Context: an optimization exercise on an open-source flow, tuned for a short achievable clock period and few clock cycles. The choices shown serve that exercise and are no tape-out recipe. In this exercise RTL edits were held to simulation tests only and were not proved equivalent to the original. Some runs may be left out. An edit can pass the tests and still lose a function that they never use. No activity file was given, so power comes from the tool's default toggle rates.

### flow/flow/run.sh
#!/bin/bash
set -uo pipefail
MARGIN=$(cat flow/margin.txt 2>/dev/null || echo 8)
bash standard.sh SETUP_SLACK_MARGIN=$MARGIN "BUFFER_PORTS_ARGS=-buffer_cell sky130_fd_sc_hd__buf_4" finish > standard.log 2>&1
st=$?
cp -f orfs/logs/*/armv4core/base/*.log . 2>/dev/null || true
exit $st
### flow/flow/margin.txt
8
### flow/standard.sh
#!/bin/bash
# synth_recipe.tcl (not shown) runs the flow's synth.tcl, then flattens the netlist and writes it again
# the make line also repeats each setting of config.mk as NAME=value (left out here)
make -C /OpenROAD-flow-scripts/flow DESIGN_CONFIG=/design/flow/config.mk WORK_HOME=/design/flow/orfs CLKGATE_MAP_FILE= SYNTH_SCRIPT=/design/flow/synth_recipe.tcl "${@:-finish}"
### flow/config.mk
export PLATFORM = sky130hd
export DESIGN_NAME = armv4core
export DESIGN_NICKNAME = armv4core
export VERILOG_FILES = /design/flow/design.v
export SDC_FILE = /design/flow/constraint.sdc
export NUM_CORES = 8
export LEC_CHECK = 0
export CAP_MARGIN = 50
export CORE_MARGIN = 2
export CORE_UTILIZATION = 30
export GPL_TIMING_DRIVEN = 1
export SLEW_MARGIN = 50
export SYNTH_HIERARCHICAL = 1
export TNS_END_PERCENT = 100
### flow/constraint.sdc
create_clock -name core_clock -period 12.5 [get_ports {clk}]
set_input_delay 2.5000 -clock core_clock [delete_from_list [all_inputs] [get_ports {clk}]]
set_output_delay 2.5000 -clock core_clock [all_outputs]
set_load 0.01 [all_outputs]
### flow/design.v
module armv4core (
    input clk,
    input rst_n,
    input en,
    input           i_irq,
    input [31:0]    i_irq_r0,
    output          o_rom_en,
    output [31:0]   o_rom_addr,
    input [31:0]    i_rom_data,
    output          o_ram_en,
    output          o_ram_wr,
    output [1:0]    o_ram_size,
    output [31:0]   o_ram_addr,
    input [31:0]    i_ram_rdata,
    output [31:0]   o_ram_wdata
);
    integer k;
    reg [3:0]  nzcv;
    reg        ibit;
    reg        mode;         
    reg [3:0]  spsr_nzcv;
    reg        spsr_i;
    reg        irq_q;
    function cpass;
        input [3:0] c;
        input [3:0] f;
        reg n, z, cc, v;
        begin
            {n, z, cc, v} = f;
            case (c)
                4'h0: cpass = z;
                4'h1: cpass = ~z;
                4'h2: cpass = cc;
                4'h3: cpass = ~cc;
                4'h4: cpass = n;
                4'h5: cpass = ~n;
                4'h6: cpass = v;
                4'h7: cpass = ~v;
                4'h8: cpass = cc & ~z;
                4'h9: cpass = ~cc | z;
                4'ha: cpass = (n == v);
                4'hb: cpass = (n != v);
                4'hc: cpass = ~z & (n == v);
                4'hd: cpass = z | (n != v);
                4'he: cpass = 1'b1;
                default: cpass = 1'b0;
            endcase
        end
    endfunction
    reg [31:0] rcur [0:14];
    reg [31:0] rsh  [0:14];
    reg [31:0] pc_f;
    reg        v_d;
    reg [31:0] pc_d;
    reg        pd_taken;
    reg        pd_fold;          
    reg [3:0]  pd_fcond;
    reg [31:0] pd_tgt;
    reg        pd_hit;           
    reg [9:0]  pd_idx;           
    reg [7:0]  pd_g;             
    reg        rom_en_q;
    reg        hold_v;
    reg [31:0] hold_ins, hold_pc, hold_tgt;
    reg        hold_taken, hold_hit, hold_fold;
    reg [3:0]  hold_fcond;
    reg [9:0]  hold_idx;
    reg [7:0]  hold_g;
    reg        v_r;
    reg [31:0] ins_r;
    reg [31:0] pc_r, pc4_r, pc8_r;
    reg        pr_taken;
    reg        pr_fold;
    reg [3:0]  pr_fcond;
    reg        pr_hit;
    reg [9:0]  pr_idx;
    reg [7:0]  pr_g;
    reg [31:0] pr_tgt;
    reg        r_irq;
    reg        r_dp_i, r_dp_rs, r_dp_rr, r_mrs, r_msr, r_b, r_bl, r_ldr, r_hw, r_swp, r_blk;
    reg        r_ret, r_dppc, r_memreg, r_fastoff, r_needpre, r_load, r_store;
    reg [3:0]  ra_idx, rb_idx, rc_idx;
    reg [14:0] rc_sel1h;         
    reg        rc_pc;
    reg [31:0] ra_val, rb_val;   
    reg        ra_use, ra_early, rb_use, rb_early, rc_use, rc_early;
    reg        r_lsl0;           
    reg [4:0]  sh_k;             
    reg [4:0]  sh_amt;           
    reg [1:0]  sh_type;
    reg        sh_zero, sh_big, sh_eq32, sh_rrx;
    reg [31:0] r_imm;            
    reg [31:0] r_immx;           
    reg [5:0]  r_osel;           
    reg        r_immc_flag;      
    reg [4:0]  r_blk_n_unused;
    reg [3:0]  r_first_k_unused;
    reg [15:0] r_rest_unused;
    reg        r_blk_pc;
    reg        r_pre;            
    reg [7:0]  rs_amt_q;
    reg [31:0] off_q;
    reg        v_e;
    reg        e_new;
    reg [4:0]  e_left;
    reg [4:0]  acc_left;
    reg        k_dp, k_b, k_ret, k_dppc, k_mem, k_blk, k_swp, k_mrs, k_msr, k_irq;
    reg [3:0]  cond_e;
    reg [31:0] op1_e, op2_e;
    reg        shc_e, shcf_e, rrx_e, inv_a_e, inv_b_e;
    reg [1:0]  cin_e;            
    reg [1:0]  lsel_e;           
    reg        setf_e, arith_e;
    reg [3:0]  rd_e;
    reg        rdwe_e, early_e;
    reg [31:0] early_val_e;
    reg        spsr_sel_e;
    reg        path_e;
    reg [31:0] alt_e, tgt_e, ptgt_e, pc_e;
    reg [31:0] addr_e;           
    reg        ram_en_q, ram_wr_q;
    reg        tmis_e;           
    reg        ret_late_e;       
    reg        fold_e;           
    reg        dfr_e;            
    reg        ret_hit_q;        
    reg        eq_v;             
    reg [3:0]  eq_idx;
    reg [31:0] eq_data;
    reg        lc_a_e, lc_b_e;   
    reg        kill_q;           
    reg [31:0] kalt_q;           
    reg [7:0]  kill_g_q;
    reg [31:0] dfr_pc;
    reg [3:0]  fcond_e;
    reg        host_e;           
    reg        prev_v, prev_host, prev_setf;    
    reg [31:0] prev_pc;
    reg        st_e, ld_e, sign_e, u_e, blk_l_e, blk_pc_e, blk_s_e;
    reg [1:0]  size_e;
    reg [3:0]  ldrd_e;
    reg [3:0]  cur_k_e;
    reg [15:0] rest_e;
    reg [31:0] wdata_e;
    reg        bl_e, bwd_e;
    reg        cpm_e;
    reg [9:0]  idx_e;
    reg [7:0]  g_e;            
    reg        busy_q;           
    reg        eld_q;            
    reg [3:0]  eld_rd_q;
    reg [15:0] eld_oh_q;
    reg        e_late_q;         
    reg        e_early_q;        
    reg        e_earlyc_q;       
    reg        w_v;
    reg [3:0]  w_rd;
    reg        w_sign;
    reg [1:0]  w_size;
    reg [31:0] pcld_q;
    reg [31:0] w_data;
    always @(*) begin
        w_data = i_ram_rdata;
        if (w_sign) begin
            if (w_size == 2'b00) w_data = {{24{i_ram_rdata[7]}}, i_ram_rdata[7:0]};
            else if (w_size == 2'b01) w_data = {{16{i_ram_rdata[15]}}, i_ram_rdata[15:0]};
        end
    end
    wire w_we = w_v & (w_rd != 4'd15);
    wire cp = cpass(cond_e, nzcv);
    wire cflag = nzcv[1];
    wire [31:0] ax = op1_e;
    wire [31:0] bx = {rrx_e ? (cflag ^ inv_b_e) : op2_e[31], op2_e[30:0]};
    wire        cin = (cin_e == 2'd2) ? cflag : cin_e[0];
    wire [32:0] sum33;
    ks_add32 u_alu_add (.a(ax), .b(bx), .cin(cin), .sum(sum33[31:0]), .cout(sum33[32]));
    reg  [31:0] log_res;
    always @(*) begin
        case (lsel_e)
            2'd1: log_res = op1_e & bx;
            2'd2: log_res = op1_e ^ bx;
            default: log_res = op1_e | bx;
        endcase
    end
    wire [31:0] alu_res = (lsel_e == 2'd0) ? sum33[31:0] : log_res;
    wire alu_v = (ax[31] == bx[31]) & (sum33[31] != ax[31]);
    wire shc_fin = shcf_e ? cflag : shc_e;
    wire [31:0] zt = {ax[30:0] | bx[30:0], cin};
    wire        z_add = &(~(ax ^ bx ^ zt));
    wire        z_log = (lsel_e == 2'd1) ? ((op1_e & bx) == 32'd0) :
                        (lsel_e == 2'd2) ? ((op1_e ^ bx) == 32'd0) : ((op1_e | bx) == 32'd0);
    wire        z_res = arith_e ? z_add : z_log;
    wire [31:0] lca = lc_a_e ? i_ram_rdata : op1_e;
    wire [31:0] lcb = lc_b_e ? (i_ram_rdata ^ {32{inv_b_e}}) : op2_e;
    wire [31:0] lc_sum;
    wire        lc_co;
    ks_add32 u_lc_add (.a(lca), .b(lcb), .cin(cin_e[0]), .sum(lc_sum), .cout(lc_co));
    wire [31:0] lc_zt = {lca[30:0] | lcb[30:0], cin_e[0]};
    wire        lc_z = &(~(lca ^ lcb ^ lc_zt));
    wire        lc_v = (lca[31] == lcb[31]) & (lc_sum[31] != lca[31]);
    wire [3:0]  lc_nzcv = {lc_sum[31], lc_z, lc_co, lc_v};
    wire lc_upd = ev & e_new & cp & setf_e & (lc_a_e | lc_b_e);
    wire [3:0] alu_nzcv = {alu_res[31], z_res,
                           arith_e ? sum33[32] : shc_fin,
                           arith_e ? alu_v : nzcv[0]};
    wire irq_ok = irq_q & ~ibit;
    wire [31:0] cpsr_val = {nzcv, 20'd0, ibit, 5'b10100, mode, 1'b0};
    wire [31:0] spsr_val = {spsr_nzcv, 20'd0, spsr_i, 5'b10100, mode, 1'b0};
    wire [31:0] e_alt = k_mrs ? (spsr_sel_e ? spsr_val : cpsr_val) : early_val_e;
    wire [31:0] e_data = (k_mrs | early_e) ? e_alt : alu_res;
    wire ev = v_e & ~kill_q;     
    wire e_we = ev & e_new & cp & rdwe_e & (rd_e != 4'd15) & ~k_irq;
    wire swp_rd_cyc = k_swp & (e_left == 5'd2);
    wire swp_wr_cyc = k_swp & (e_left == 5'd1);
    wire blk_acc = k_blk & (acc_left != 5'd0);
    wire e_acc = k_mem | k_swp | blk_acc;
    wire e_wr = (k_mem & st_e) | swp_wr_cyc | (k_blk & ~blk_l_e);
    wire e_ld = (k_mem & ld_e) | swp_rd_cyc | (k_blk & blk_l_e);
    assign o_ram_en    = ram_en_q;
    assign o_ram_wr    = ram_wr_q;
    assign o_ram_size  = size_e;
    assign o_ram_addr  = addr_e;
    assign o_ram_wdata = wdata_e;
    wire       eld_any = eld_q;
    wire [3:0] eld_rd = eld_rd_q;
    reg [3:0]  nk_e;             
    reg [15:0] rest2_e;          
    wire [3:0] nk = nk_e;
    wire [15:0] nk_oh = 16'd1 << nk_e;
    reg [3:0]  nk2;
    always @(*) begin
        nk2 = 4'd0;
        if (u_e) begin
            for (k = 15; k >= 0; k = k - 1)
                if (rest2_e[k]) begin nk2 = k; end
        end else begin
            for (k = 0; k < 16; k = k + 1)
                if (rest2_e[k]) begin nk2 = k; end
        end
    end
    wire irq_take = ev & k_irq & irq_ok;
    wire blk_final = k_blk & blk_pc_e & (e_left == 5'd1);
    wire swap_ret = ev & blk_final & cp & blk_s_e;
    wire [3:0] nzcv_oth = swap_ret ? spsr_nzcv :
                          (ev & cp & k_msr & ~spsr_sel_e) ? op2_e[31:28] :
                          (ev & e_new & cp & setf_e) ? alu_nzcv : nzcv;
    wire [31:0] ret_val = (ret_late_e & w_v) ? w_data : op2_e;
    wire ret_hit = path_e & (ret_val == ptgt_e);         
    wire ret_hit_e = path_e & ret_hit_q;                 
    wire kill_n = (ev & e_new & k_ret & ret_late_e & cp & ~ret_hit) | st_inval;
    reg        redir_e;
    reg [31:0] tgt_re;
    always @(*) begin
        redir_e = 1'b0;
        tgt_re = alt_e;
        if (ev) begin
            if (k_irq) begin
                redir_e = 1'b1;
                tgt_re = irq_ok ? 32'h0000_0004 : pc_e;
            end else if (k_b) begin
                redir_e = (cp != path_e) | (cp & tmis_e);
                tgt_re = (cp & tmis_e) ? tgt_e : alt_e;
            end else if (k_ret) begin
                if (cp) begin
                    redir_e = ~ret_late_e & ~ret_hit_e;
                    tgt_re = op2_e;
                end else begin
                    redir_e = path_e;
                    tgt_re = alt_e;
                end
            end else if (k_dppc) begin
                redir_e = cp | path_e;
                tgt_re = cp ? alu_res : alt_e;
            end else if (blk_final) begin
                redir_e = cp;
                tgt_re = pcld_q;
            end else if (fold_e & ~cpass(fcond_e, nzcv)) begin
                redir_e = 1'b1;
                tgt_re = alt_e;
            end
        end
        if (kill_q) begin
            redir_e = 1'b1;
            tgt_re = kalt_q;
        end
    end
    wire e_busy = busy_q;
    wire e_cbr = (k_b | k_ret) & (cond_e != 4'he);
    wire e_cfold = fold_e & (fcond_e != 4'he);
    wire [7:0] ghr_re = e_cbr ? {g_e[6:0], cp} :
                        e_cfold ? {g_e[6:0], cpass(fcond_e, nzcv)} : g_e;
    wire [31:0] cur [0:15];
    genvar gi;
    generate
        for (gi = 0; gi < 15; gi = gi + 1) begin : g_cur
            assign cur[gi] = rcur[gi];
        end
    endgenerate
    assign cur[15] = pc8_r;
    wire [3:0] rc_sel = e_busy ? nk : r_blk ? r_first_k : rc_idx;
    reg [31:0] rfa, rfb, rfc;
    wire [14:0] rc_sel1h_x = e_busy ? nk_oh[14:0] : r_blk ? sel1h(r_first_k) : rc_sel1h;
    always @(*) begin
        rfa = ra_val;
        rfb = rb_val;
        rfc = (rc_pc & ~e_busy) ? pc8_r : 32'd0;
        for (k = 0; k < 15; k = k + 1) begin
            rfc = rfc | ({32{rc_sel1h_x[k]}} & rcur[k]);
        end
    end
    wire efa = e_we & (rd_e == ra_idx) & (ra_idx != 4'd15);
    wire efb = e_we & (rd_e == rb_idx) & (rb_idx != 4'd15);
    wire efc = e_we & (rd_e == rc_sel) & (rc_sel != 4'd15);
    wire wfa = w_we & (w_rd == ra_idx) & (ra_idx != 4'd15);
    wire wfb = w_we & (w_rd == rb_idx) & (rb_idx != 4'd15);
    wire wfc = w_we & (w_rd == rc_sel) & (rc_sel != 4'd15);
    wire [31:0] ra_p = efa ? e_data : wfa ? w_data : rfa;
    wire [31:0] rb_p = efb ? e_data : wfb ? w_data : rfb;
    wire qfc = eq_v & (eq_idx == rc_sel) & (rc_sel != 4'd15);
    wire [31:0] rc_p = efc ? e_data : wfc ? w_data : qfc ? eq_data : rfc;
    wire [31:0] rs_src = (efc & e_early_q) ? early_val_e : wfc ? w_data : qfc ? eq_data : rfc;
    wire [31:0] rd_p = rc_p;
    wire [31:0] ra_x = rfa;
    wire [31:0] rb_x = rfb;
    wire e_late_wr = e_late_q | e_earlyc_q;
    wire ra_early_x = ra_early & ~((r_ldr | r_hw) & r_store & ins_r[24]);
    wire r_lcmp = ~r_irq & (r_dp_i | (r_dp_rs & r_lsl0)) & ((ins_r[24:21] == 4'b1010) | (ins_r[24:21] == 4'b1011));
    wire e_ld_sx = sign_e & ~k_blk;      
    wire r_lcmp_ok = r_lcmp & ~e_ld_sx;
    wire hz_a = ra_use & (ra_idx != 4'd15) & ((eld_any & (eld_rd == ra_idx) & ~r_lcmp_ok) |
                (ra_early_x & e_late_wr & (rd_e == ra_idx)) | (ra_early_x & w_v & (w_rd == ra_idx))) |
                (r_memop & v_e & dfr_e);
    wire ret_skip = r_ret & pr_taken;    
    wire hz_b = rb_use & (rb_idx != 4'd15) & ((eld_any & (eld_rd == rb_idx) & ~ret_skip & ~r_lcmp_ok) |
                (rb_early & e_late_wr & (rd_e == rb_idx)) | (rb_early & w_v & (w_rd == rb_idx)));
    wire hz_c = rc_use & (rc_idx != 4'd15) & ((eld_any & (eld_rd == rc_idx)) |
                (rc_early & e_late_wr & (rd_e == rc_idx)) | (rc_early & w_v & (w_rd == rc_idx)));
    wire stm_hz = r_blk & ~r_load & eld_any & (|(ins_r[15:0] & eld_oh_q));
    wire rrx_hz = r_memreg & sh_rrx & v_e & (setf_e | k_msr);
    wire r_memop = r_ldr | r_hw | r_swp | r_blk;
    wire cond_hz = r_memop & (ins_r[31:28] != 4'he) & v_e & (setf_e | k_msr);
    wire lr_hz = (r_blk | r_swp) & v_e & e_new & k_ret & ret_late_e;
    wire rt_hz = r_ret & e_late_wr & (rd_e == 4'd14);
    wire hazard_c = hz_a | hz_b | hz_c | stm_hz | rrx_hz | cond_hz | lr_hz | rt_hz;    
    wire r_dstore = (r_ldr | r_hw) & r_store & ins_r[24];
    wire defer_r = r_dstore & (ra_idx != 4'd15) &
                   ((e_late_wr & (rd_e == ra_idx)) | (w_v & (w_rd == ra_idx)));
    reg  hazard_q;
    wire hazard = hazard_q;
    wire stall_r = e_busy | hazard | (r_needpre & ~r_pre);
    wire adv = ~(v_r & stall_r);
    wire [4:0]  shk = sh_k;
    wire [31:0] sh_in = rb_x;
    wire [63:0] sh_dbl = {sh_in, sh_in} >> shk;
    wire [31:0] sh_rot = sh_dbl[31:0];
    reg  [31:0] sh_mask;
    always @(*) begin
        for (k = 0; k < 32; k = k + 1) begin
            if (sh_zero) sh_mask[k] = 1'b1;
            else if (sh_big) sh_mask[k] = (sh_type == 2'd3);
            else case (sh_type)
                2'd0: sh_mask[k] = (k >= sh_amt);
                2'd1, 2'd2: sh_mask[k] = (k < (32 - sh_amt));
                default: sh_mask[k] = 1'b1;
            endcase
        end
    end
    wire sh_fill = (sh_type == 2'd2) & sh_in[31];
    wire [31:0] sh_res0 = (sh_rot & sh_mask) | (~sh_mask & {32{sh_fill}});
    wire [31:0] sh_res = sh_rrx ? {1'b0, sh_in[31:1]} : sh_res0;
    reg sh_c;
    always @(*) begin
        if (sh_rrx) sh_c = sh_in[0];
        else case (sh_type)
            2'd0: sh_c = (sh_big & ~sh_eq32) ? 1'b0 : sh_rot[0];    
            2'd1: sh_c = (sh_big & ~sh_eq32) ? 1'b0 : sh_rot[31];
            2'd2: sh_c = sh_big ? sh_in[31] : sh_rot[31];
            default: sh_c = sh_rot[31];
        endcase
    end
    reg [3:0] r_first_k;
    always @(*) begin
        r_first_k = 4'd0;
        if (ins_r[23]) begin
            for (k = 15; k >= 0; k = k - 1) if (ins_r[k]) r_first_k = k;
        end else begin
            for (k = 0; k < 16; k = k + 1) if (ins_r[k]) r_first_k = k;
        end
    end
    wire [15:0] r_rest = ins_r[15:0] & ~(16'd1 << r_first_k);
    reg [3:0] r_second_k;
    always @(*) begin
        r_second_k = 4'd0;
        if (ins_r[23]) begin
            for (k = 15; k >= 0; k = k - 1) if (r_rest[k]) r_second_k = k;
        end else begin
            for (k = 0; k < 16; k = k + 1) if (r_rest[k]) r_second_k = k;
        end
    end
    reg [4:0] r_blk_n;
    always @(*) begin
        r_blk_n = 5'd0;
        for (k = 0; k < 16; k = k + 1) r_blk_n = r_blk_n + {4'd0, ins_r[k]};
    end
    wire [31:0] b_tgt = pc8_r + {{6{ins_r[23]}}, ins_r[23:0], 2'b00};
    wire r_u = ins_r[23];
    wire [31:0] offx = ({32{r_osel[0]}} & r_immx) |
                       ({32{r_osel[1]}} & rb_x) |
                       ({32{r_osel[2]}} & {rb_x[30:0], 1'b0}) |
                       ({32{r_osel[3]}} & {rb_x[29:0], 2'b0}) |
                       ({32{r_osel[4]}} & {rb_x[28:0], 3'b0}) |
                       ({32{r_osel[5]}} & off_q);
    wire [31:0] addr_sum;
    wire        addr_co_unused;
    ks_add32 u_addr_add (.a(ra_x), .b(offx), .cin(~r_u), .sum(addr_sum), .cout(addr_co_unused));
    reg [13:0] ras [0:7];
    reg [2:0]  ras_sp;           
    reg [3:0]  ras_n;
    reg [13:0] ras_tq;
    wire       ras_ne = (ras_n != 4'd0);
    wire [31:0] ras_top = {16'd0, ras_tq, 2'b00};
    wire r_hostable = ~(r_b | r_ret | r_dppc | r_blk | r_swp | r_msr | r_irq);
    wire r_setf = (r_dp_i | r_dp_rs | r_dp_rr) & ins_r[20];
    wire r_hostok = r_hostable & (~r_setf | (pr_fcond == 4'he));
    reg        redir_r;
    reg [31:0] tgt_rr;
    reg        path_r;
    reg [31:0] alt_r;
    reg [31:0] ptgt_r;
    always @(*) begin
        redir_r = 1'b0;
        tgt_rr = b_tgt;
        path_r = 1'b0;
        alt_r = pc4_r;
        ptgt_r = pr_tgt;
        if (r_irq) begin
            redir_r = 1'b0;
        end else if (pr_fold & ~r_hostok) begin
            redir_r = 1'b1;
            tgt_rr = pc4_r;
            alt_r = b_tgt;
        end else if (r_b) begin
            if (pr_taken) begin
                path_r = 1'b1;
            end else if (pr_hit & (ins_r[31:28] != 4'he)) begin
                path_r = 1'b0;
            end else if ((ins_r[31:28] == 4'he) | ins_r[23]) begin
                path_r = 1'b1;
                redir_r = 1'b1;
                tgt_rr = b_tgt;
            end
            alt_r = path_r ? pc4_r : b_tgt;
        end else if (r_ret) begin
            if (pr_taken) begin
                path_r = 1'b1;
                ptgt_r = pr_tgt;
            end else if (pr_hit) begin
                path_r = 1'b0;
            end else if ((ins_r[31:28] == 4'he) & ras_ne) begin
                path_r = 1'b1;
                redir_r = 1'b1;
                tgt_rr = ras_top;
                ptgt_r = ras_top;
            end
            alt_r = pc4_r;
        end else if (pr_taken) begin
            redir_r = 1'b1;
            tgt_rr = pc4_r;
        end
    end
    wire r_go = v_r & adv & ~redir_e;            
    wire redir_rg = r_go & redir_r;
    localparam NB = 8;
    reg        btb_v   [0:NB-1];
    reg [13:0] btb_tag [0:NB-1];
    reg [13:0] btb_tgt [0:NB-1];
    reg        btb_cnd [0:NB-1];    
    reg        btb_ret [0:NB-1];
    reg        btb_fold [0:NB-1];   
    reg [3:0]  btb_fcond [0:NB-1];
    reg [13:0] btb_baddr [0:NB-1];  
    reg [2:0]  btb_rr;
    reg [7:0]  ghr;              
    reg [1:0]  pht [0:63];
    wire [7:0] pidx_f = {2'd0, pc_f[7:2] ^ ghr[5:0] ^ {ghr[7:6], 4'd0}};
    wire [1:0] pht_c = pht[pidx_f[5:0]];
    wire       pht_t = pht_c[1];
    reg        bp_hit, bp_cnd, bp_fold;
    reg [3:0]  bp_fcond;
    reg [31:0] bp_tgt;
    wire       pc_f_low = (pc_f[31:16] == 16'd0);
    always @(*) begin
        bp_hit = 1'b0;
        bp_cnd = 1'b0;
        bp_fold = 1'b0;
        bp_fcond = 4'd0;
        bp_tgt = 32'd0;
        for (k = 0; k < NB; k = k + 1) begin
            if (btb_v[k] & (btb_tag[k] == pc_f[15:2]) & pc_f_low) begin
                bp_hit = 1'b1;
                bp_cnd = bp_cnd | btb_cnd[k];
                bp_fold = bp_fold | btb_fold[k];
                bp_fcond = bp_fcond | btb_fcond[k];
                bp_tgt = bp_tgt | (btb_ret[k] ? ras_top : {16'd0, btb_tgt[k], 2'b00});
            end
        end
    end
    wire bp_next = bp_hit & (~bp_cnd | pht_t);    
    wire bp_taken = bp_next & ~bp_fold;           
    wire bp_folds = bp_next & bp_fold;            
    wire [31:0] pc_f4 = pc_f + 32'd4;
    reg       bu_hit;
    reg [2:0] bu_idx;
    always @(*) begin
        bu_hit = 1'b0;
        bu_idx = 3'd0;
        for (k = 0; k < NB; k = k + 1)
            if (btb_v[k] & (btb_tag[k] == pc_e[15:2])) begin
                bu_hit = 1'b1;
                bu_idx = k;
            end
    end
    wire bu_en = ev & e_new & (k_b | k_ret);
    reg  hu_hit;
    always @(*) begin
        hu_hit = 1'b0;
        for (k = 0; k < NB; k = k + 1)
            if (btb_v[k] & (btb_tag[k] == prev_pc[15:2])) hu_hit = 1'b1;
    end
    wire fold_alloc = k_b & prev_v & prev_host & (prev_pc + 32'd4 == pc_e) & (~prev_setf | (cond_e == 4'he)) &
                      ~bl_e & ~hu_hit & (prev_pc[31:16] == 16'd0);
    reg  st_fold_hit;
    always @(*) begin
        st_fold_hit = 1'b0;
        for (k = 0; k < NB; k = k + 1)
            if (btb_v[k] & btb_fold[k] & (btb_baddr[k] == addr_e[15:2])) st_fold_hit = 1'b1;
    end
    wire st_inval = ram_en_q & ram_wr_q & (addr_e[31:16] == 16'd0) & st_fold_hit;
    assign o_rom_en = rom_en_q;
    assign o_rom_addr = pc_f;
    wire        dv = hold_v | v_d;
    wire [31:0] ins = hold_v ? hold_ins : i_rom_data;
    wire [31:0] dpc = hold_v ? hold_pc : pc_d;
    wire [31:0] dpc4 = dpc + 32'd4;
    wire [31:0] dpc8 = dpc + 32'd8;
    wire        dtaken = hold_v ? hold_taken : pd_taken;
    wire        dfold = hold_v ? hold_fold : pd_fold;
    wire [3:0]  dfcond = hold_v ? hold_fcond : pd_fcond;
    wire        dhit = hold_v ? hold_hit : pd_hit;
    wire [9:0]  didx = hold_v ? hold_idx : pd_idx;
    wire [7:0]  dg = hold_v ? hold_g : pd_g;
    wire [31:0] dtgt = hold_v ? hold_tgt : pd_tgt;
    wire irq_inj = irq_q & ~ibit & ~(v_r & r_irq) & ~(v_e & k_irq);
    wire d_misc   = (ins[24:23] == 2'b10) & ~ins[20];
    wire d_dp_i   = (ins[27:25] == 3'b001) & ~d_misc;
    wire d_dp_rs  = (ins[27:25] == 3'b000) & ~ins[4] & ~d_misc;
    wire d_dp_rr  = (ins[27:25] == 3'b000) & ~ins[7] & ins[4] & ~d_misc;
    wire d_dp     = d_dp_i | d_dp_rs | d_dp_rr;
    wire d_mrs    = (ins[27:23] == 5'b00010) & (ins[21:20] == 2'b00) & ~ins[7] & ~ins[4];
    wire d_msr    = (ins[27:23] == 5'b00010) & (ins[21:20] == 2'b10) & ~ins[7] & ~ins[4];
    wire d_b      = (ins[27:25] == 3'b101);
    wire d_ldr_i  = (ins[27:25] == 3'b010);
    wire d_ldr_r  = (ins[27:25] == 3'b011) & ~ins[4];
    wire d_ldr    = d_ldr_i | d_ldr_r;
    wire d_hw     = (ins[27:25] == 3'b000) & ins[7] & ins[4] & (ins[6:5] != 2'b00) &
                    ((ins[6:5] == 2'b01) | ins[20]) & (ins[22] | (ins[11:8] == 4'd0));
    wire d_hw_r   = d_hw & ~ins[22];
    wire d_swp    = (ins[27:23] == 5'b00010) & (ins[21:20] == 2'b00) & (ins[11:4] == 8'b0000_1001);
    wire d_blk    = (ins[27:25] == 3'b100);
    wire d_mem    = d_ldr | d_hw;
    wire d_load   = ins[20];
    wire [3:0] d_opc = ins[24:21];
    wire d_mov    = (d_opc == 4'b1101) | (d_opc == 4'b1111);
    wire d_test   = (d_opc[3:2] == 2'b10);
    wire d_lsl0   = (ins[11:4] == 8'd0);
    wire d_ret    = d_dp_rs & (d_opc == 4'b1101) & ~ins[20] & d_lsl0 & (ins[3:0] == 4'd14) & (ins[15:12] == 4'd15);
    wire d_dppc   = d_dp & ~d_test & (ins[15:12] == 4'd15) & ~d_ret;
    wire d_fast   = d_ldr_r & (ins[6:5] == 2'b00) & (ins[11:9] == 3'd0);    
    wire d_memreg = d_ldr_r | d_hw_r;
    wire [4:0] d_si = ins[11:7];
    wire [1:0] d_st = ins[6:5];
    wire d_izero  = (d_st == 2'd0) & (d_si == 5'd0);
    wire d_ibig   = (d_st == 2'd1 || d_st == 2'd2) & (d_si == 5'd0);    
    wire d_irrx   = (d_st == 2'd3) & (d_si == 5'd0);
    wire [4:0] d_ik = (d_st == 2'd0) ? (5'd0 - d_si) : d_si;
    wire [63:0] d_imm_dbl = {24'd0, ins[7:0], 24'd0, ins[7:0]} >> {ins[11:8], 1'b0};
    wire [31:0] d_imm_rot = d_imm_dbl[31:0];
    wire [31:0] d_imm = d_dp_i ? d_imm_rot :
                        d_ldr_i ? {20'd0, ins[11:0]} :
                        d_hw ? {24'd0, ins[11:8], ins[3:0]} :
                        d_blk ? {29'd0, ins[24], 2'b00} : 32'd0;
    wire d_P = ins[24];
    wire d_U = ins[23];
    wire [31:0] d_offv = (d_ldr_i & d_P) ? {20'd0, ins[11:0]} :
                         (d_hw & ins[22] & d_P) ? {24'd0, ins[11:8], ins[3:0]} :
                         d_blk ? {29'd0, d_P, 2'b00} : 32'd0;
    wire d_oreg = (d_memreg & d_P);
    wire d_ofast = d_U & (d_fast | d_hw_r);
    wire [5:0] d_osel = {d_oreg & ~d_ofast,
                         d_oreg & d_ofast & d_fast & (ins[8:7] == 2'd3),
                         d_oreg & d_ofast & d_fast & (ins[8:7] == 2'd2),
                         d_oreg & d_ofast & d_fast & (ins[8:7] == 2'd1),
                         d_oreg & d_ofast & ((d_fast & (ins[8:7] == 2'd0)) | d_hw_r),
                         ~d_oreg};
    wire [15:0] d_list = ins[15:0];
    wire [3:0] d_ra = irq_inj ? 4'd0 : ins[19:16];
    wire [3:0] d_rb = irq_inj ? 4'd13 : ins[3:0];
    wire [3:0] d_rc = d_dp_rr ? ins[11:8] : ins[15:12];
    function [14:0] sel1h;
        input [3:0] idx;
        reg [15:0] oh;
        begin
            oh = 16'd1 << idx;
            sel1h = oh[14:0];
        end
    endfunction
    reg [31:0] d_rfa, d_rfb;
    always @(*) begin
        d_rfa = (d_ra == 4'd15) ? dpc8 : 32'd0;
        d_rfb = (d_rb == 4'd15) ? dpc8 : 32'd0;
        for (k = 0; k < 15; k = k + 1) begin
            d_rfa = d_rfa | ({32{d_ra == k}} & rcur[k]);
            d_rfb = d_rfb | ({32{d_rb == k}} & rcur[k]);
        end
    end
    wire [3:0]  pa_idx = adv ? d_ra : ra_idx;
    wire [3:0]  pb_idx = adv ? d_rb : rb_idx;
    wire [31:0] pa_base = adv ? d_rfa : ra_val;
    wire [31:0] pb_base = adv ? d_rfb : rb_val;
    wire pa_e = e_we & (rd_e == pa_idx) & (pa_idx != 4'd15);
    wire pa_w = w_we & (w_rd == pa_idx) & (pa_idx != 4'd15);
    wire pb_e = e_we & (rd_e == pb_idx) & (pb_idx != 4'd15);
    wire pb_w = w_we & (w_rd == pb_idx) & (pb_idx != 4'd15);
    wire pa_q = eq_v & (eq_idx == pa_idx) & (pa_idx != 4'd15);
    wire pb_q = eq_v & (eq_idx == pb_idx) & (pb_idx != 4'd15);
    wire go_n = v_r & adv;
    wire r_movx = ~r_irq & (r_dp_i | (r_dp_rs & r_lsl0)) & (ins_r[24:21] == 4'b1101 || ins_r[24:21] == 4'b1111);
    wire [31:0] mov_val = (r_dp_i ? r_imm : rb_p) ^ {32{ins_r[22]}};
    wire r_wbP = (r_ldr | r_hw) & ins_r[21] & ins_r[24];
    wire [3:0] n_eld_rd = e_busy ? nk : (r_blk ? r_first_k : ins_r[15:12]);
    wire [15:0] n_eld_oh = 16'd1 << n_eld_rd;
    wire n_eld = e_busy ? (k_blk & blk_l_e & (acc_left > 5'd1)) :
                 (go_n & ~r_irq & (((r_ldr | r_hw) & r_load) | r_swp | (r_blk & r_load)));
    wire n_late = ~e_busy & go_n & ((r_irq | ((r_dp_i | r_dp_rs | r_dp_rr) & x_rdwe & ~r_movx) | r_mrs |
                  (r_blk & ins_r[21]) | ((r_ldr | r_hw) & ~ins_r[24]) | (defer_r & ins_r[21])) |
                  (~r_irq & (ins_r[31:28] != 4'he) & ((r_b & r_bl) | (r_wbP & ~defer_r) | r_movx)));
    wire [3:0] n_rd = e_busy ? rd_e :
                      r_irq ? 4'd13 :
                      (r_dp_i | r_dp_rs | r_dp_rr | r_mrs) ? ins_r[15:12] :
                      r_b ? 4'd14 : ins_r[19:16];
    wire n_wv = eld_q & cpm_e;
    wire [31:0] ev_next = r_b ? pc4_r : r_movx ? mov_val : addr_sum;
    wire n_early = ~e_busy & go_n & ~r_irq & (ins_r[31:28] == 4'he) & ((r_b & r_bl) | (r_wbP & ~defer_r) | r_movx);
    wire [3:0] n_wrd = eld_rd_q;
    wire n_flagw = ~e_busy & go_n & ~r_irq & (((r_dp_i | r_dp_rs | r_dp_rr) & ins_r[20]) | r_msr);
    wire n_dfr = ~e_busy & go_n & ~r_irq & defer_r;
    wire n_lr = ~e_busy & go_n & ret_skip & eld_q & (eld_rd_q == 4'd14);
    function hzf;
        input [3:0] idx;
        input       use_, early, skip;
        input       eld;
        input [3:0] eldrd;
        input       late;
        input [3:0] rd;
        input       wv;
        input [3:0] wrd;
        begin
            hzf = use_ & (idx != 4'd15) & ((eld & (eldrd == idx) & ~skip) |
                  (early & late & (rd == idx)) | (early & wv & (wrd == idx)));
        end
    endfunction
    wire dq_ra_use = ~irq_inj & ((d_dp & ~d_mov) | d_mem | d_swp | d_blk);
    wire dq_ra_early = ~irq_inj & ((d_mem & ~(~d_load & d_P)) | d_swp | d_blk);
    wire dq_rb_use = irq_inj | d_dp_rs | d_dp_rr | d_memreg | d_swp | d_msr;
    wire dq_rb_early = ~irq_inj & ((d_dp_rs & ~d_lsl0) | d_dp_rr | d_memreg);
    wire dq_rc_use = ~irq_inj & (d_dp_rr | (d_mem & ~d_load));
    wire dq_rc_early = ~irq_inj & d_dp_rr;
    wire dq_skip = ~irq_inj & d_ret & dtaken;
    wire dq_lcmp = ~irq_inj & (d_dp_i | (d_dp_rs & d_lsl0)) & ((d_opc == 4'b1010) | (d_opc == 4'b1011));
    wire dq_stm = ~irq_inj & d_blk & ~d_load;
    wire dq_rrx = ~irq_inj & d_memreg & d_irrx & d_ldr_r;
    wire dq_cnd = ~irq_inj & (d_mem | d_swp | d_blk) & (ins[31:28] != 4'he);
    wire n_eld_sx = ~e_busy & go_n & ~r_irq & r_hw & ins_r[6] & r_load;
    wire hz_d = hzf(d_ra, dq_ra_use, dq_ra_early, dq_lcmp & ~n_eld_sx, n_eld, n_eld_rd, n_late, n_rd, n_wv, n_wrd) |
                hzf(d_rb, dq_rb_use, dq_rb_early, dq_skip | (dq_lcmp & ~n_eld_sx), n_eld, n_eld_rd, n_late, n_rd, n_wv, n_wrd) |
                hzf(d_rc, dq_rc_use, dq_rc_early, 1'b0, n_eld, n_eld_rd, n_late, n_rd, n_wv, n_wrd) |
                (dq_stm & n_eld & (|(ins[15:0] & n_eld_oh))) |
                ((dq_rrx | dq_cnd) & n_flagw) |
                (~irq_inj & (d_mem | d_swp | d_blk) & n_dfr) |
                (~irq_inj & (d_swp | d_blk) & n_lr) |
                (~irq_inj & d_ret & n_late & (n_rd == 4'd14));
    wire hz_r = hzf(ra_idx, ra_use, ra_early_x, r_lcmp & ~n_eld_sx, n_eld, n_eld_rd, n_late, n_rd, n_wv, n_wrd) |
                hzf(rb_idx, rb_use, rb_early, ret_skip | (r_lcmp & ~n_eld_sx), n_eld, n_eld_rd, n_late, n_rd, n_wv, n_wrd) |
                hzf(rc_idx, rc_use, rc_early, 1'b0, n_eld, n_eld_rd, n_late, n_rd, n_wv, n_wrd) |
                (r_blk & ~r_load & n_eld & (|(ins_r[15:0] & n_eld_oh))) |
                (((r_memreg & sh_rrx) | (r_memop & (ins_r[31:28] != 4'he))) & n_flagw) |
                (r_memop & n_dfr) |
                ((r_blk | r_swp) & n_lr) |
                (r_ret & n_late & (n_rd == 4'd14));
    reg        x_inv_a, x_inv_b, x_arith, x_rdwe, x_op1z;
    reg [1:0]  x_cin, x_lsel;
    always @(*) begin
        x_inv_a = 1'b0; x_inv_b = 1'b0; x_arith = 1'b0; x_rdwe = 1'b1; x_op1z = 1'b0;
        x_cin = 2'd0; x_lsel = 2'd0;
        case (ins_r[24:21])
            4'b0000: x_lsel = 2'd1;
            4'b0001: x_lsel = 2'd2;
            4'b0010: begin x_arith = 1'b1; x_inv_b = 1'b1; x_cin = 2'd1; end
            4'b0011: begin x_arith = 1'b1; x_inv_a = 1'b1; x_cin = 2'd1; end
            4'b0100: begin x_arith = 1'b1; end
            4'b0101: begin x_arith = 1'b1; x_cin = 2'd2; end
            4'b0110: begin x_arith = 1'b1; x_inv_b = 1'b1; x_cin = 2'd2; end
            4'b0111: begin x_arith = 1'b1; x_inv_a = 1'b1; x_cin = 2'd2; end
            4'b1000: begin x_lsel = 2'd1; x_rdwe = 1'b0; end
            4'b1001: begin x_lsel = 2'd2; x_rdwe = 1'b0; end
            4'b1010: begin x_arith = 1'b1; x_inv_b = 1'b1; x_cin = 2'd1; x_rdwe = 1'b0; end
            4'b1011: begin x_arith = 1'b1; x_rdwe = 1'b0; end
            4'b1100: x_lsel = 2'd3;
            4'b1101: begin x_lsel = 2'd3; x_op1z = 1'b1; end
            4'b1110: begin x_lsel = 2'd1; x_inv_b = 1'b1; end
            default:  begin x_lsel = 2'd3; x_op1z = 1'b1; x_inv_b = 1'b1; end   
        endcase
    end
    wire [31:0] dp_op2 = r_dp_i ? r_imm : (r_dp_rs & r_lsl0) ? rb_p : sh_res;
    wire [31:0] ra_n = wfa ? w_data : rfa;
    wire [31:0] rb_n = wfb ? w_data : rfb;
    wire        op1_zero = (x_op1z & ~r_memop) | r_irq | r_msr;
    wire        op1_inv = x_inv_a & ~r_memop;
    wire        op1_late = efa & ~op1_zero;
    wire [31:0] op1_n = op1_zero ? 32'd0 : (ra_n ^ {32{op1_inv}});
    wire        op2_rb = r_irq | r_msr | (~r_blk & ~r_ldr & ~r_hw & ~r_dp_i & r_dp_rs & r_lsl0);
    wire        op2_inv = ~(r_irq | r_msr) & x_inv_b;
    wire        op2_late = efb & op2_rb;
    wire [31:0] dp_op2_n = r_dp_i ? r_imm : (r_dp_rs & r_lsl0) ? rb_n : sh_res;
    wire [31:0] op2_n = (r_irq | r_msr) ? rb_n :
                        r_blk ? (ins_r[23] ? {25'd0, r_blk_n, 2'b00} : ~{25'd0, r_blk_n, 2'b00}) :
                        (r_ldr | r_hw) ? ((r_memreg ? sh_res : r_imm) ^ {32{~ins_r[23]}}) :
                        (x_inv_b ? ~dp_op2_n : dp_op2_n);
    always @(posedge clk or negedge rst_n) begin
        if (!rst_n) begin
            nzcv <= 4'd0; ibit <= 1'b1; mode <= 1'b0; spsr_nzcv <= 4'd0; spsr_i <= 1'b1; irq_q <= 1'b0;
            pc_f <= 32'd0; v_d <= 1'b0; pc_d <= 32'd0; pd_taken <= 1'b0; pd_tgt <= 32'd0; pd_hit <= 1'b0; pd_idx <= 10'd0; pd_g <= 8'd0; pd_fold <= 1'b0; pd_fcond <= 4'd0;
            rom_en_q <= 1'b1; hold_v <= 1'b0; hold_ins <= 32'd0; hold_pc <= 32'd0; hold_tgt <= 32'd0;
            hold_taken <= 1'b0; hold_hit <= 1'b0; hold_idx <= 10'd0; hold_g <= 8'd0; hold_fold <= 1'b0; hold_fcond <= 4'd0;
            v_r <= 1'b0; ins_r <= 32'd0; pc_r <= 32'd0; pc4_r <= 32'd0; pc8_r <= 32'd0;
            pr_taken <= 1'b0; pr_tgt <= 32'd0; pr_hit <= 1'b0; pr_idx <= 10'd0; pr_g <= 8'd0; pr_fold <= 1'b0; pr_fcond <= 4'd0; r_irq <= 1'b0;
            r_dp_i <= 1'b0; r_dp_rs <= 1'b0; r_dp_rr <= 1'b0; r_mrs <= 1'b0; r_msr <= 1'b0;
            r_b <= 1'b0; r_bl <= 1'b0; r_ldr <= 1'b0; r_hw <= 1'b0; r_swp <= 1'b0; r_blk <= 1'b0;
            r_ret <= 1'b0; r_dppc <= 1'b0; r_memreg <= 1'b0; r_fastoff <= 1'b0; r_needpre <= 1'b0;
            r_load <= 1'b0; r_store <= 1'b0;
            ra_idx <= 4'd0; rb_idx <= 4'd0; rc_idx <= 4'd0;
            rc_sel1h <= 15'd0; rc_pc <= 1'b0; ra_val <= 32'd0; rb_val <= 32'd0;
            ra_use <= 1'b0; ra_early <= 1'b0; rb_use <= 1'b0; rb_early <= 1'b0; rc_use <= 1'b0; rc_early <= 1'b0;
            r_lsl0 <= 1'b0; sh_k <= 5'd0; sh_amt <= 5'd0; sh_type <= 2'd0; sh_zero <= 1'b0; sh_big <= 1'b0; sh_eq32 <= 1'b0; sh_rrx <= 1'b0;
            r_imm <= 32'd0; r_immc_flag <= 1'b0; r_blk_n_unused <= 5'd0; r_first_k_unused <= 4'd0; r_rest_unused <= 16'd0; r_blk_pc <= 1'b0;
            r_pre <= 1'b0; rs_amt_q <= 8'd0; off_q <= 32'd0;
            v_e <= 1'b0; e_new <= 1'b0; e_left <= 5'd0; acc_left <= 5'd0;
            k_dp <= 1'b0; k_b <= 1'b0; k_ret <= 1'b0; k_dppc <= 1'b0; k_mem <= 1'b0; k_blk <= 1'b0;
            k_swp <= 1'b0; k_mrs <= 1'b0; k_msr <= 1'b0; k_irq <= 1'b0;
            cond_e <= 4'd0; op1_e <= 32'd0; op2_e <= 32'd0; shc_e <= 1'b0; shcf_e <= 1'b0; rrx_e <= 1'b0;
            inv_a_e <= 1'b0; inv_b_e <= 1'b0; cin_e <= 2'd0; lsel_e <= 2'd0; setf_e <= 1'b0; arith_e <= 1'b0;
            rd_e <= 4'd0; rdwe_e <= 1'b0; early_e <= 1'b0; early_val_e <= 32'd0; spsr_sel_e <= 1'b0;
            path_e <= 1'b0; alt_e <= 32'd0; tgt_e <= 32'd0; ptgt_e <= 32'd0; pc_e <= 32'd0;
            addr_e <= 32'd0; ram_en_q <= 1'b0; ram_wr_q <= 1'b0; tmis_e <= 1'b0; ret_late_e <= 1'b0; fold_e <= 1'b0; fcond_e <= 4'd0; dfr_e <= 1'b0; dfr_pc <= 32'd0; ret_hit_q <= 1'b0; eq_v <= 1'b0; eq_idx <= 4'd0; eq_data <= 32'd0; lc_a_e <= 1'b0; lc_b_e <= 1'b0; kill_q <= 1'b0; kalt_q <= 32'd0; kill_g_q <= 8'd0; host_e <= 1'b0;
            prev_v <= 1'b0; prev_host <= 1'b0; prev_setf <= 1'b0; prev_pc <= 32'd0; st_e <= 1'b0; ld_e <= 1'b0;
            r_immx <= 32'd0; r_osel <= 6'd0;
            sign_e <= 1'b0; u_e <= 1'b0; blk_l_e <= 1'b0; blk_pc_e <= 1'b0; blk_s_e <= 1'b0; size_e <= 2'd0;
            ldrd_e <= 4'd0; bwd_e <= 1'b0; cpm_e <= 1'b0; idx_e <= 10'd0; g_e <= 8'd0; cur_k_e <= 4'd0; nk_e <= 4'd0; rest2_e <= 16'd0; wdata_e <= 32'd0; bl_e <= 1'b0;
            hazard_q <= 1'b0; busy_q <= 1'b0; eld_q <= 1'b0; eld_rd_q <= 4'd0; eld_oh_q <= 16'd0; e_late_q <= 1'b0; e_early_q <= 1'b0; e_earlyc_q <= 1'b0;
            w_v <= 1'b0; w_rd <= 4'd0; w_sign <= 1'b0; w_size <= 2'd0; pcld_q <= 32'd0;
            ras_n <= 4'd0; ras_sp <= 3'd0; ras_tq <= 14'd0;
            btb_rr <= 3'd0;
            ghr <= 8'd0;
            for (k = 0; k < 64; k = k + 1) pht[k] <= 2'd2;
            for (k = 0; k < 8; k = k + 1) ras[k] <= 14'd0;
            for (k = 0; k < NB; k = k + 1) begin
                btb_v[k] <= 1'b0; btb_tag[k] <= 14'd0; btb_tgt[k] <= 14'd0; btb_cnd[k] <= 1'b0; btb_ret[k] <= 1'b0; btb_fold[k] <= 1'b0; btb_fcond[k] <= 4'd0; btb_baddr[k] <= 14'd0;
            end
        end else if (en) begin
            irq_q <= i_irq;
            eq_v <= e_we;
            eq_idx <= rd_e;
            eq_data <= e_data;
            ra_val <= (n_early & (pa_idx == n_rd) & (pa_idx != 4'd15)) ? ev_next :
                      pa_e ? e_data : pa_w ? w_data : pa_q ? eq_data : pa_base;
            rb_val <= (n_early & (pb_idx == n_rd) & (pb_idx != 4'd15)) ? ev_next :
                      pb_e ? e_data : pb_w ? w_data : pb_q ? eq_data : pb_base;
            hazard_q <= adv ? hz_d : hz_r;
            w_v <= eld_q & cpm_e & ~kill_q;
            w_rd <= eld_rd;
            w_sign <= sign_e & ~k_blk;
            w_size <= size_e;
            if (w_v & (w_rd == 4'd15)) pcld_q <= w_data;
            nzcv <= lc_upd ? lc_nzcv : nzcv_oth;
            if (ev & cp & k_msr) begin
                if (spsr_sel_e) begin
                    spsr_nzcv <= op2_e[31:28];
                    spsr_i <= op2_e[7];
                end else begin
                    ibit <= op2_e[7];
                end
            end
            if (irq_take) begin
                spsr_nzcv <= nzcv;
                spsr_i <= ibit;
                ibit <= 1'b1;
                mode <= 1'b1;
            end
            if (swap_ret) begin
                ibit <= spsr_i;
                mode <= 1'b0;
            end
            if (ev & e_new) begin
                prev_v <= 1'b1;
                prev_pc <= pc_e;
                prev_host <= host_e & ~k_irq;
                prev_setf <= setf_e;
            end
            if (redir_e & k_irq) prev_v <= 1'b0;
            if (bu_en) begin
                if (bu_hit) begin
                    if (cp & k_b) btb_tgt[bu_idx] <= tgt_e[15:2];
                end else if (cp) begin
                    btb_v[btb_rr] <= 1'b1;
                    btb_tag[btb_rr] <= fold_alloc ? prev_pc[15:2] : pc_e[15:2];
                    btb_tgt[btb_rr] <= tgt_e[15:2];
                    btb_cnd[btb_rr] <= (cond_e != 4'he);
                    btb_ret[btb_rr] <= k_ret;
                    btb_fold[btb_rr] <= fold_alloc;
                    btb_fcond[btb_rr] <= cond_e;
                    btb_baddr[btb_rr] <= pc_e[15:2];
                    btb_rr <= btb_rr + 3'd1;
                end
                if (cond_e != 4'he) begin
                    if (cp) pht[idx_e[5:0]] <= (idx_e[9:8] == 2'd3) ? 2'd3 : idx_e[9:8] + 2'd1;
                    else    pht[idx_e[5:0]] <= (idx_e[9:8] == 2'd0) ? 2'd0 : idx_e[9:8] - 2'd1;
                end
            end
            if (ev & e_new & fold_e & (fcond_e != 4'he)) begin
                if (cpass(fcond_e, nzcv)) pht[idx_e[5:0]] <= (idx_e[9:8] == 2'd3) ? 2'd3 : idx_e[9:8] + 2'd1;
                else                      pht[idx_e[5:0]] <= (idx_e[9:8] == 2'd0) ? 2'd0 : idx_e[9:8] - 2'd1;
            end
            if (st_inval) begin
                for (k = 0; k < NB; k = k + 1) if (btb_fold[k]) btb_v[k] <= 1'b0;
            end
            kill_q <= kill_n;
            kalt_q <= st_inval ? (v_e ? pc_e + 32'd4 : dfr_pc + 32'd4) : ret_val;
            kill_g_q <= (cond_e != 4'he) ? {g_e[6:0], 1'b1} : g_e;
            if (kill_q) ghr <= kill_g_q;
            else if (redir_e) ghr <= ghr_re;
            else if (adv & v_r & redir_r) ghr <= pr_g;
            else if (rom_en_q & bp_hit & bp_cnd) ghr <= {ghr[6:0], bp_next};
            if (e_busy) begin
                e_left <= e_left - 5'd1;
                e_new <= 1'b0;
                busy_q <= (e_left > 5'd2);
                eld_q <= k_blk & blk_l_e & (acc_left > 5'd1);
                eld_rd_q <= nk;
                eld_oh_q <= nk_oh;
                e_late_q <= 1'b0;
                e_early_q <= 1'b0;
                e_earlyc_q <= 1'b0;
                ram_en_q <= cpm_e & ((k_blk & (acc_left > 5'd1)) | k_swp);
                if (k_swp) ram_wr_q <= 1'b1;
                if (blk_acc) begin
                    acc_left <= acc_left - 5'd1;
                    cur_k_e <= nk_e;
                    nk_e <= nk2;
                    rest2_e <= rest2_e & ~(16'd1 << nk2);
                    wdata_e <= rd_p;
                end
            end else begin
                v_e <= r_go;
                e_new <= r_go;
                pc_e <= pc_r;
                cond_e <= r_irq ? 4'he : ins_r[31:28];
                cpm_e <= cpass(ins_r[31:28], nzcv);
                idx_e <= pr_idx;
                g_e <= pr_g;
                k_dp <= ~r_irq & (r_dp_i | r_dp_rs | r_dp_rr);
                k_b <= ~r_irq & r_b;
                bl_e <= ~r_irq & r_bl;
                bwd_e <= r_b & ins_r[23];
                k_ret <= ~r_irq & r_ret;
                k_dppc <= ~r_irq & r_dppc;
                k_mem <= ~r_irq & (r_ldr | r_hw);
                k_blk <= ~r_irq & r_blk;
                k_swp <= ~r_irq & r_swp;
                k_mrs <= ~r_irq & r_mrs;
                k_msr <= ~r_irq & r_msr;
                k_irq <= r_irq;
                path_e <= path_r;
                tmis_e <= pr_taken & r_b & (pr_tgt != b_tgt);
                ret_hit_q <= ((wfb ? w_data : rb_val) == ptgt_r);
                lc_a_e <= r_lcmp_ok & ra_use & eld_q & cpm_e & ~kill_q & (eld_rd_q == ra_idx) & (ra_idx != 4'd15);
                lc_b_e <= r_lcmp_ok & rb_use & eld_q & cpm_e & ~kill_q & (eld_rd_q == rb_idx) & (rb_idx != 4'd15);
                fold_e <= pr_fold & r_hostok;
                fcond_e <= pr_fcond;
                host_e <= r_hostable;
                ret_late_e <= ret_skip & eld_q & (eld_rd_q == 4'd14);
                alt_e <= (pr_fold & r_hostok) ? pc8_r : alt_r;
                tgt_e <= b_tgt;
                ptgt_e <= ptgt_r;
                op1_e <= op1_late ? (e_data ^ {32{op1_inv}}) : op1_n;
                op2_e <= op2_late ? (e_data ^ {32{op2_inv}}) : op2_n;
                shc_e <= r_dp_i ? r_imm[31] : sh_c;
                shcf_e <= r_dp_i ? r_immc_flag : (sh_zero | (r_dp_rs & r_lsl0));
                rrx_e <= r_dp_rs & sh_rrx;
                if (r_irq | r_msr) begin
                    inv_a_e <= 1'b0; inv_b_e <= 1'b0; cin_e <= 2'd0; lsel_e <= 2'd3; arith_e <= 1'b0;
                end else if (r_memop) begin
                    inv_a_e <= 1'b0; inv_b_e <= ~ins_r[23]; cin_e <= {1'b0, ~ins_r[23]}; lsel_e <= 2'd0; arith_e <= 1'b1;
                end else begin
                    inv_a_e <= x_inv_a; inv_b_e <= x_inv_b; cin_e <= x_cin; lsel_e <= x_lsel; arith_e <= x_arith;
                end
                setf_e <= ~r_irq & (r_dp_i | r_dp_rs | r_dp_rr) & ins_r[20];
                if (r_irq) begin
                    rd_e <= 4'd13; rdwe_e <= 1'b1; early_e <= 1'b0;
                end else if (r_dp_i | r_dp_rs | r_dp_rr) begin
                    rd_e <= ins_r[15:12]; rdwe_e <= x_rdwe; early_e <= r_movx;
                end else if (r_mrs) begin
                    rd_e <= ins_r[15:12]; rdwe_e <= 1'b1; early_e <= 1'b0;
                end else if (r_b) begin
                    rd_e <= 4'd14; rdwe_e <= r_bl; early_e <= 1'b1;
                end else if (r_ldr | r_hw) begin
                    rd_e <= ins_r[19:16]; rdwe_e <= ins_r[21] | ~ins_r[24]; early_e <= ins_r[24] & ~defer_r;
                end else if (r_blk) begin
                    rd_e <= ins_r[19:16]; rdwe_e <= ins_r[21]; early_e <= 1'b0;
                end else begin
                    rd_e <= 4'd0; rdwe_e <= 1'b0; early_e <= 1'b0;
                end
                early_val_e <= ev_next;
                spsr_sel_e <= ins_r[22];
                ram_en_q <= r_go & ~r_irq & r_memop & ~defer_r & cpass(ins_r[31:28], nzcv) & ~kill_n;
                ram_wr_q <= ~r_swp & r_store;
                dfr_e <= r_go & ~r_irq & defer_r;
                if (defer_r) dfr_pc <= pc_r;
                if (dfr_e) begin
                    ram_en_q <= cpm_e & ~kill_q;
                    ram_wr_q <= 1'b1;
                end
                st_e <= r_store;
                ld_e <= r_load;
                u_e <= ins_r[23];
                sign_e <= r_hw & ins_r[6];
                if (~dfr_e) size_e <= r_blk ? 2'b10 :
                          r_hw ? (ins_r[5] ? 2'b01 : 2'b00) :
                          ins_r[22] ? 2'b00 : 2'b10;
                ldrd_e <= ins_r[15:12];
                blk_l_e <= ins_r[20];
                blk_pc_e <= r_blk_pc;
                blk_s_e <= ins_r[22];
                cur_k_e <= r_first_k;
                nk_e <= r_second_k;
                rest2_e <= r_rest & ~(16'd1 << r_second_k);
                acc_left <= r_blk ? r_blk_n : 5'd0;
                e_left <= r_irq ? 5'd1 : r_blk ? (r_blk_n + (r_blk_pc ? 5'd2 : 5'd0)) : r_swp ? 5'd2 : 5'd1;
                busy_q <= r_go & ~r_irq & ((r_blk & ((r_blk_n > 5'd1) | r_blk_pc)) | r_swp);
                eld_q <= r_go & ~r_irq & (((r_ldr | r_hw) & r_load) | r_swp | (r_blk & r_load));
                eld_rd_q <= r_blk ? r_first_k : ins_r[15:12];
                eld_oh_q <= 16'd1 << (r_blk ? r_first_k : ins_r[15:12]);
                e_late_q <= r_go & (r_irq | ((r_dp_i | r_dp_rs | r_dp_rr) & x_rdwe & ~r_movx) | r_mrs | (r_blk & ins_r[21]) |
                            ((r_ldr | r_hw) & ~ins_r[24]) | (defer_r & ins_r[21]));
                e_early_q <= r_go & ~r_irq & (ins_r[31:28] == 4'he) & ((r_b & r_bl) | (r_wbP & ~defer_r) | r_movx);
                e_earlyc_q <= r_go & ~r_irq & (ins_r[31:28] != 4'he) & ((r_b & r_bl) | (r_wbP & ~defer_r) | r_movx);
                if (~dfr_e) wdata_e <= r_swp ? rb_p : rc_p;
            end
            if (kill_q) begin
                v_e <= 1'b0;
                e_new <= 1'b0;
                busy_q <= 1'b0;
                eld_q <= 1'b0;
                ram_en_q <= 1'b0;
            end
            addr_e <= (~e_busy & ~dfr_e) ? addr_sum :
                      dfr_e ? alu_res :
                      blk_acc ? (u_e ? addr_e + 32'd4 : addr_e - 32'd4) : addr_e;
            if (v_r & ~adv & ~e_busy & ~hazard & r_needpre & ~r_pre) begin
                r_pre <= 1'b1;
                off_q <= {sh_rrx ? nzcv[1] : sh_res[31], sh_res[30:0]} ^ {32{~ins_r[23]}};
            end
            if (v_r & r_dp_rr & ~r_pre & ~e_busy & ~hazard) begin
                rs_amt_q <= rs_src[7:0];
                sh_amt <= rs_src[4:0];
                sh_zero <= (rs_src[7:0] == 8'd0);
                sh_big <= (rs_src[7:5] != 3'd0);
                sh_eq32 <= (rs_src[7:0] == 8'd32);
                sh_k <= (ins_r[6:5] == 2'd0) ? (5'd0 - rs_src[4:0]) : rs_src[4:0];
            end
            if (redir_e | (adv & v_r & redir_r)) begin
                pc_f <= redir_e ? tgt_re : tgt_rr;
                v_d <= 1'b0;
                hold_v <= 1'b0;
                rom_en_q <= 1'b1;
            end else begin
                if (rom_en_q) pc_f <= bp_next ? bp_tgt : pc_f4;
                hold_v <= hold_v ? ~adv : (v_d & ~adv & rom_en_q);
                v_d <= rom_en_q | (v_d & ~(adv & ~hold_v));
                rom_en_q <= ~((hold_v ? ~adv : (v_d & ~adv & rom_en_q)) &
                              (rom_en_q | (v_d & ~(adv & ~hold_v))));
            end
            if (rom_en_q) begin
                pc_d <= pc_f;
                pd_taken <= bp_taken;
                pd_fold <= bp_folds;
                pd_fcond <= bp_fcond;
                pd_hit <= bp_hit;
                pd_idx <= {pht_c, pidx_f};
                pd_g <= ghr;
                pd_tgt <= bp_tgt;
            end
            if (~hold_v & ~adv & rom_en_q) begin
                hold_ins <= i_rom_data;
                hold_pc <= pc_d;
                hold_taken <= pd_taken;
                hold_fold <= pd_fold;
                hold_fcond <= pd_fcond;
                hold_hit <= pd_hit;
                hold_idx <= pd_idx;
                hold_g <= pd_g;
                hold_tgt <= pd_tgt;
            end
            if (redir_e) begin
                v_r <= 1'b0;
                r_pre <= 1'b0;
            end else if (adv) begin
                v_r <= dv & ~(v_r & redir_r);
                r_pre <= 1'b0;
            end
            if (adv) begin
                ins_r <= ins;
                pc_r <= dpc;
                pc4_r <= dpc4;
                pc8_r <= dpc8;
                pr_taken <= dtaken & ~irq_inj;
                pr_fold <= dfold & ~irq_inj;
                pr_fcond <= dfcond;
                pr_hit <= dhit & ~irq_inj;
                pr_idx <= didx;
                pr_g <= dg;
                pr_tgt <= dtgt;
                r_irq <= irq_inj;
                r_dp_i <= d_dp_i & ~irq_inj; r_dp_rs <= d_dp_rs & ~irq_inj; r_dp_rr <= d_dp_rr & ~irq_inj;
                r_mrs <= d_mrs & ~irq_inj; r_msr <= d_msr & ~irq_inj; r_b <= d_b & ~irq_inj; r_bl <= d_b & ins[24] & ~irq_inj;
                r_ldr <= d_ldr & ~irq_inj; r_hw <= d_hw & ~irq_inj; r_swp <= d_swp & ~irq_inj; r_blk <= d_blk & ~irq_inj;
                r_ret <= d_ret & ~irq_inj; r_dppc <= d_dppc & ~irq_inj;
                r_memreg <= d_memreg & ~irq_inj; r_fastoff <= d_fast | d_hw_r; r_needpre <= ~irq_inj & (d_dp_rr | (d_oreg & ~d_ofast));
                r_load <= d_load; r_store <= ~d_load;
                ra_idx <= d_ra;
                rb_idx <= d_rb;
                rc_idx <= d_rc;
                rc_sel1h <= d_dp_rr ? sel1h(ins[11:8]) : sel1h(ins[15:12]);
                rc_pc <= (d_dp_rr ? (ins[11:8] == 4'd15) : (ins[15:12] == 4'd15)) & ~d_blk;
                ra_use <= ~irq_inj & ((d_dp & ~d_mov) | d_mem | d_swp | d_blk);
                ra_early <= ~irq_inj & (d_mem | d_swp | d_blk);
                rb_use <= irq_inj | d_dp_rs | d_dp_rr | d_memreg | d_swp | d_msr;
                rb_early <= ~irq_inj & ((d_dp_rs & ~d_lsl0) | d_dp_rr | d_memreg);
                rc_use <= ~irq_inj & (d_dp_rr | (d_mem & ~d_load));
                rc_early <= ~irq_inj & d_dp_rr;
                r_lsl0 <= d_lsl0;
                sh_k <= d_hw_r ? 5'd0 : d_ik;
                sh_amt <= d_hw ? 5'd0 : d_si;
                sh_type <= d_st;
                sh_zero <= d_izero | d_hw_r;
                sh_big <= d_ibig;
                sh_eq32 <= d_ibig;
                sh_rrx <= d_irrx & (d_dp_rs | d_ldr_r);
                r_imm <= d_imm;
                r_immx <= d_U ? d_offv : ~d_offv;
                r_osel <= d_osel;
                r_immc_flag <= (ins[11:8] == 4'd0);
                r_blk_pc <= d_blk & ins[20] & ins[15];
            end
            if (v_r & adv & path_r & r_bl) begin
                ras[ras_sp] <= pc4_r[15:2];
                ras_sp <= ras_sp + 3'd1;
                ras_tq <= pc4_r[15:2];
                ras_n <= (ras_n == 4'd8) ? 4'd8 : ras_n + 4'd1;
            end else if (v_r & adv & path_r & r_ret) begin
                if (ras_ne) begin
                    ras_sp <= ras_sp - 3'd1;
                    ras_tq <= ras[ras_sp - 3'd2];
                end
                ras_n <= (ras_n == 4'd0) ? 4'd0 : ras_n - 4'd1;
            end
        end
    end
    generate
        for (gi = 0; gi < 15; gi = gi + 1) begin : g_rf
            always @(posedge clk or negedge rst_n) begin
                if (!rst_n) begin
                    rcur[gi] <= 32'd0;
                    rsh[gi] <= 32'd0;
                end else if (en) begin
                    if (irq_take) begin
                        if (gi == 0) rcur[gi] <= i_irq_r0;
                        else if (gi == 13) rcur[gi] <= mode ? rsh[gi] : op2_e;
                        else if (gi == 14) rcur[gi] <= pc_e;
                        else if (~mode) rcur[gi] <= rsh[gi];
                    end else if (swap_ret) begin
                        rcur[gi] <= rsh[gi];
                    end else if (w_we & (w_rd == gi)) begin
                        rcur[gi] <= w_data;
                    end else if (eq_v & (eq_idx == gi)) begin
                        rcur[gi] <= eq_data;
                    end
                    if ((irq_take & ~mode) | swap_ret) begin
                        rsh[gi] <= (w_we & (w_rd == gi)) ? w_data : (eq_v & (eq_idx == gi)) ? eq_data : rcur[gi];
                    end
                end
            end
        end
    endgenerate
endmodule
module ks_add32 (
    input  [31:0] a,
    input  [31:0] b,
    input         cin,
    output [31:0] sum,
    output        cout
);
    wire [31:0] p0 = a ^ b;
    wire [31:0] g0 = a & b;
    wire [32:0] g [0:6];
    wire [32:0] p [0:6];
    assign g[0] = {g0, cin};
    assign p[0] = {p0, 1'b0};
    genvar l, i;
    generate
        for (l = 0; l < 6; l = l + 1) begin : g_lvl
            for (i = 0; i < 33; i = i + 1) begin : g_bit
                if (i >= (1 << l)) begin : g_op
                    assign g[l+1][i] = g[l][i] | (p[l][i] & g[l][i - (1 << l)]);
                    assign p[l+1][i] = p[l][i] & p[l][i - (1 << l)];
                end else begin : g_pass
                    assign g[l+1][i] = g[l][i];
                    assign p[l+1][i] = p[l][i];
                end
            end
        end
    endgenerate
    assign sum = p0 ^ g[6][31:0];
    assign cout = g[6][32];
endmodule
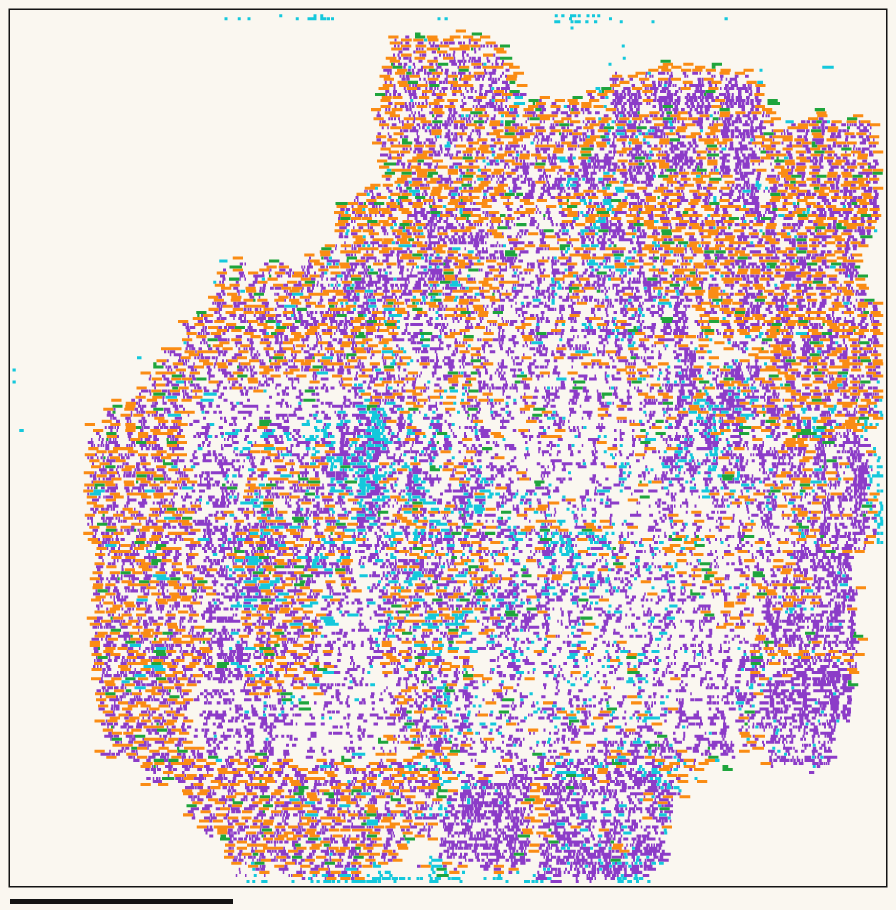
Figure 1: run 1, placed cells, one colour a class.
The bar under the picture is 200 um long.
purple -> all other logic  # cells 16982, share of their area 53%
cyan -> other buffers and delay cells  # cells 1901, share of their area 9.3%
green -> clock drivers and dummy loads  # cells 620, share of their area 5.4%
orange -> flops  # cells 2785, share of their area 32%
final instance area: 229000 sq um
Layout Utilization: 37.5%
std cell rows: 287

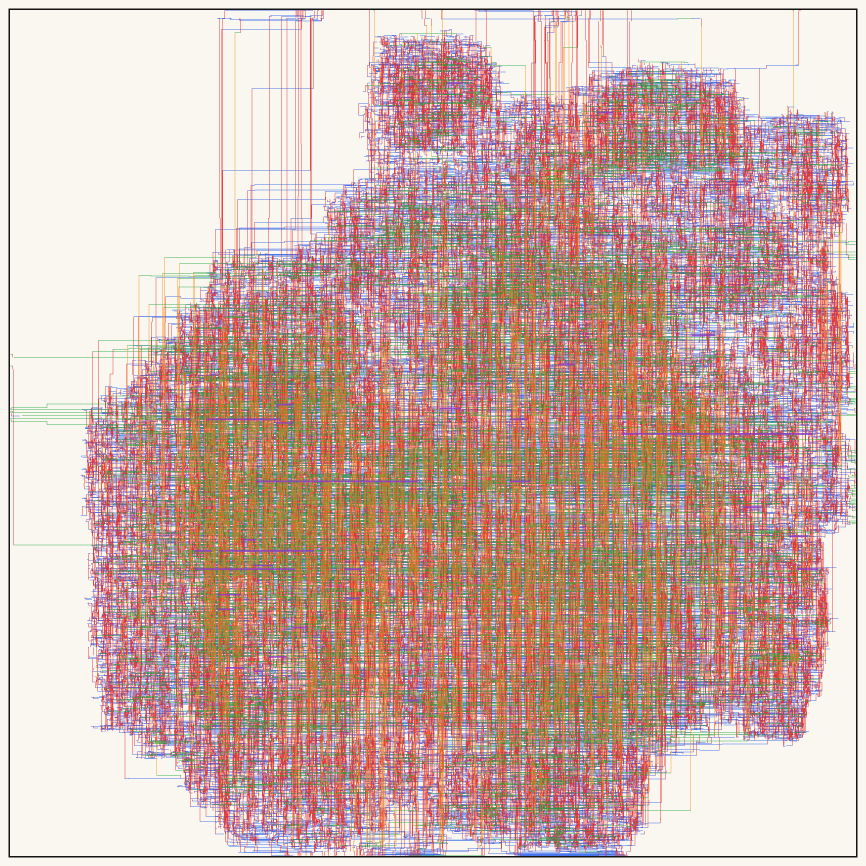
Figure 2: run 1, wiring by layer.
blue -> met1  # wire length 432 mm
red -> met2  # wire length 454 mm
purple -> met5  # wire length 1020 um
green -> met3  # wire length 167 mm
orange -> met4  # wire length 123 mm
Overall Global Routing Usage: 36.0%
WL final: 1180 mm

==> out/qor.txt, run 1 <==
worst relative slew slack -> 39.3%
Critical Path RT -> 13.47 ns
slowest stage cell, crit path -> dfrtp_2
CTS Buf Count -> 340
Hold Crit Endpoint -> idx_e[1]
syn avg cell area -> 8.48 sq um
vias per cell -> 6.45
worst reg-to-reg setup slack -> 7.39 ns
Die ar. -> 620000 sq um
die width -> 787 um
dpl ws -> 5.80 ns
DR vias -> 196000
Clock Pin Slew Worst Setup and Hold Paths -> 0.07 ns
Critical R2R Capture -> early_val_e[29]
I/O Buffers -> 200
R2R Path Start -> nzcv[1]
Placed Cells incl. Taps -> 29000
TritonCTS clock tree -> done
vias in the first global route -> 177000
first-pass GRT wire length -> 1560 mm
hold slack -> 0.465 ns
Placement Cell Area -> 201000 sq um
core area -> 611000 sq um
fmax -> 196 MHz
pin count of the biggest net entering global routing -> 118
total grt overflow -> 0
number of top-level pins -> 201
DRC -> 0
# hold bufs at CTS -> 0
initial antenna violation count -> 155
critical path endpoint category -> flip-flop
Crit Path Category -> flip-flop to flip-flop
Clock Latency Late Sink -> 1.08 ns
Final period util -> 40.9%
wire per inst -> 38.6 um
Hold Path Class -> flip-flop to flip-flop
Synth Cell Area -> 184000 sq um
DP HPWL -> 808 mm
CP Launch Type -> flip-flop
Peak VDD IR -> 0.515 mV
worst slew pin tran -> 0.907 ns
RSZ-0062 raised after global routing -> true
gpl congestion -> 1.13
clock skew -> 0.0999 ns
Ys Warns -> 20
Final Power -> 0.0720 W
worst path bufs/invs -> 3
clock sinks -> 2785
status -> complete, no violations
Filler cells -> 61300
Max Root-Sink Buffers -> 4
cell count after synthesis -> 21700
synthesis-to-layout area growth -> 24.6%
1st-iter DRT viols -> 33100
CTS root buffer -> clkbuf_16
Initial Util -> 30.1%
syn_nets -> 22100
DIE HEIGHT -> 787 um
P_leak -> 94.9 nW
Worst EP arrival -> 6.07 ns
Crit Path Max Fanout -> 3
Worst Reg-to-Reg Cells -> 23
Slew Viols, Final -> 0
PD cells -> 314 nW/um^2
htree depth -> 5
hold path depth -> 2
Critical Path Max Stage Delay -> 0.50 ns
setup violators final -> 0
critical path, cell by cell -> a21o_4 > fa_2 > a21oi_2 > o211ai_1 > o2111a_2 > o21a_1 > a221o_2 > mux2i_4 > a2111oi_4 > nand2_2 > o31ai_4 > buf_6 > mux2i_1 > o21ai_1 > buf_6 > nor3_4 > o31ai_4 > xnor2_1 > mux2i_1 > o21ai_2 > buf_4 > nand2_1 > nand2_1
Fin. Hold Viols -> 0
Hold Startpoint -> pr_idx[1]
Final #Nets -> 22400
Largest delay share family, worst path -> compound AO/OA/AOI/OAI gates
layout cells sized above 1 -> 22.6%
drt first pass iters -> 17
maxcap violations -> 0
Routed Antenna Nets -> 0
Testbench counts for the RTL of run 1, summed over its fixed seeds: cycles 179,045.
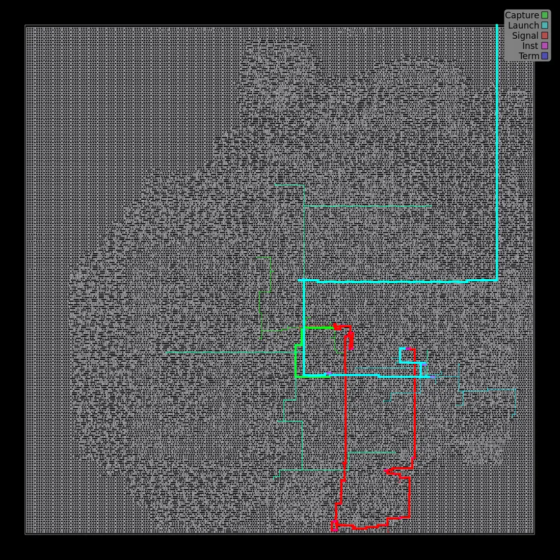
Figure 3: run 1, critical path on the layout.
setup TNS: 0 ns
min Tclk post-route: 5.11 ns
final worst slack: 7.39 ns
fin cells: 30500

## run 1: state kept, by name (all words and copies together), names as in the netlist, 112 cells and up
| register | flops |
|---|---|
| btb_tag | 112 |
| btb_tgt | 112 |
| btb_baddr | 112 |
| rsh | 480 |
| pht | 128 |
| rcur | 480 |
| ras | 112 |
## run 1: routing by layer
metal / up-vias / share of wire [%] / track usage (%)
met5: - / 0.086 / 0.562
met4: 74 / 10 / 29.0
met3: 4485 / 14 / 15.3
met2: 15400 / 39 / 48.4
met1: 97700 / 37 / 44.4
li1: 78700 / - / -
## run 1: what timing repair did
action,CTS,global route
cloned,58,20
resized for setup,1082,643
setup endpoints to repair,1895,825
pin swaps,300,390
buffers inserted,459,221
hold endpoints to repair,0,0
## run 1: power by group
part	internal, W	total, W	switching, W
clock network	0.00632	0.0109	0.00460
registers	0.0116	0.0166	0.00497
logic	0.0155	0.0445	0.0290
total	0.0335	0.0720	0.0385
## run 1: cell usage in the layout, fill, tap and decap left out, types with 218 or more instances in the layout
cell and n:
nand2_1 3144, o21ai_0 1474, mux2i_1 930, o211ai_1 218, a21oi_1 1541, nor2_1 1777
dfrtp_1 2594, inv_1 314, ha_1 269, a31oi_1 313, a22oi_1 559, xnor2_1 817
buf_6 243, xor2_1 279, nand4_1 287, mux2_2 943, o21ai_1 261, clkbuf_16 362
buf_4 1275, nand3_1 324
## run 1: layout make-up
class                           instances  area [sq um]  area share (%)
Multi-Input combinational cell      16600        115000            50.3
Sequential cell                      2785         70000            30.5
Timing Repair Buffer                 1901         20400            8.88
Tap cell                             8092         10100            4.42
Clock buffer                          481          9870            4.31
Clock inverter                        139          2010           0.879
Inverter                              344          1340           0.582
Antenna cell                           95           238           0.104
## run 1: how the worst max path moves through the flow
stage / from / endpoint / slack [ns] / depth (start not counted)
final: nzcv[1] / early_val_e[29] / 7.39 / 23
after global routing: nzcv[1] / early_val_e[29] / 7.30 / 23
after CTS: nzcv[1] / early_val_e[29] / 7.31 / 23
after detailed placement: i_rom_data[18] / ra_val[5] / 5.80 / 12
after global placement: i_rom_data[3] / rb_val[19] / 4.89 / 14
after floorplan: i_ram_rdata[0] / nzcv[0] / 7.33 / 17
==> inputs of run 2 (changes only) <==
==> flow/flow/margin.txt (replaced) <==
10
==> run 2 against run 1 <==
  * The flow now stops in global routing
  * Synthesized cell count unchanged
  * Synthesized area unchanged
==> out/qor.txt, run 2 <==
status -> stopped before the end
Stop stage -> global routing
Stop Error -> [ERROR GRT-0232] Routing congestion too high. Check the congestion heatmap in the GUI.
htree depth -> 5
CTS root buffer -> clkbuf_16
Max Root-Sink Buffers -> 4
cell count after synthesis -> 21700
DP HPWL -> 768 mm
Overall Global Routing Usage -> 43.8%
Ys Warns -> 20
CTS Buf Count -> 331
total grt overflow -> 1
syn avg cell area -> 8.48 sq um
pin count of the biggest net entering global routing -> 72
dpl ws -> 6.01 ns
DIE HEIGHT -> 787 um
syn_nets -> 22100
Initial Util -> 30.1%
clock sinks -> 2785
Synth Cell Area -> 184000 sq um
I/O Buffers -> 200
die width -> 787 um
std cell rows -> 287
number of top-level pins -> 201
gpl congestion -> 1.10
-- run 2: timing repair --
action,in CTS
gates cloned,717
hold endpoints to repair,0
buffers inserted,1878
pin swaps,1547
hold buffers,0
endpoints found under the setup margin,4833
gates resized for setup,5151
-- run 2: power groups by stage --
stage          sequential [W]  combinational [W]  clock [W]
2_1_floorplan          0.0135             0.0202          0
3_3_place_gp           0.0167             0.0326          0
3_5_place_dp           0.0168             0.0334          0
4_1_cts                0.0165             0.0447     0.0108
-- run 2: per-stage QoR --
step	power, W	area [sq um]	cells	utilization [%]
global placement	0.0493	202000	28800	33.1
detailed placement	0.0502	205000	28900	33.6
floorplan	0.0338	196000	21700	-
CTS	0.0720	274000	32100	44.8
-- run 2: layer usage --
metal  GRT usage, %  overflow
met4           42.9         0
met5           12.8         0
met2           57.4         1
met3           28.0         0
met1           45.4         0
-- run 2: how the worst max path moves through the flow --
stage / start / endpoint / slack, ns / depth (start not counted)
detailed placement: nzcv[2] / rsh[3][25] / 6.01 / 14
floorplan: i_ram_rdata[0] / nzcv[0] / 7.33 / 17
global placement: nzcv[0] / pc_f[30] / 5.33 / 17
CTS: nzcv[1] / rb_val[29] / 7.58 / 21
==> inputs of run 3 (changes only) <==
==> flow/flow/margin.txt (replaced) <==
8
--- a/flow/config.mk
+++ b/flow/config.mk
@@ -8,5 +8,5 @@
 export CAP_MARGIN = 50
 export CORE_MARGIN = 2
-export CORE_UTILIZATION = 30
+export CORE_UTILIZATION = 36
 export GPL_TIMING_DRIVEN = 1
 export SLEW_MARGIN = 50
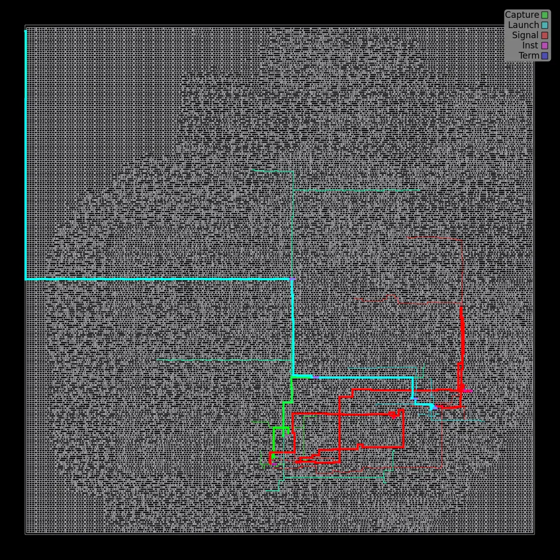
Figure 4: run 3, critical path on the layout.
min Tclk post-route: 5.10 ns
Layout Utilization: 43.4%

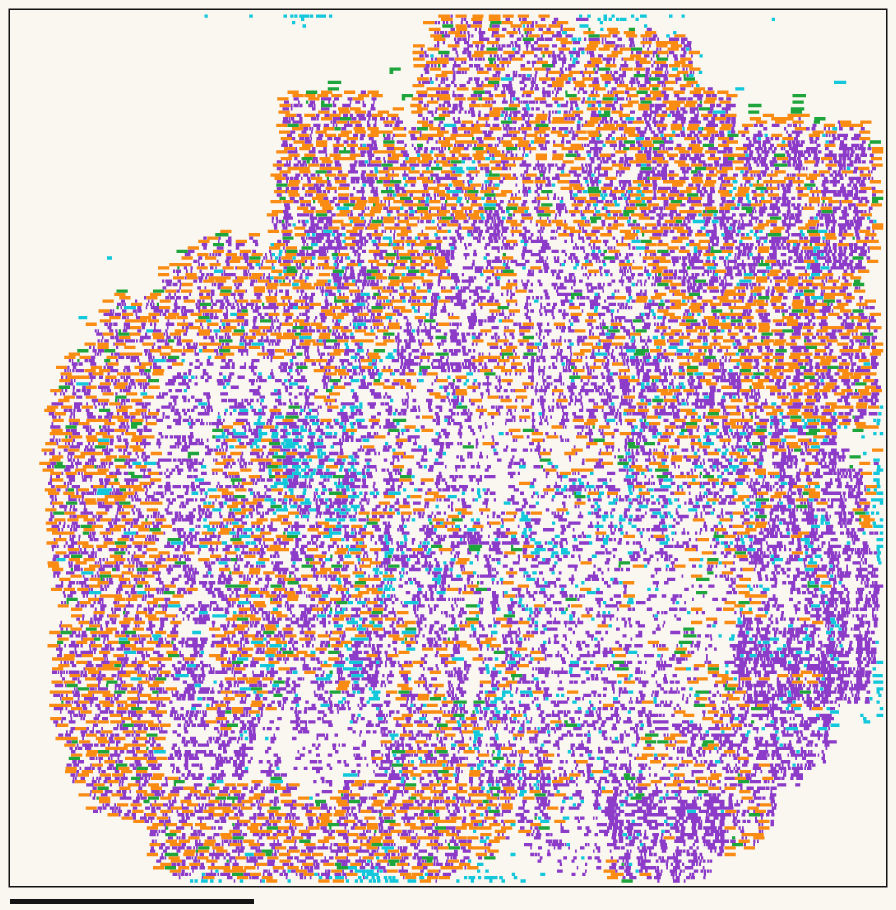
Figure 5: run 3, placed cells, one colour a class.
The bar under the picture is 200 um long.
orange -> flops  # cells 2785, share of their area 33%
purple -> all other logic  # cells 16985, share of their area 54%
cyan -> other buffers and delay cells  # cells 1639, share of their area 7.7%
green -> clock drivers and dummy loads  # cells 610, share of their area 5.3%
std cell rows: 262
final instance area: 221000 sq um
sequential share of cell area: 31.7%

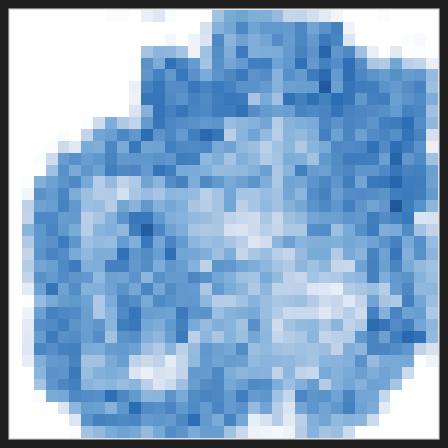
Figure 6: run 3, local utilization.
36 x 36 tiles, from white (low) to dark blue (high), 0 to 100% covered.
mean over tiles = 41%
tiles over 75% full = 1.2%
emptiest ninth of the die = upper left
core area: 509000 sq um
Initial Util: 36.1%

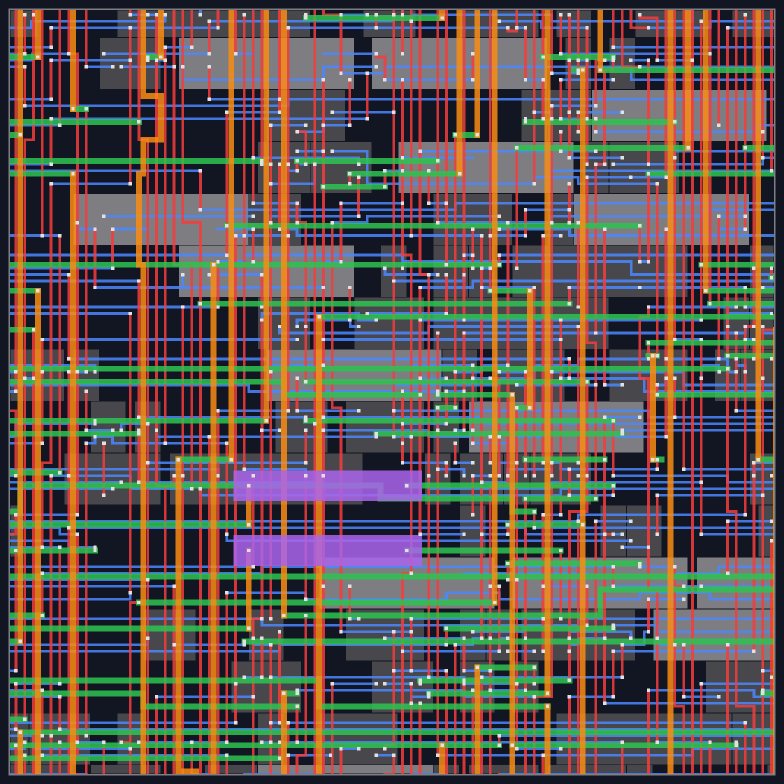
Figure 7: run 3, close-up of the layout.
Region (160, 160) to (200, 200) um. Cells in grey, sequential cells in the stronger grey; small squares are vias.
red -> met2
purple -> met5
blue -> met1
orange -> met4
green -> met3
netlist names of flops here include = `rsh` (7), `rcur` (5)
most frequent = nand2_1 (23), dfrtp_1 (12), mux2_2 (8)
sequential cells in the window = 12
cells with their middle in the window = 81

==> run 3 against run 2 <==
  * Now clean on timing, DRC and antenna
  * Synthesized cell count did not move
  * Synthesized area did not move
==> out/qor.txt, run 3 <==
status -> complete, no violations
maxcap violations -> 0
pin count of the biggest net entering global routing -> 151
Crit Path Max Fanout -> 8
I/O Buffers -> 200
Max Root-Sink Buffers -> 4
Final Power -> 0.0691 W
RSZ-0062 raised after global routing -> true
Critical Path RT -> 13.47 ns
fmax -> 196 MHz
DRC -> 0
1st-iter DRT viols -> 33200
vias per cell -> 6.70
CP Launch Type -> flip-flop
Final period util -> 40.8%
Clock Latency Late Sink -> 1.12 ns
CTS Buf Count -> 334
Die ar. -> 517000 sq um
Ys Warns -> 20
gpl congestion -> 1.14
Fin. Hold Viols -> 0
setup violators final -> 0
WL final -> 1130 mm
total grt overflow -> 0
Worst EP arrival -> 6.07 ns
Synth Cell Area -> 184000 sq um
DIE HEIGHT -> 719 um
CTS root buffer -> clkbuf_16
cell count after synthesis -> 21700
vias in the first global route -> 175000
commonest non-fill, non-tap cell in the layout -> nand2_1
Slew Viols, Final -> 0
Largest regs -> rcur x480, rsh x480, pht x128
initial antenna violation count -> 185
critical path endpoint category -> flip-flop
P_leak -> 91.9 nW
# hold bufs at CTS -> 0
clock sinks -> 2785
Filler cells -> 49700
Crit Path Category -> flip-flop to flip-flop
TritonCTS clock tree -> done
worst slew pin tran -> 0.916 ns
synthesis-to-layout area growth -> 20.2%
wire per inst -> 39.0 um
syn avg cell area -> 8.48 sq um
die width -> 719 um
syn_nets -> 22100
DP HPWL -> 793 mm
Clock Pin Slew Worst Setup and Hold Paths -> 0.07 ns
Routed Antenna Nets -> 0
worst relative slew slack -> 38.9%
htree depth -> 5
drt first pass iters -> 12
Overall Global Routing Usage -> 41.4%
clock skew -> 0.134 ns
DR vias -> 194000
layout cells sized above 1 -> 20.6%
setup TNS -> 0 ns
most frequent cells in the layout -> nand2_1 (3166), dfrtp_1 (2581), nor2_1 (1787)
number of top-level pins -> 201
Peak VDD IR -> 0.645 mV
Hold Path Class -> flip-flop to flip-flop
Final #Nets -> 22200
first-pass GRT wire length -> 1500 mm
PD cells -> 312 nW/um^2
## run 3: critical path: stages (launching register included)
cell and delay, ns:
dfrtp_1 0.41, buf_4 0.44, inv_1 0.48, ha_1 0.48
a221oi_1 0.43, o31ai_4 0.12, buf_12 0.16, mux2i_1 0.39
nand2_1 0.23, buf_4 0.26, nor3_1 0.19, o31ai_1 0.11
xnor2_1 0.15, mux2i_1 0.12, o21ai_2 0.67, mux2i_1 0.16
o21ai_1 0.16
## run 3: layout make-up
type / instances / area (sq um) / area share, %
well taps: 6732 / 8420 / 3.81
repair buffers: 1639 / 16300 / 7.37
multi-input cells: 16600 / 113000 / 51.3
inverters: 344 / 1350 / 0.612
clock inverters: 125 / 1680 / 0.758
diodes: 125 / 313 / 0.141
flip-flops and latches: 2785 / 70000 / 31.7
clock buffers: 485 / 9620 / 4.35
## run 3: through the flow
stage	instance area, sq um	setup WS, ns	cells	hold WS, ns	util, %
final	221000	7.40	28900	0.469	43.4
after global routing	221000	7.46	28800	0.493	43.4
after CTS	216000	7.61	28500	0.471	42.4
after detailed placement	198000	5.76	27600	0.452	39.0
after global placement	196000	5.10	27500	0.456	38.4
after floorplan	185000	7.33	21700	0.439	-
## run 3: report_power, final
group	leakage (nW)	switching, W	internal [W]	total [W]
combinational	51.5	0.0275	0.0144	0.0419
sequential	34.9	0.00524	0.0116	0.0168
clock	5.48	0.00453	0.00583	0.0104
total	91.9	0.0373	0.0318	0.0691
## run 3: per-layer routing
metal | share of wire, % | vias to the layer above | global-route usage [%]
met2 | 38 | 15400 | 54.3
met5 | 0.16 | - | 0.703
met1 | 37 | 95600 | 51.4
met4 | 10 | 90 | 33.6
li1 | - | 78200 | -
met3 | 15 | 4307 | 19.0
## run 3: timing repair
item,CTS,global route
setup endpoints to repair,1781,959
pin swaps,200,235
cloned,16,24
resized for setup,770,457
buffers inserted,276,186
## run 3: worst paths after layout
check | to | from | slack [ns] | cells after the start
max reg2reg | rb_val[6] | op2_e[6] | 7.40 | 16
min | idx_e[1] | pr_idx[1] | 0.47 | 2
min in group asynchronous | btb_tgt[3][4] | rst_n | 1.29 | 1
min reg2reg | idx_e[1] | pr_idx[1] | 0.47 | 2
max in group asynchronous | rcur[0][11] | rst_n | 8.73 | 6
max | rb_val[6] | op2_e[6] | 7.40 | 16
Figure 8. Wiring by layer (run 3).
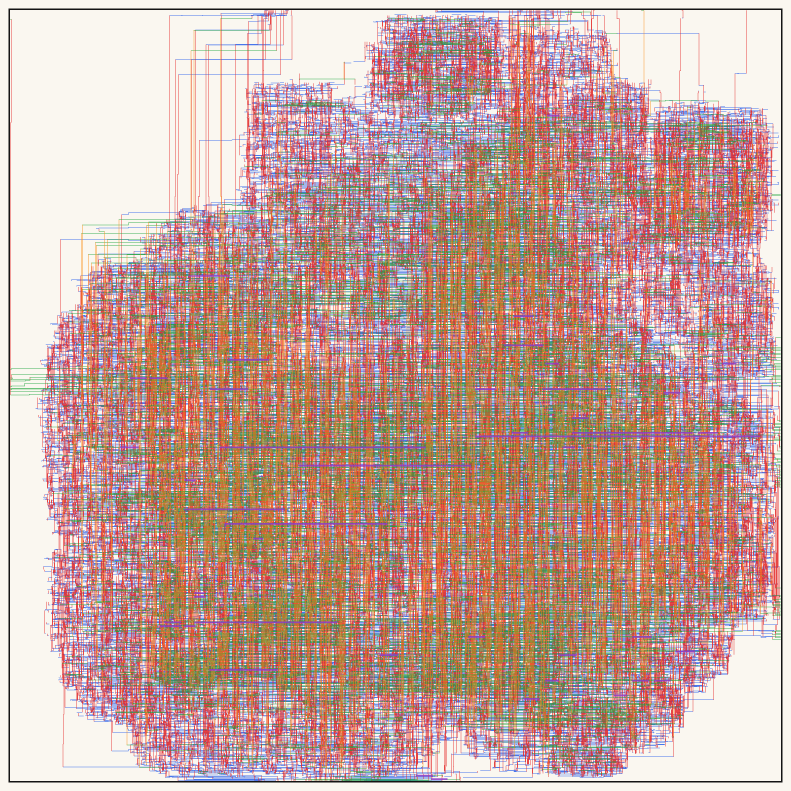

==> inputs of run 4 (changes only) <==
--- a/flow/design.v
+++ b/flow/design.v
@@ -319,5 +319,13 @@
     wire qfc = eq_v & (eq_idx == rc_sel) & (rc_sel != 4'd15);
     wire [31:0] rc_p = efc ? e_data : wfc ? w_data : qfc ? eq_data : rfc;
-    wire [31:0] rs_src = (efc & e_early_q) ? early_val_e : wfc ? w_data : qfc ? eq_data : rfc;
+    reg  [7:0] rs_rf;
+    always @(*) begin
+        rs_rf = rc_pc ? pc8_r[7:0] : 8'd0;
+        for (k = 0; k < 15; k = k + 1) rs_rf = rs_rf | ({8{rc_sel1h[k]}} & rcur[k][7:0]);
+    end
+    wire rs_ok = rc_idx != 4'd15;
+    wire [7:0] rs_src = (e_early_q & e_we & (rd_e == rc_idx) & rs_ok) ? early_val_e[7:0] :
+                        (w_we & (w_rd == rc_idx) & rs_ok) ? w_data[7:0] :
+                        (eq_v & (eq_idx == rc_idx) & rs_ok) ? eq_data[7:0] : rs_rf;
     wire [31:0] rd_p = rc_p;
     wire [31:0] ra_x = rfa;
@@ -635,6 +643,7 @@
     wire pb_q = eq_v & (eq_idx == pb_idx) & (pb_idx != 4'd15);
     wire go_n = v_r & adv;
-    wire r_movx = ~r_irq & (r_dp_i | (r_dp_rs & r_lsl0)) & (ins_r[24:21] == 4'b1101 || ins_r[24:21] == 4'b1111);
-    wire [31:0] mov_val = (r_dp_i ? r_imm : rb_p) ^ {32{ins_r[22]}};
+    wire r_movx = ~r_irq & (r_dp_i | (r_dp_rs & r_lsl0)) & (ins_r[24:21] == 4'b1101 || ins_r[24:21] == 4'b1111) &
+                  ~(~r_dp_i & e_late_wr & (rd_e == rb_idx));
+    wire [31:0] mov_val = (r_dp_i ? r_imm : efb ? early_val_e : wfb ? w_data : rb_val) ^ {32{ins_r[22]}};
     wire r_wbP = (r_ldr | r_hw) & ins_r[21] & ins_r[24];
     wire [3:0] n_eld_rd = e_busy ? nk : (r_blk ? r_first_k : ins_r[15:12]);
--- a/flow/config.mk
+++ b/flow/config.mk
@@ -8,5 +8,5 @@
 export CAP_MARGIN = 50
 export CORE_MARGIN = 2
-export CORE_UTILIZATION = 36
+export CORE_UTILIZATION = 30
 export GPL_TIMING_DRIVEN = 1
 export SLEW_MARGIN = 50
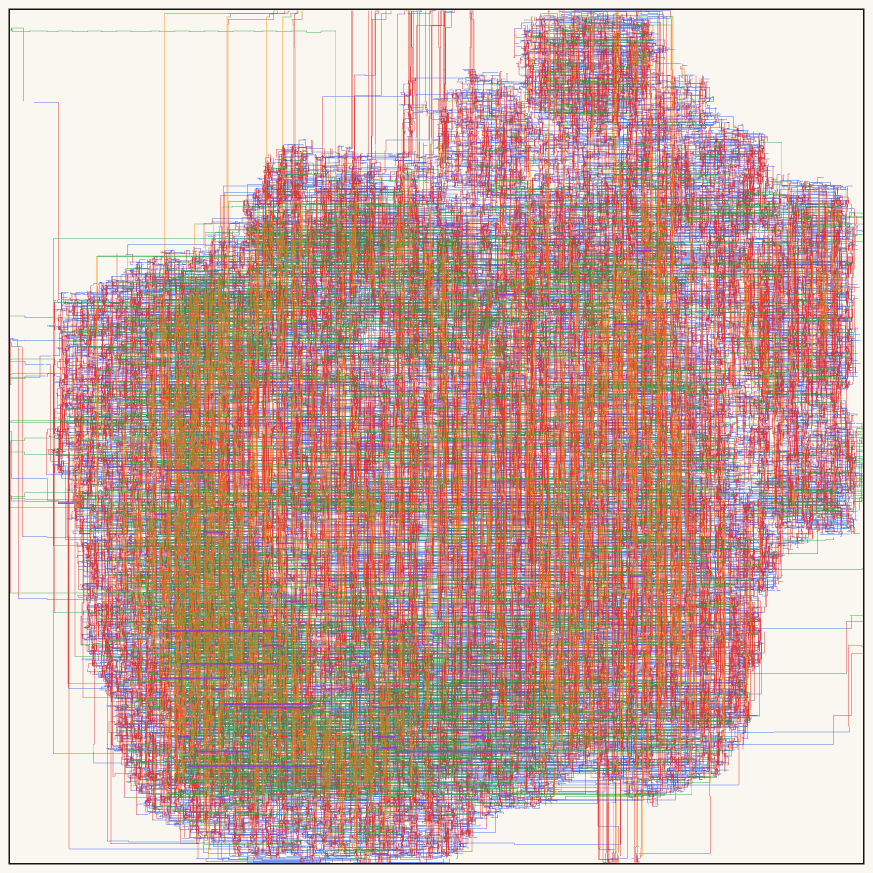
Figure 9: run 4, wiring by layer.
blue -> met1  # wire length 444 mm
purple -> met5  # wire length 1160 um
red -> met2  # wire length 476 mm
orange -> met4  # wire length 121 mm
green -> met3  # wire length 168 mm
wire per inst: 39.2 um
Overall Global Routing Usage: 36.2%
WL final: 1210 mm
DR vias: 201000

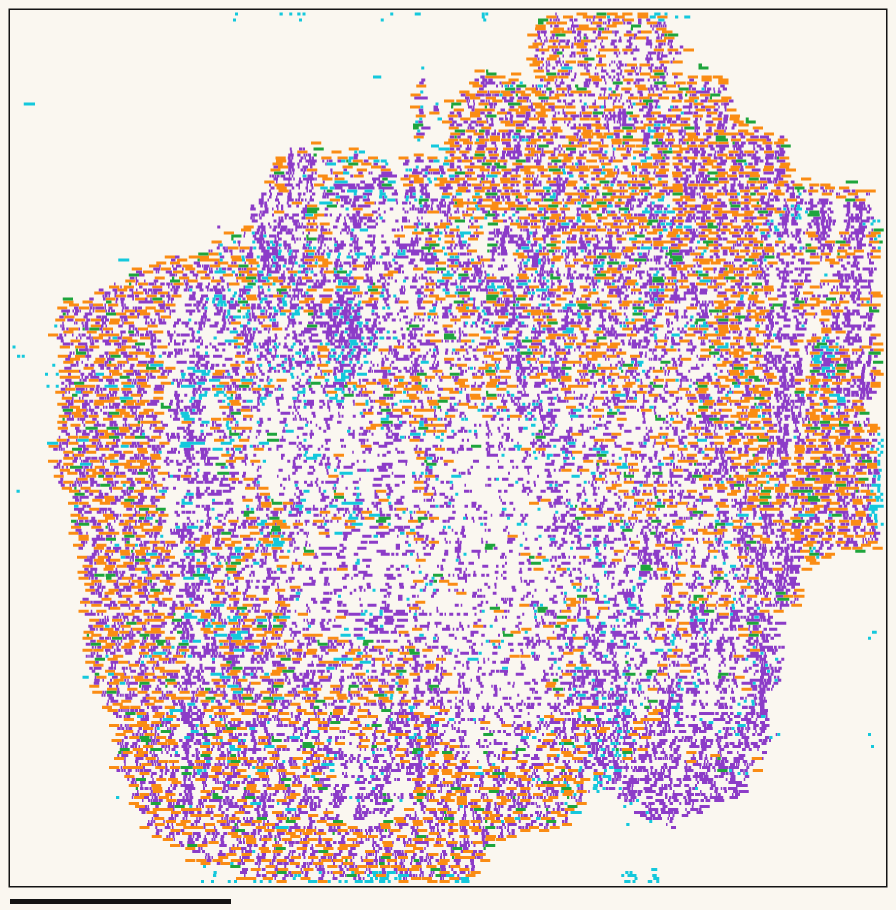
Figure 10: run 4, placed cells, one colour a class.
The bar under the picture is 200 um long.
purple -> all other logic  # cells 17382, share of their area 54%
cyan -> other buffers and delay cells  # cells 1575, share of their area 7.6%
orange -> flops  # cells 2785, share of their area 33%
green -> clock drivers and dummy loads  # cells 624, share of their area 5.4%
core area: 623000 sq um
sequential share of cell area: 31.2%

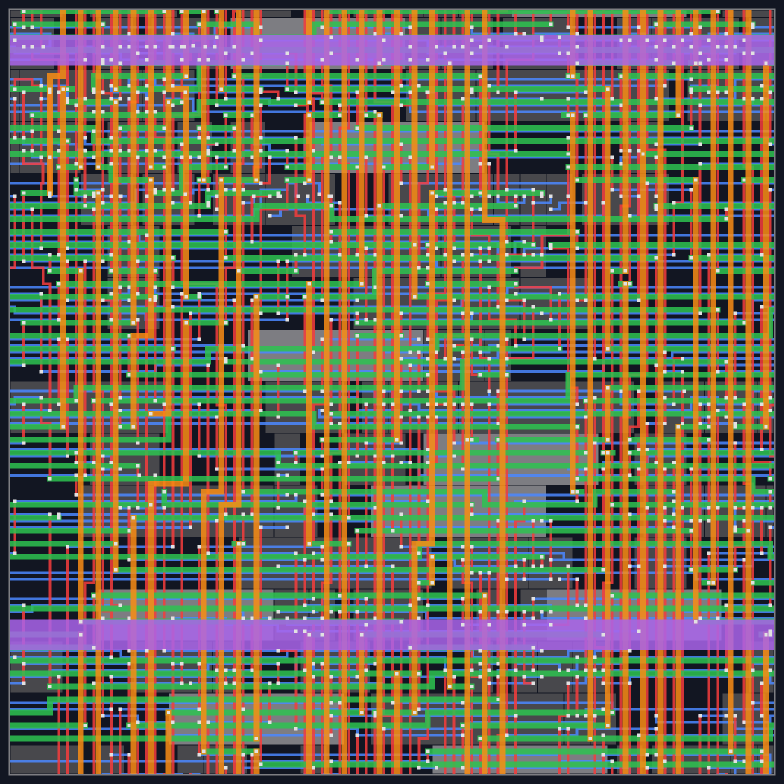
Figure 11: run 4, close-up of the layout.
Region (178, 178) to (218, 218) um. Cells in grey, sequential cells in the stronger grey; small squares are vias.
red -> met2
green -> met3
orange -> met4
purple -> met5
blue -> met1
cells with their middle in the window = 101
sequential cells in the window = 9
most frequent = nand2_1 (18), nor2_1 (10)
netlist names of flops here include = `rsh` (5), `rcur` (4)

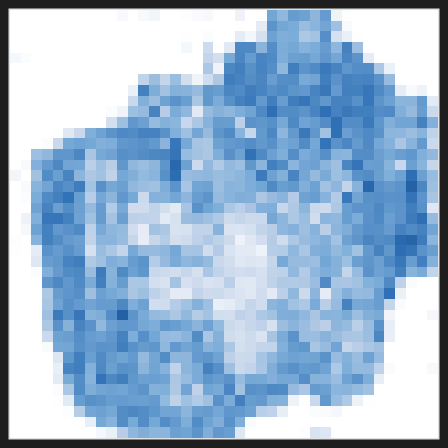
Figure 12: run 4, local utilization.
40 x 40 tiles, from white (low) to dark blue (high), 0 to 100% covered.
tiles over 75% full = 0.50%
mean over tiles = 34%
nearly empty tiles = 25%
emptiest ninth of the die = upper left
fullest tile = 81%
Initial Util: 30.0%
Layout Utilization: 36.1%

==> run 4 against run 3 <==
  * Still clean on timing, DRC and antenna
  * Sequential cell count stayed put
  * Clock skew down 0.024 ns
  * Cell count increased by 6.9%
  * Largest cell class unchanged
==> out/qor.txt, run 4 <==
worst slew pin tran -> 0.933 ns
synthesis-to-layout area growth -> 20.2%
Filler cells -> 63700
# hold bufs at CTS -> 0
Largest regs -> rcur x480, rsh x480, pht x128
CP Launch Type -> flip-flop
vias per cell -> 6.51
FF+latch area -> 70000 sq um
Worst EP arrival -> 5.82 ns
Critical Path Max Stage Delay -> 0.70 ns
cell count after synthesis -> 22200
setup violators final -> 0
Combinational Power Share -> 59.7%
slowest stage cell, crit path -> o21ai_0
drt first pass iters -> 14
Synth Cell Area -> 187000 sq um
Max Used Layer -> met5
final worst slack -> 7.61 ns
Slew Viols, Final -> 0
Ys Warns -> 20
min Tclk post-route -> 4.89 ns
CTS root buffer -> clkbuf_16
final instance area -> 225000 sq um
fmax -> 204 MHz
Die ar. -> 630000 sq um
status -> complete, no violations
DRC -> 0
Final #Nets -> 22500
most frequent cells in the layout -> nand2_1 (3224), dfrtp_1 (2555), nor2_1 (1875)
multi-input gate area in the final layout -> 115000 sq um
Peak VDD IR -> 0.610 mV
met3 routed WL -> 168 mm
maxcap violations -> 0
met2 wire length -> 476 mm
htree depth -> 5
commonest non-fill, non-tap cell in the layout -> nand2_1
Clock Pin Slew Worst Setup and Hold Paths -> 0.06 ns
RSZ-0062 raised after global routing -> true
Clock Power Share -> 15.3%
Routed Antenna Nets -> 0
DIE HEIGHT -> 794 um
worst relative slew slack -> 37.8%
gpl congestion -> 1.08
1st-iter DRT viols -> 34200
Max Root-Sink Buffers -> 4
Most common cell on crit path -> o21ai_0
P_leak -> 92.1 nW
Placement Cell Area -> 202000 sq um
std cell rows -> 290
clock sinks -> 2785
clock skew -> 0.110 ns
number of top-level pins -> 201
internal power -> 0.0318 W
DP HPWL -> 853 mm
switching portion of total power -> 54.6%
Fin. Hold Viols -> 0
pin count of the biggest net entering global routing -> 109
Final period util -> 39.2%
total grt overflow -> 0
initial antenna violation count -> 188
setup TNS -> 0 ns
CTS Buf Count -> 339
first-pass GRT wire length -> 1600 mm
die width -> 794 um
layout cells sized above 1 -> 19.9%
P_sw -> 0.0382 W
Clock Latency Late Sink -> 1.12 ns
syn avg cell area -> 8.44 sq um
TritonCTS clock tree -> done
Crit Path Category -> flip-flop to flip-flop
dpl ws -> 5.95 ns
PD cells -> 311 nW/um^2
met1 wire length -> 444 mm
syn_nets -> 22600
vias in the first global route -> 180000
I/O Buffers -> 200
Flop pwr share -> 25.1%
Critical Path RT -> 13.43 ns
critical path, cell by cell -> buf_12 > a21o_4 > fa_2 > a21oi_2 > o211ai_1 > buf_4 > buf_6 > o2111ai_4 > buf_4 > nand2_1 > xor2_1 > a21oi_2 > o21ai_0 > nand2b_2 > xor2_1 > o21ai_0 > nand2_1 > o21ai_0
critical path endpoint category -> flip-flop
Crit Path Max Fanout -> 6
Hold Path Class -> flip-flop to flip-flop
Testbench counts for the RTL of run 4, summed over its fixed seeds: cycles 179,045.
==> run 4: layout make-up <==
| cell class | count | area share, % |
|---|---|---|
| well taps | 8322 | 4.63 |
| flip-flops and latches | 2785 | 31.2 |
| inverters | 406 | 0.690 |
| repair buffers | 1575 | 7.20 |
| diodes | 172 | 0.191 |
| clock inverters | 150 | 0.878 |
| clock buffers | 474 | 4.27 |
| multi-input cells | 17000 | 51.0 |
==> run 4: critical path, delay by kind of cell (launching register included) <==
kind | cells | cell delay [ns]
AOI/OAI and AO/OA | 8 | 2.46
xor gates and xnor gates | 2 | 0.30
adders and majority gates | 1 | 0.35
buffers and inverters | 4 | 0.62
DFF | 1 | 0.40
and+or+nand+nor | 3 | 0.64
==> run 4: layer usage <==
layer | global-route usage, % | up-vias
met4 | 27.3 | 77
met2 | 50.2 | 16600
met5 | 0.597 | -
met3 | 15.6 | 4938
met1 | 44.1 | 99400
li1 | - | 79800
==> run 4: path summary, 6_finish.rpt <==
path / from / end / slack (ns) / cells past startpoint
setup / recovery: nzcv[1] / op1_e[9] / 7.61 / 18
hold / removal: pr_idx[1] / idx_e[1] / 0.47 / 2
setup reg to reg: nzcv[1] / op1_e[9] / 7.61 / 18
hold reg to reg: pr_idx[1] / idx_e[1] / 0.47 / 2
max in group asynchronous: rst_n / btb_tag[4][6] / 8.38 / 8
min in group asynchronous: rst_n / rsh[1][6] / 1.34 / 1
==> run 4: what timing repair did <==
action,CTS,global route
cloned,23,22
pin swaps,157,240
buffers inserted,226,198
endpoints found under the setup margin,1736,1261
resized for setup,665,481
==> run 4: power groups by stage <==
stage	Clock (W)	Sequential (W)	Combinational [W]
2_1_floorplan	0	0.0137	0.0200
3_3_place_gp	0	0.0170	0.0349
3_5_place_dp	0	0.0171	0.0357
4_1_cts	0.0107	0.0170	0.0377
5_1_grt	0.0110	0.0174	0.0423
6_report	0.0107	0.0175	0.0418
==> run 4: metrics by stage <==
| stage | hold slack (ns) | total power (W) | cells |
|---|---|---|---|
| after floorplan | 0.438 | 0.0338 | 22200 |
| after global placement | 0.450 | 0.0520 | 29500 |
| after detailed placement | 0.464 | 0.0528 | 29600 |
| after CTS | 0.478 | 0.0653 | 30500 |
| after global routing | 0.497 | 0.0708 | 30700 |
| final | 0.467 | 0.0700 | 30900 |
Figure 13. Critical path on the layout (run 4).
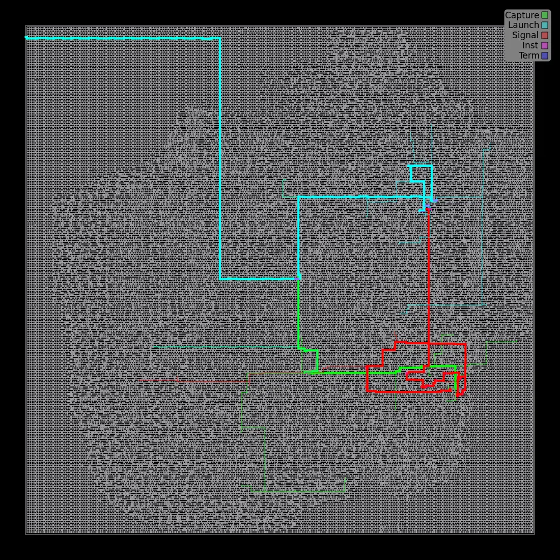

==> inputs of run 5 (changes only) <==
--- a/flow/config.mk
+++ b/flow/config.mk
@@ -8,5 +8,5 @@
 export CAP_MARGIN = 50
 export CORE_MARGIN = 2
-export CORE_UTILIZATION = 30
+export CORE_UTILIZATION = 26
 export GPL_TIMING_DRIVEN = 1
 export SLEW_MARGIN = 50
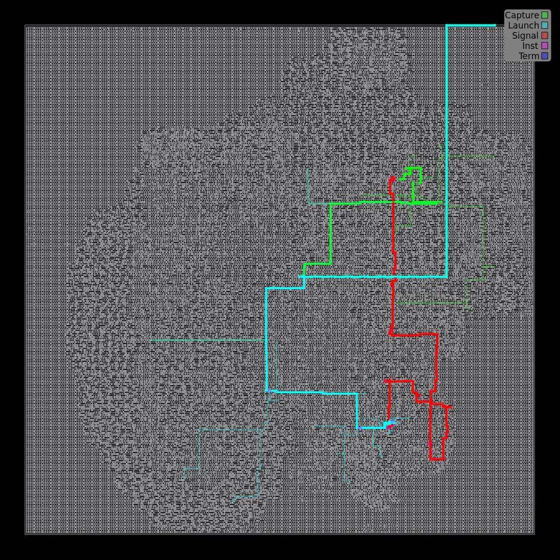
Figure 14: run 5, critical path on the layout.
Layout Utilization: 32.0%
final worst slack: 7.64 ns

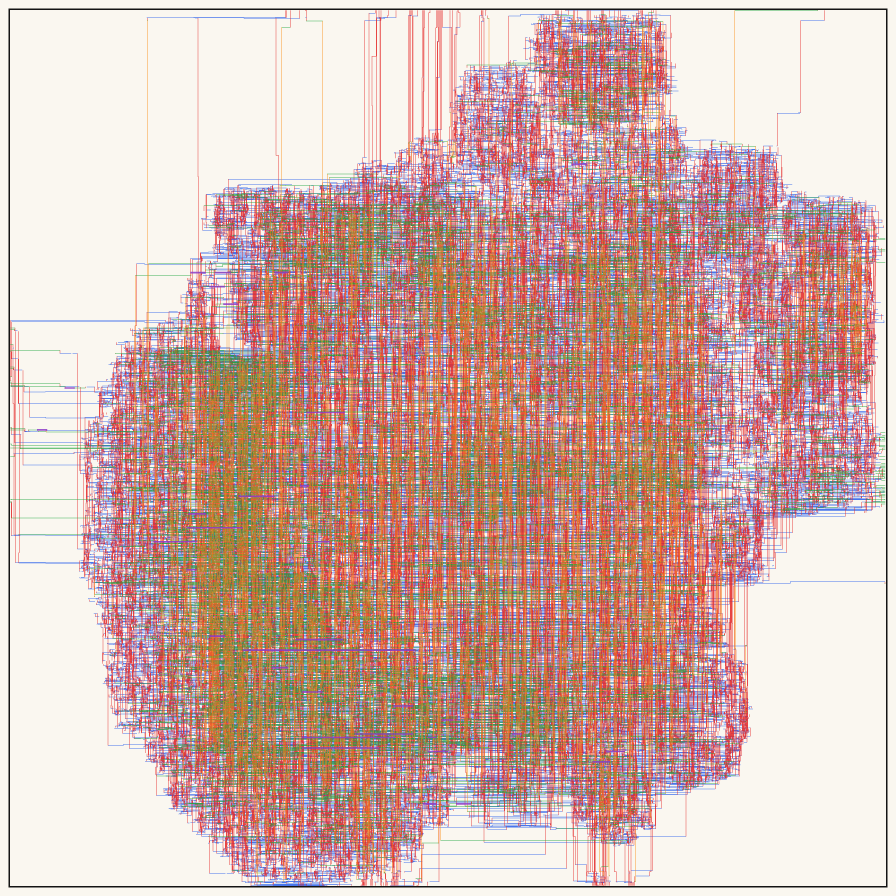
Figure 15: run 5, wiring by layer.
red -> met2  # wire length 496 mm
purple -> met5  # wire length 930 um
blue -> met1  # wire length 455 mm
orange -> met4  # wire length 137 mm
green -> met3  # wire length 156 mm
wire per inst: 38.7 um
WL final: 1240 mm
Overall Global Routing Usage: 32.1%

==> run 5 against run 4 <==
  * Total power rose by 4.1%
  * Register-to-register slack improved by 0.04 ns
  * Critical path type unchanged
  * Sequential power barely moved
  * Final area rose by 1.9%
==> out/qor.txt, run 5 <==
status -> complete, no violations
internal power -> 0.0331 W
vias in the first global route -> 180000
CTS Buf Count -> 340
setup violators final -> 0
syn avg cell area -> 8.44 sq um
fmax -> 206 MHz
# hold bufs at CTS -> 0
switching portion of total power -> 54.6%
hold path depth -> 2
Largest regs -> rcur x480, rsh x480, pht x128
CP Launch Type -> flip-flop
Hold Startpoint -> pr_idx[0]
Crit Path Max Fanout -> 4
CTS root buffer -> clkbuf_16
critical path endpoint category -> flip-flop
PD cells -> 318 nW/um^2
Placed Cells incl. Taps -> 30900
worst relative slew slack -> 41.5%
RSZ-0062 raised after global routing -> true
Die ar. -> 726000 sq um
worst slew pin tran -> 0.878 ns
synthesis-to-layout area growth -> 22.5%
TritonCTS clock tree -> done
Flop pwr share -> 24.0%
fin cells -> 32100
DP HPWL -> 890 mm
worst reg-to-reg setup slack -> 7.64 ns
syn_nets -> 22600
min Tclk post-route -> 4.86 ns
clock sinks -> 2785
R2R Path Start -> nzcv[1]
setup TNS -> 0 ns
dpl ws -> 5.83 ns
Clock Pin Slew Worst Setup and Hold Paths -> 0.07 ns
multi-input gate area in the final layout -> 116000 sq um
Clock Power Share -> 15.2%
Final #Nets -> 22600
final instance area -> 229000 sq um
initial antenna violation count -> 171
Clock Latency Late Sink -> 1.14 ns
std cell rows -> 311
origin of the worst setup path -> nzcv[1]
maxcap violations -> 0
most frequent cells in the layout -> nand2_1 (3222), dfrtp_1 (2572), nor2_1 (1847)
met3 routed WL -> 156 mm
vias per cell -> 6.22
met2 wire length -> 496 mm
number of top-level pins -> 201
I/O Buffers -> 200
DR vias -> 200000
DRC -> 0
htree depth -> 5
met1 wire length -> 455 mm
Placement Cell Area -> 205000 sq um
worst path bufs/invs -> 3
DIE HEIGHT -> 852 um
Critical Path Max Stage Delay -> 0.48 ns
critical path, cell by cell -> buf_12 > a21o_4 > fa_2 > a21oi_4 > o211ai_1 > o2111a_2 > o21a_1 > a221o_2 > mux2i_1 > a2111oi_2 > nand2_1 > o31ai_2 > buf_6 > nand2_2 > a311oi_2 > a211oi_2 > a31oi_1 > a222oi_1 > buf_2 > nand2b_4 > o211ai_1
total grt overflow -> 0
Fin. Hold Viols -> 0
die width -> 852 um
clock skew -> 0.123 ns
layout cells sized above 1 -> 20.9%
Most common cell on crit path -> o211ai_1
Crit path depth -> 21
first-pass GRT wire length -> 1630 mm
1st-iter DRT viols -> 33000
Critical R2R Capture -> pc_f[29]
Routed Antenna Nets -> 0
gpl congestion -> 1.11
Crit Path Category -> flip-flop to flip-flop
Synth Cell Area -> 187000 sq um
drt first pass iters -> 22
Hold Crit Endpoint -> idx_e[0]
cell count after synthesis -> 22200
Ys Warns -> 20
Max Root-Sink Buffers -> 4
Filler cells -> 74200
commonest non-fill, non-tap cell in the layout -> nand2_1
P_sw -> 0.0398 W
Largest delay share family, worst path -> compound AO/OA/AOI/OAI gates
Worst Reg-to-Reg Cells -> 21
Combinational Power Share -> 60.8%
Worst EP arrival -> 5.77 ns
pin count of the biggest net entering global routing -> 160
P_leak -> 93.3 nW
slowest stage cell, crit path -> a222oi_1
Critical Path RT -> 13.42 ns
Slew Viols, Final -> 0
Final period util -> 38.8%
Hold Path Class -> flip-flop to flip-flop
Max Used Layer -> met5
FF+latch area -> 70000 sq um
Peak VDD IR -> 0.911 mV
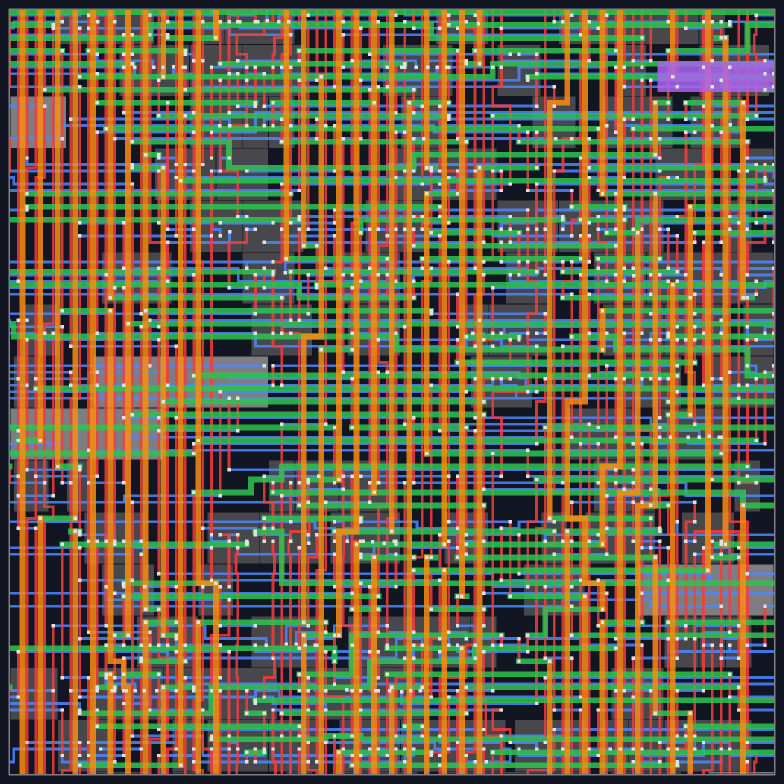
Figure 16: run 5, close-up of the layout.
Region (193, 193) to (233, 233) um. Cells in grey, sequential cells in the stronger grey; small squares are vias.
green -> met3
red -> met2
purple -> met5
orange -> met4
blue -> met1
most frequent = nand2_1 (13), a22oi_1 (13), a22o_1 (10)
netlist names of flops here include = `rsh` (2), `rcur` (1)
sequential cells in the window = 3
cells with their middle in the window = 101

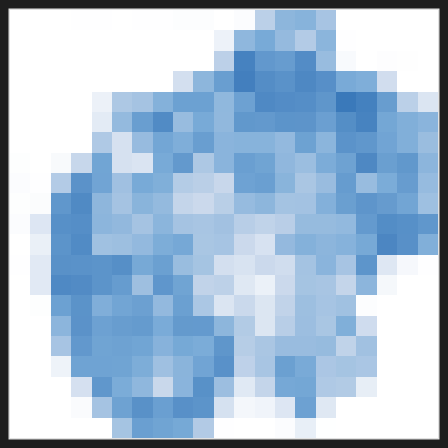
Figure 17: run 5, local utilization.
21 x 21 tiles, from white (low) to dark blue (high), 0 to 100% covered.
densest ninth of the die = middle right
emptiest ninth of the die = upper left
fullest tile = 71%
nearly empty tiles = 30%
core area: 717000 sq um
Initial Util: 26.1%

## run 5: layout make-up
type                       instances  area share, %
multi-input combinational      17000           50.4
sequential                      2785           30.6
timing repair buffer            1682           7.70
tap                             9546           5.21
clock buffer                     476           4.29
clock inverter                   154           1.01
inverter                         406          0.685
antenna                          117          0.128
## run 5: worst register-to-register path: cells and delay by family, from the launching register on
kind                       cells  cell delay, ns
adders and majority gates      1            0.38
and+or+nand+nor                3            0.33
AOI/OAI and AO/OA             13            2.79
muxes                          1            0.21
DFF                            1            0.40
buffers and inverters          3            0.60
## run 5: how the worst max path moves through the flow
stage	endpoint
floorplan	nzcv[0]
global placement	ram_en_q
detailed placement	ra_val[23]
CTS	pc_f[29]
global route	pc_f[29]
finish	pc_f[29]
## run 5: repair_timing
item / in CTS / in global routing
endpoints found under the setup margin: 1351 / 636
setup buffers: 230 / 211
hold endpoints to repair: 0 / 0
resized for setup: 773 / 588
gates cloned: 26 / 32
pin swaps: 183 / 297
## run 5: power by group through the flow
| stage | registers, W | logic [W] | clock network, W |
|---|---|---|---|
| CTS | 0.0169 | 0.0397 | 0.0111 |
| finish | 0.0175 | 0.0443 | 0.0111 |
| detailed placement | 0.0171 | 0.0370 | 0 |
| floorplan | 0.0137 | 0.0200 | 0 |
| global route | 0.0173 | 0.0448 | 0.0115 |
| global placement | 0.0170 | 0.0362 | 0 |
## run 5: metal layers
metal  vias up  GRT usage [%]
met5         -          0.538
met4        70           27.6
li1      80000              -
met2     15800           45.1
met1     99200           38.9
met3      4953           11.3
## run 5: per-stage QoR
step	hold slack, ns	power, W
final	0.460	0.0729
after global routing	0.492	0.0736
after CTS	0.454	0.0677
after detailed placement	0.456	0.0541
after global placement	0.456	0.0533
after floorplan	0.438	0.0338

==> re-timing with driven ports <==
The flow's constraints put no driver on any port. The routed layouts listed below were extracted and timed again, unchanged, in two steps. Step 1 sets driving cells, clkbuf_16 on the clock port and buf_2 on the other inputs (assumed; they add their load-dependent delay and slew). Step 2 times the ports against the registers' clock, not the clock port: input delays grow and output delays shrink by t, the midpoint of the rising clock arrivals with the driver on. a / b / c = no drivers / after step 1 / after step 2; a / b = the first two.
| run | t (ns) | slack for setup (ns) | worst setup path at the end | worst register clock-pin slew, ns | worst data-port slew with drivers (ns) |
|---|---|---|---|---|---|
| run 1 | 1.183 | 7.392 / 7.392 / 6.261 | input to register | 0.07 / 0.07 | 0.31 |
| run 3 | 1.161 | 7.399 / 7.399 / 6.327 | input to register | 0.07 / 0.07 | 0.27 |
| run 4 | 1.206 | 7.605 / 7.605 / 6.516 | input to register | 0.08 / 0.08 | 0.67 |
| run 5 | 1.218 | 7.644 / 7.350 / 6.132 | input to register | 0.08 / 0.08 | 0.88 |
After both steps every run listed still meets setup and hold. For run 5, which loses most, drivers alone change the setup slack by -0.294 ns; drivers and shift together by -1.512 ns.
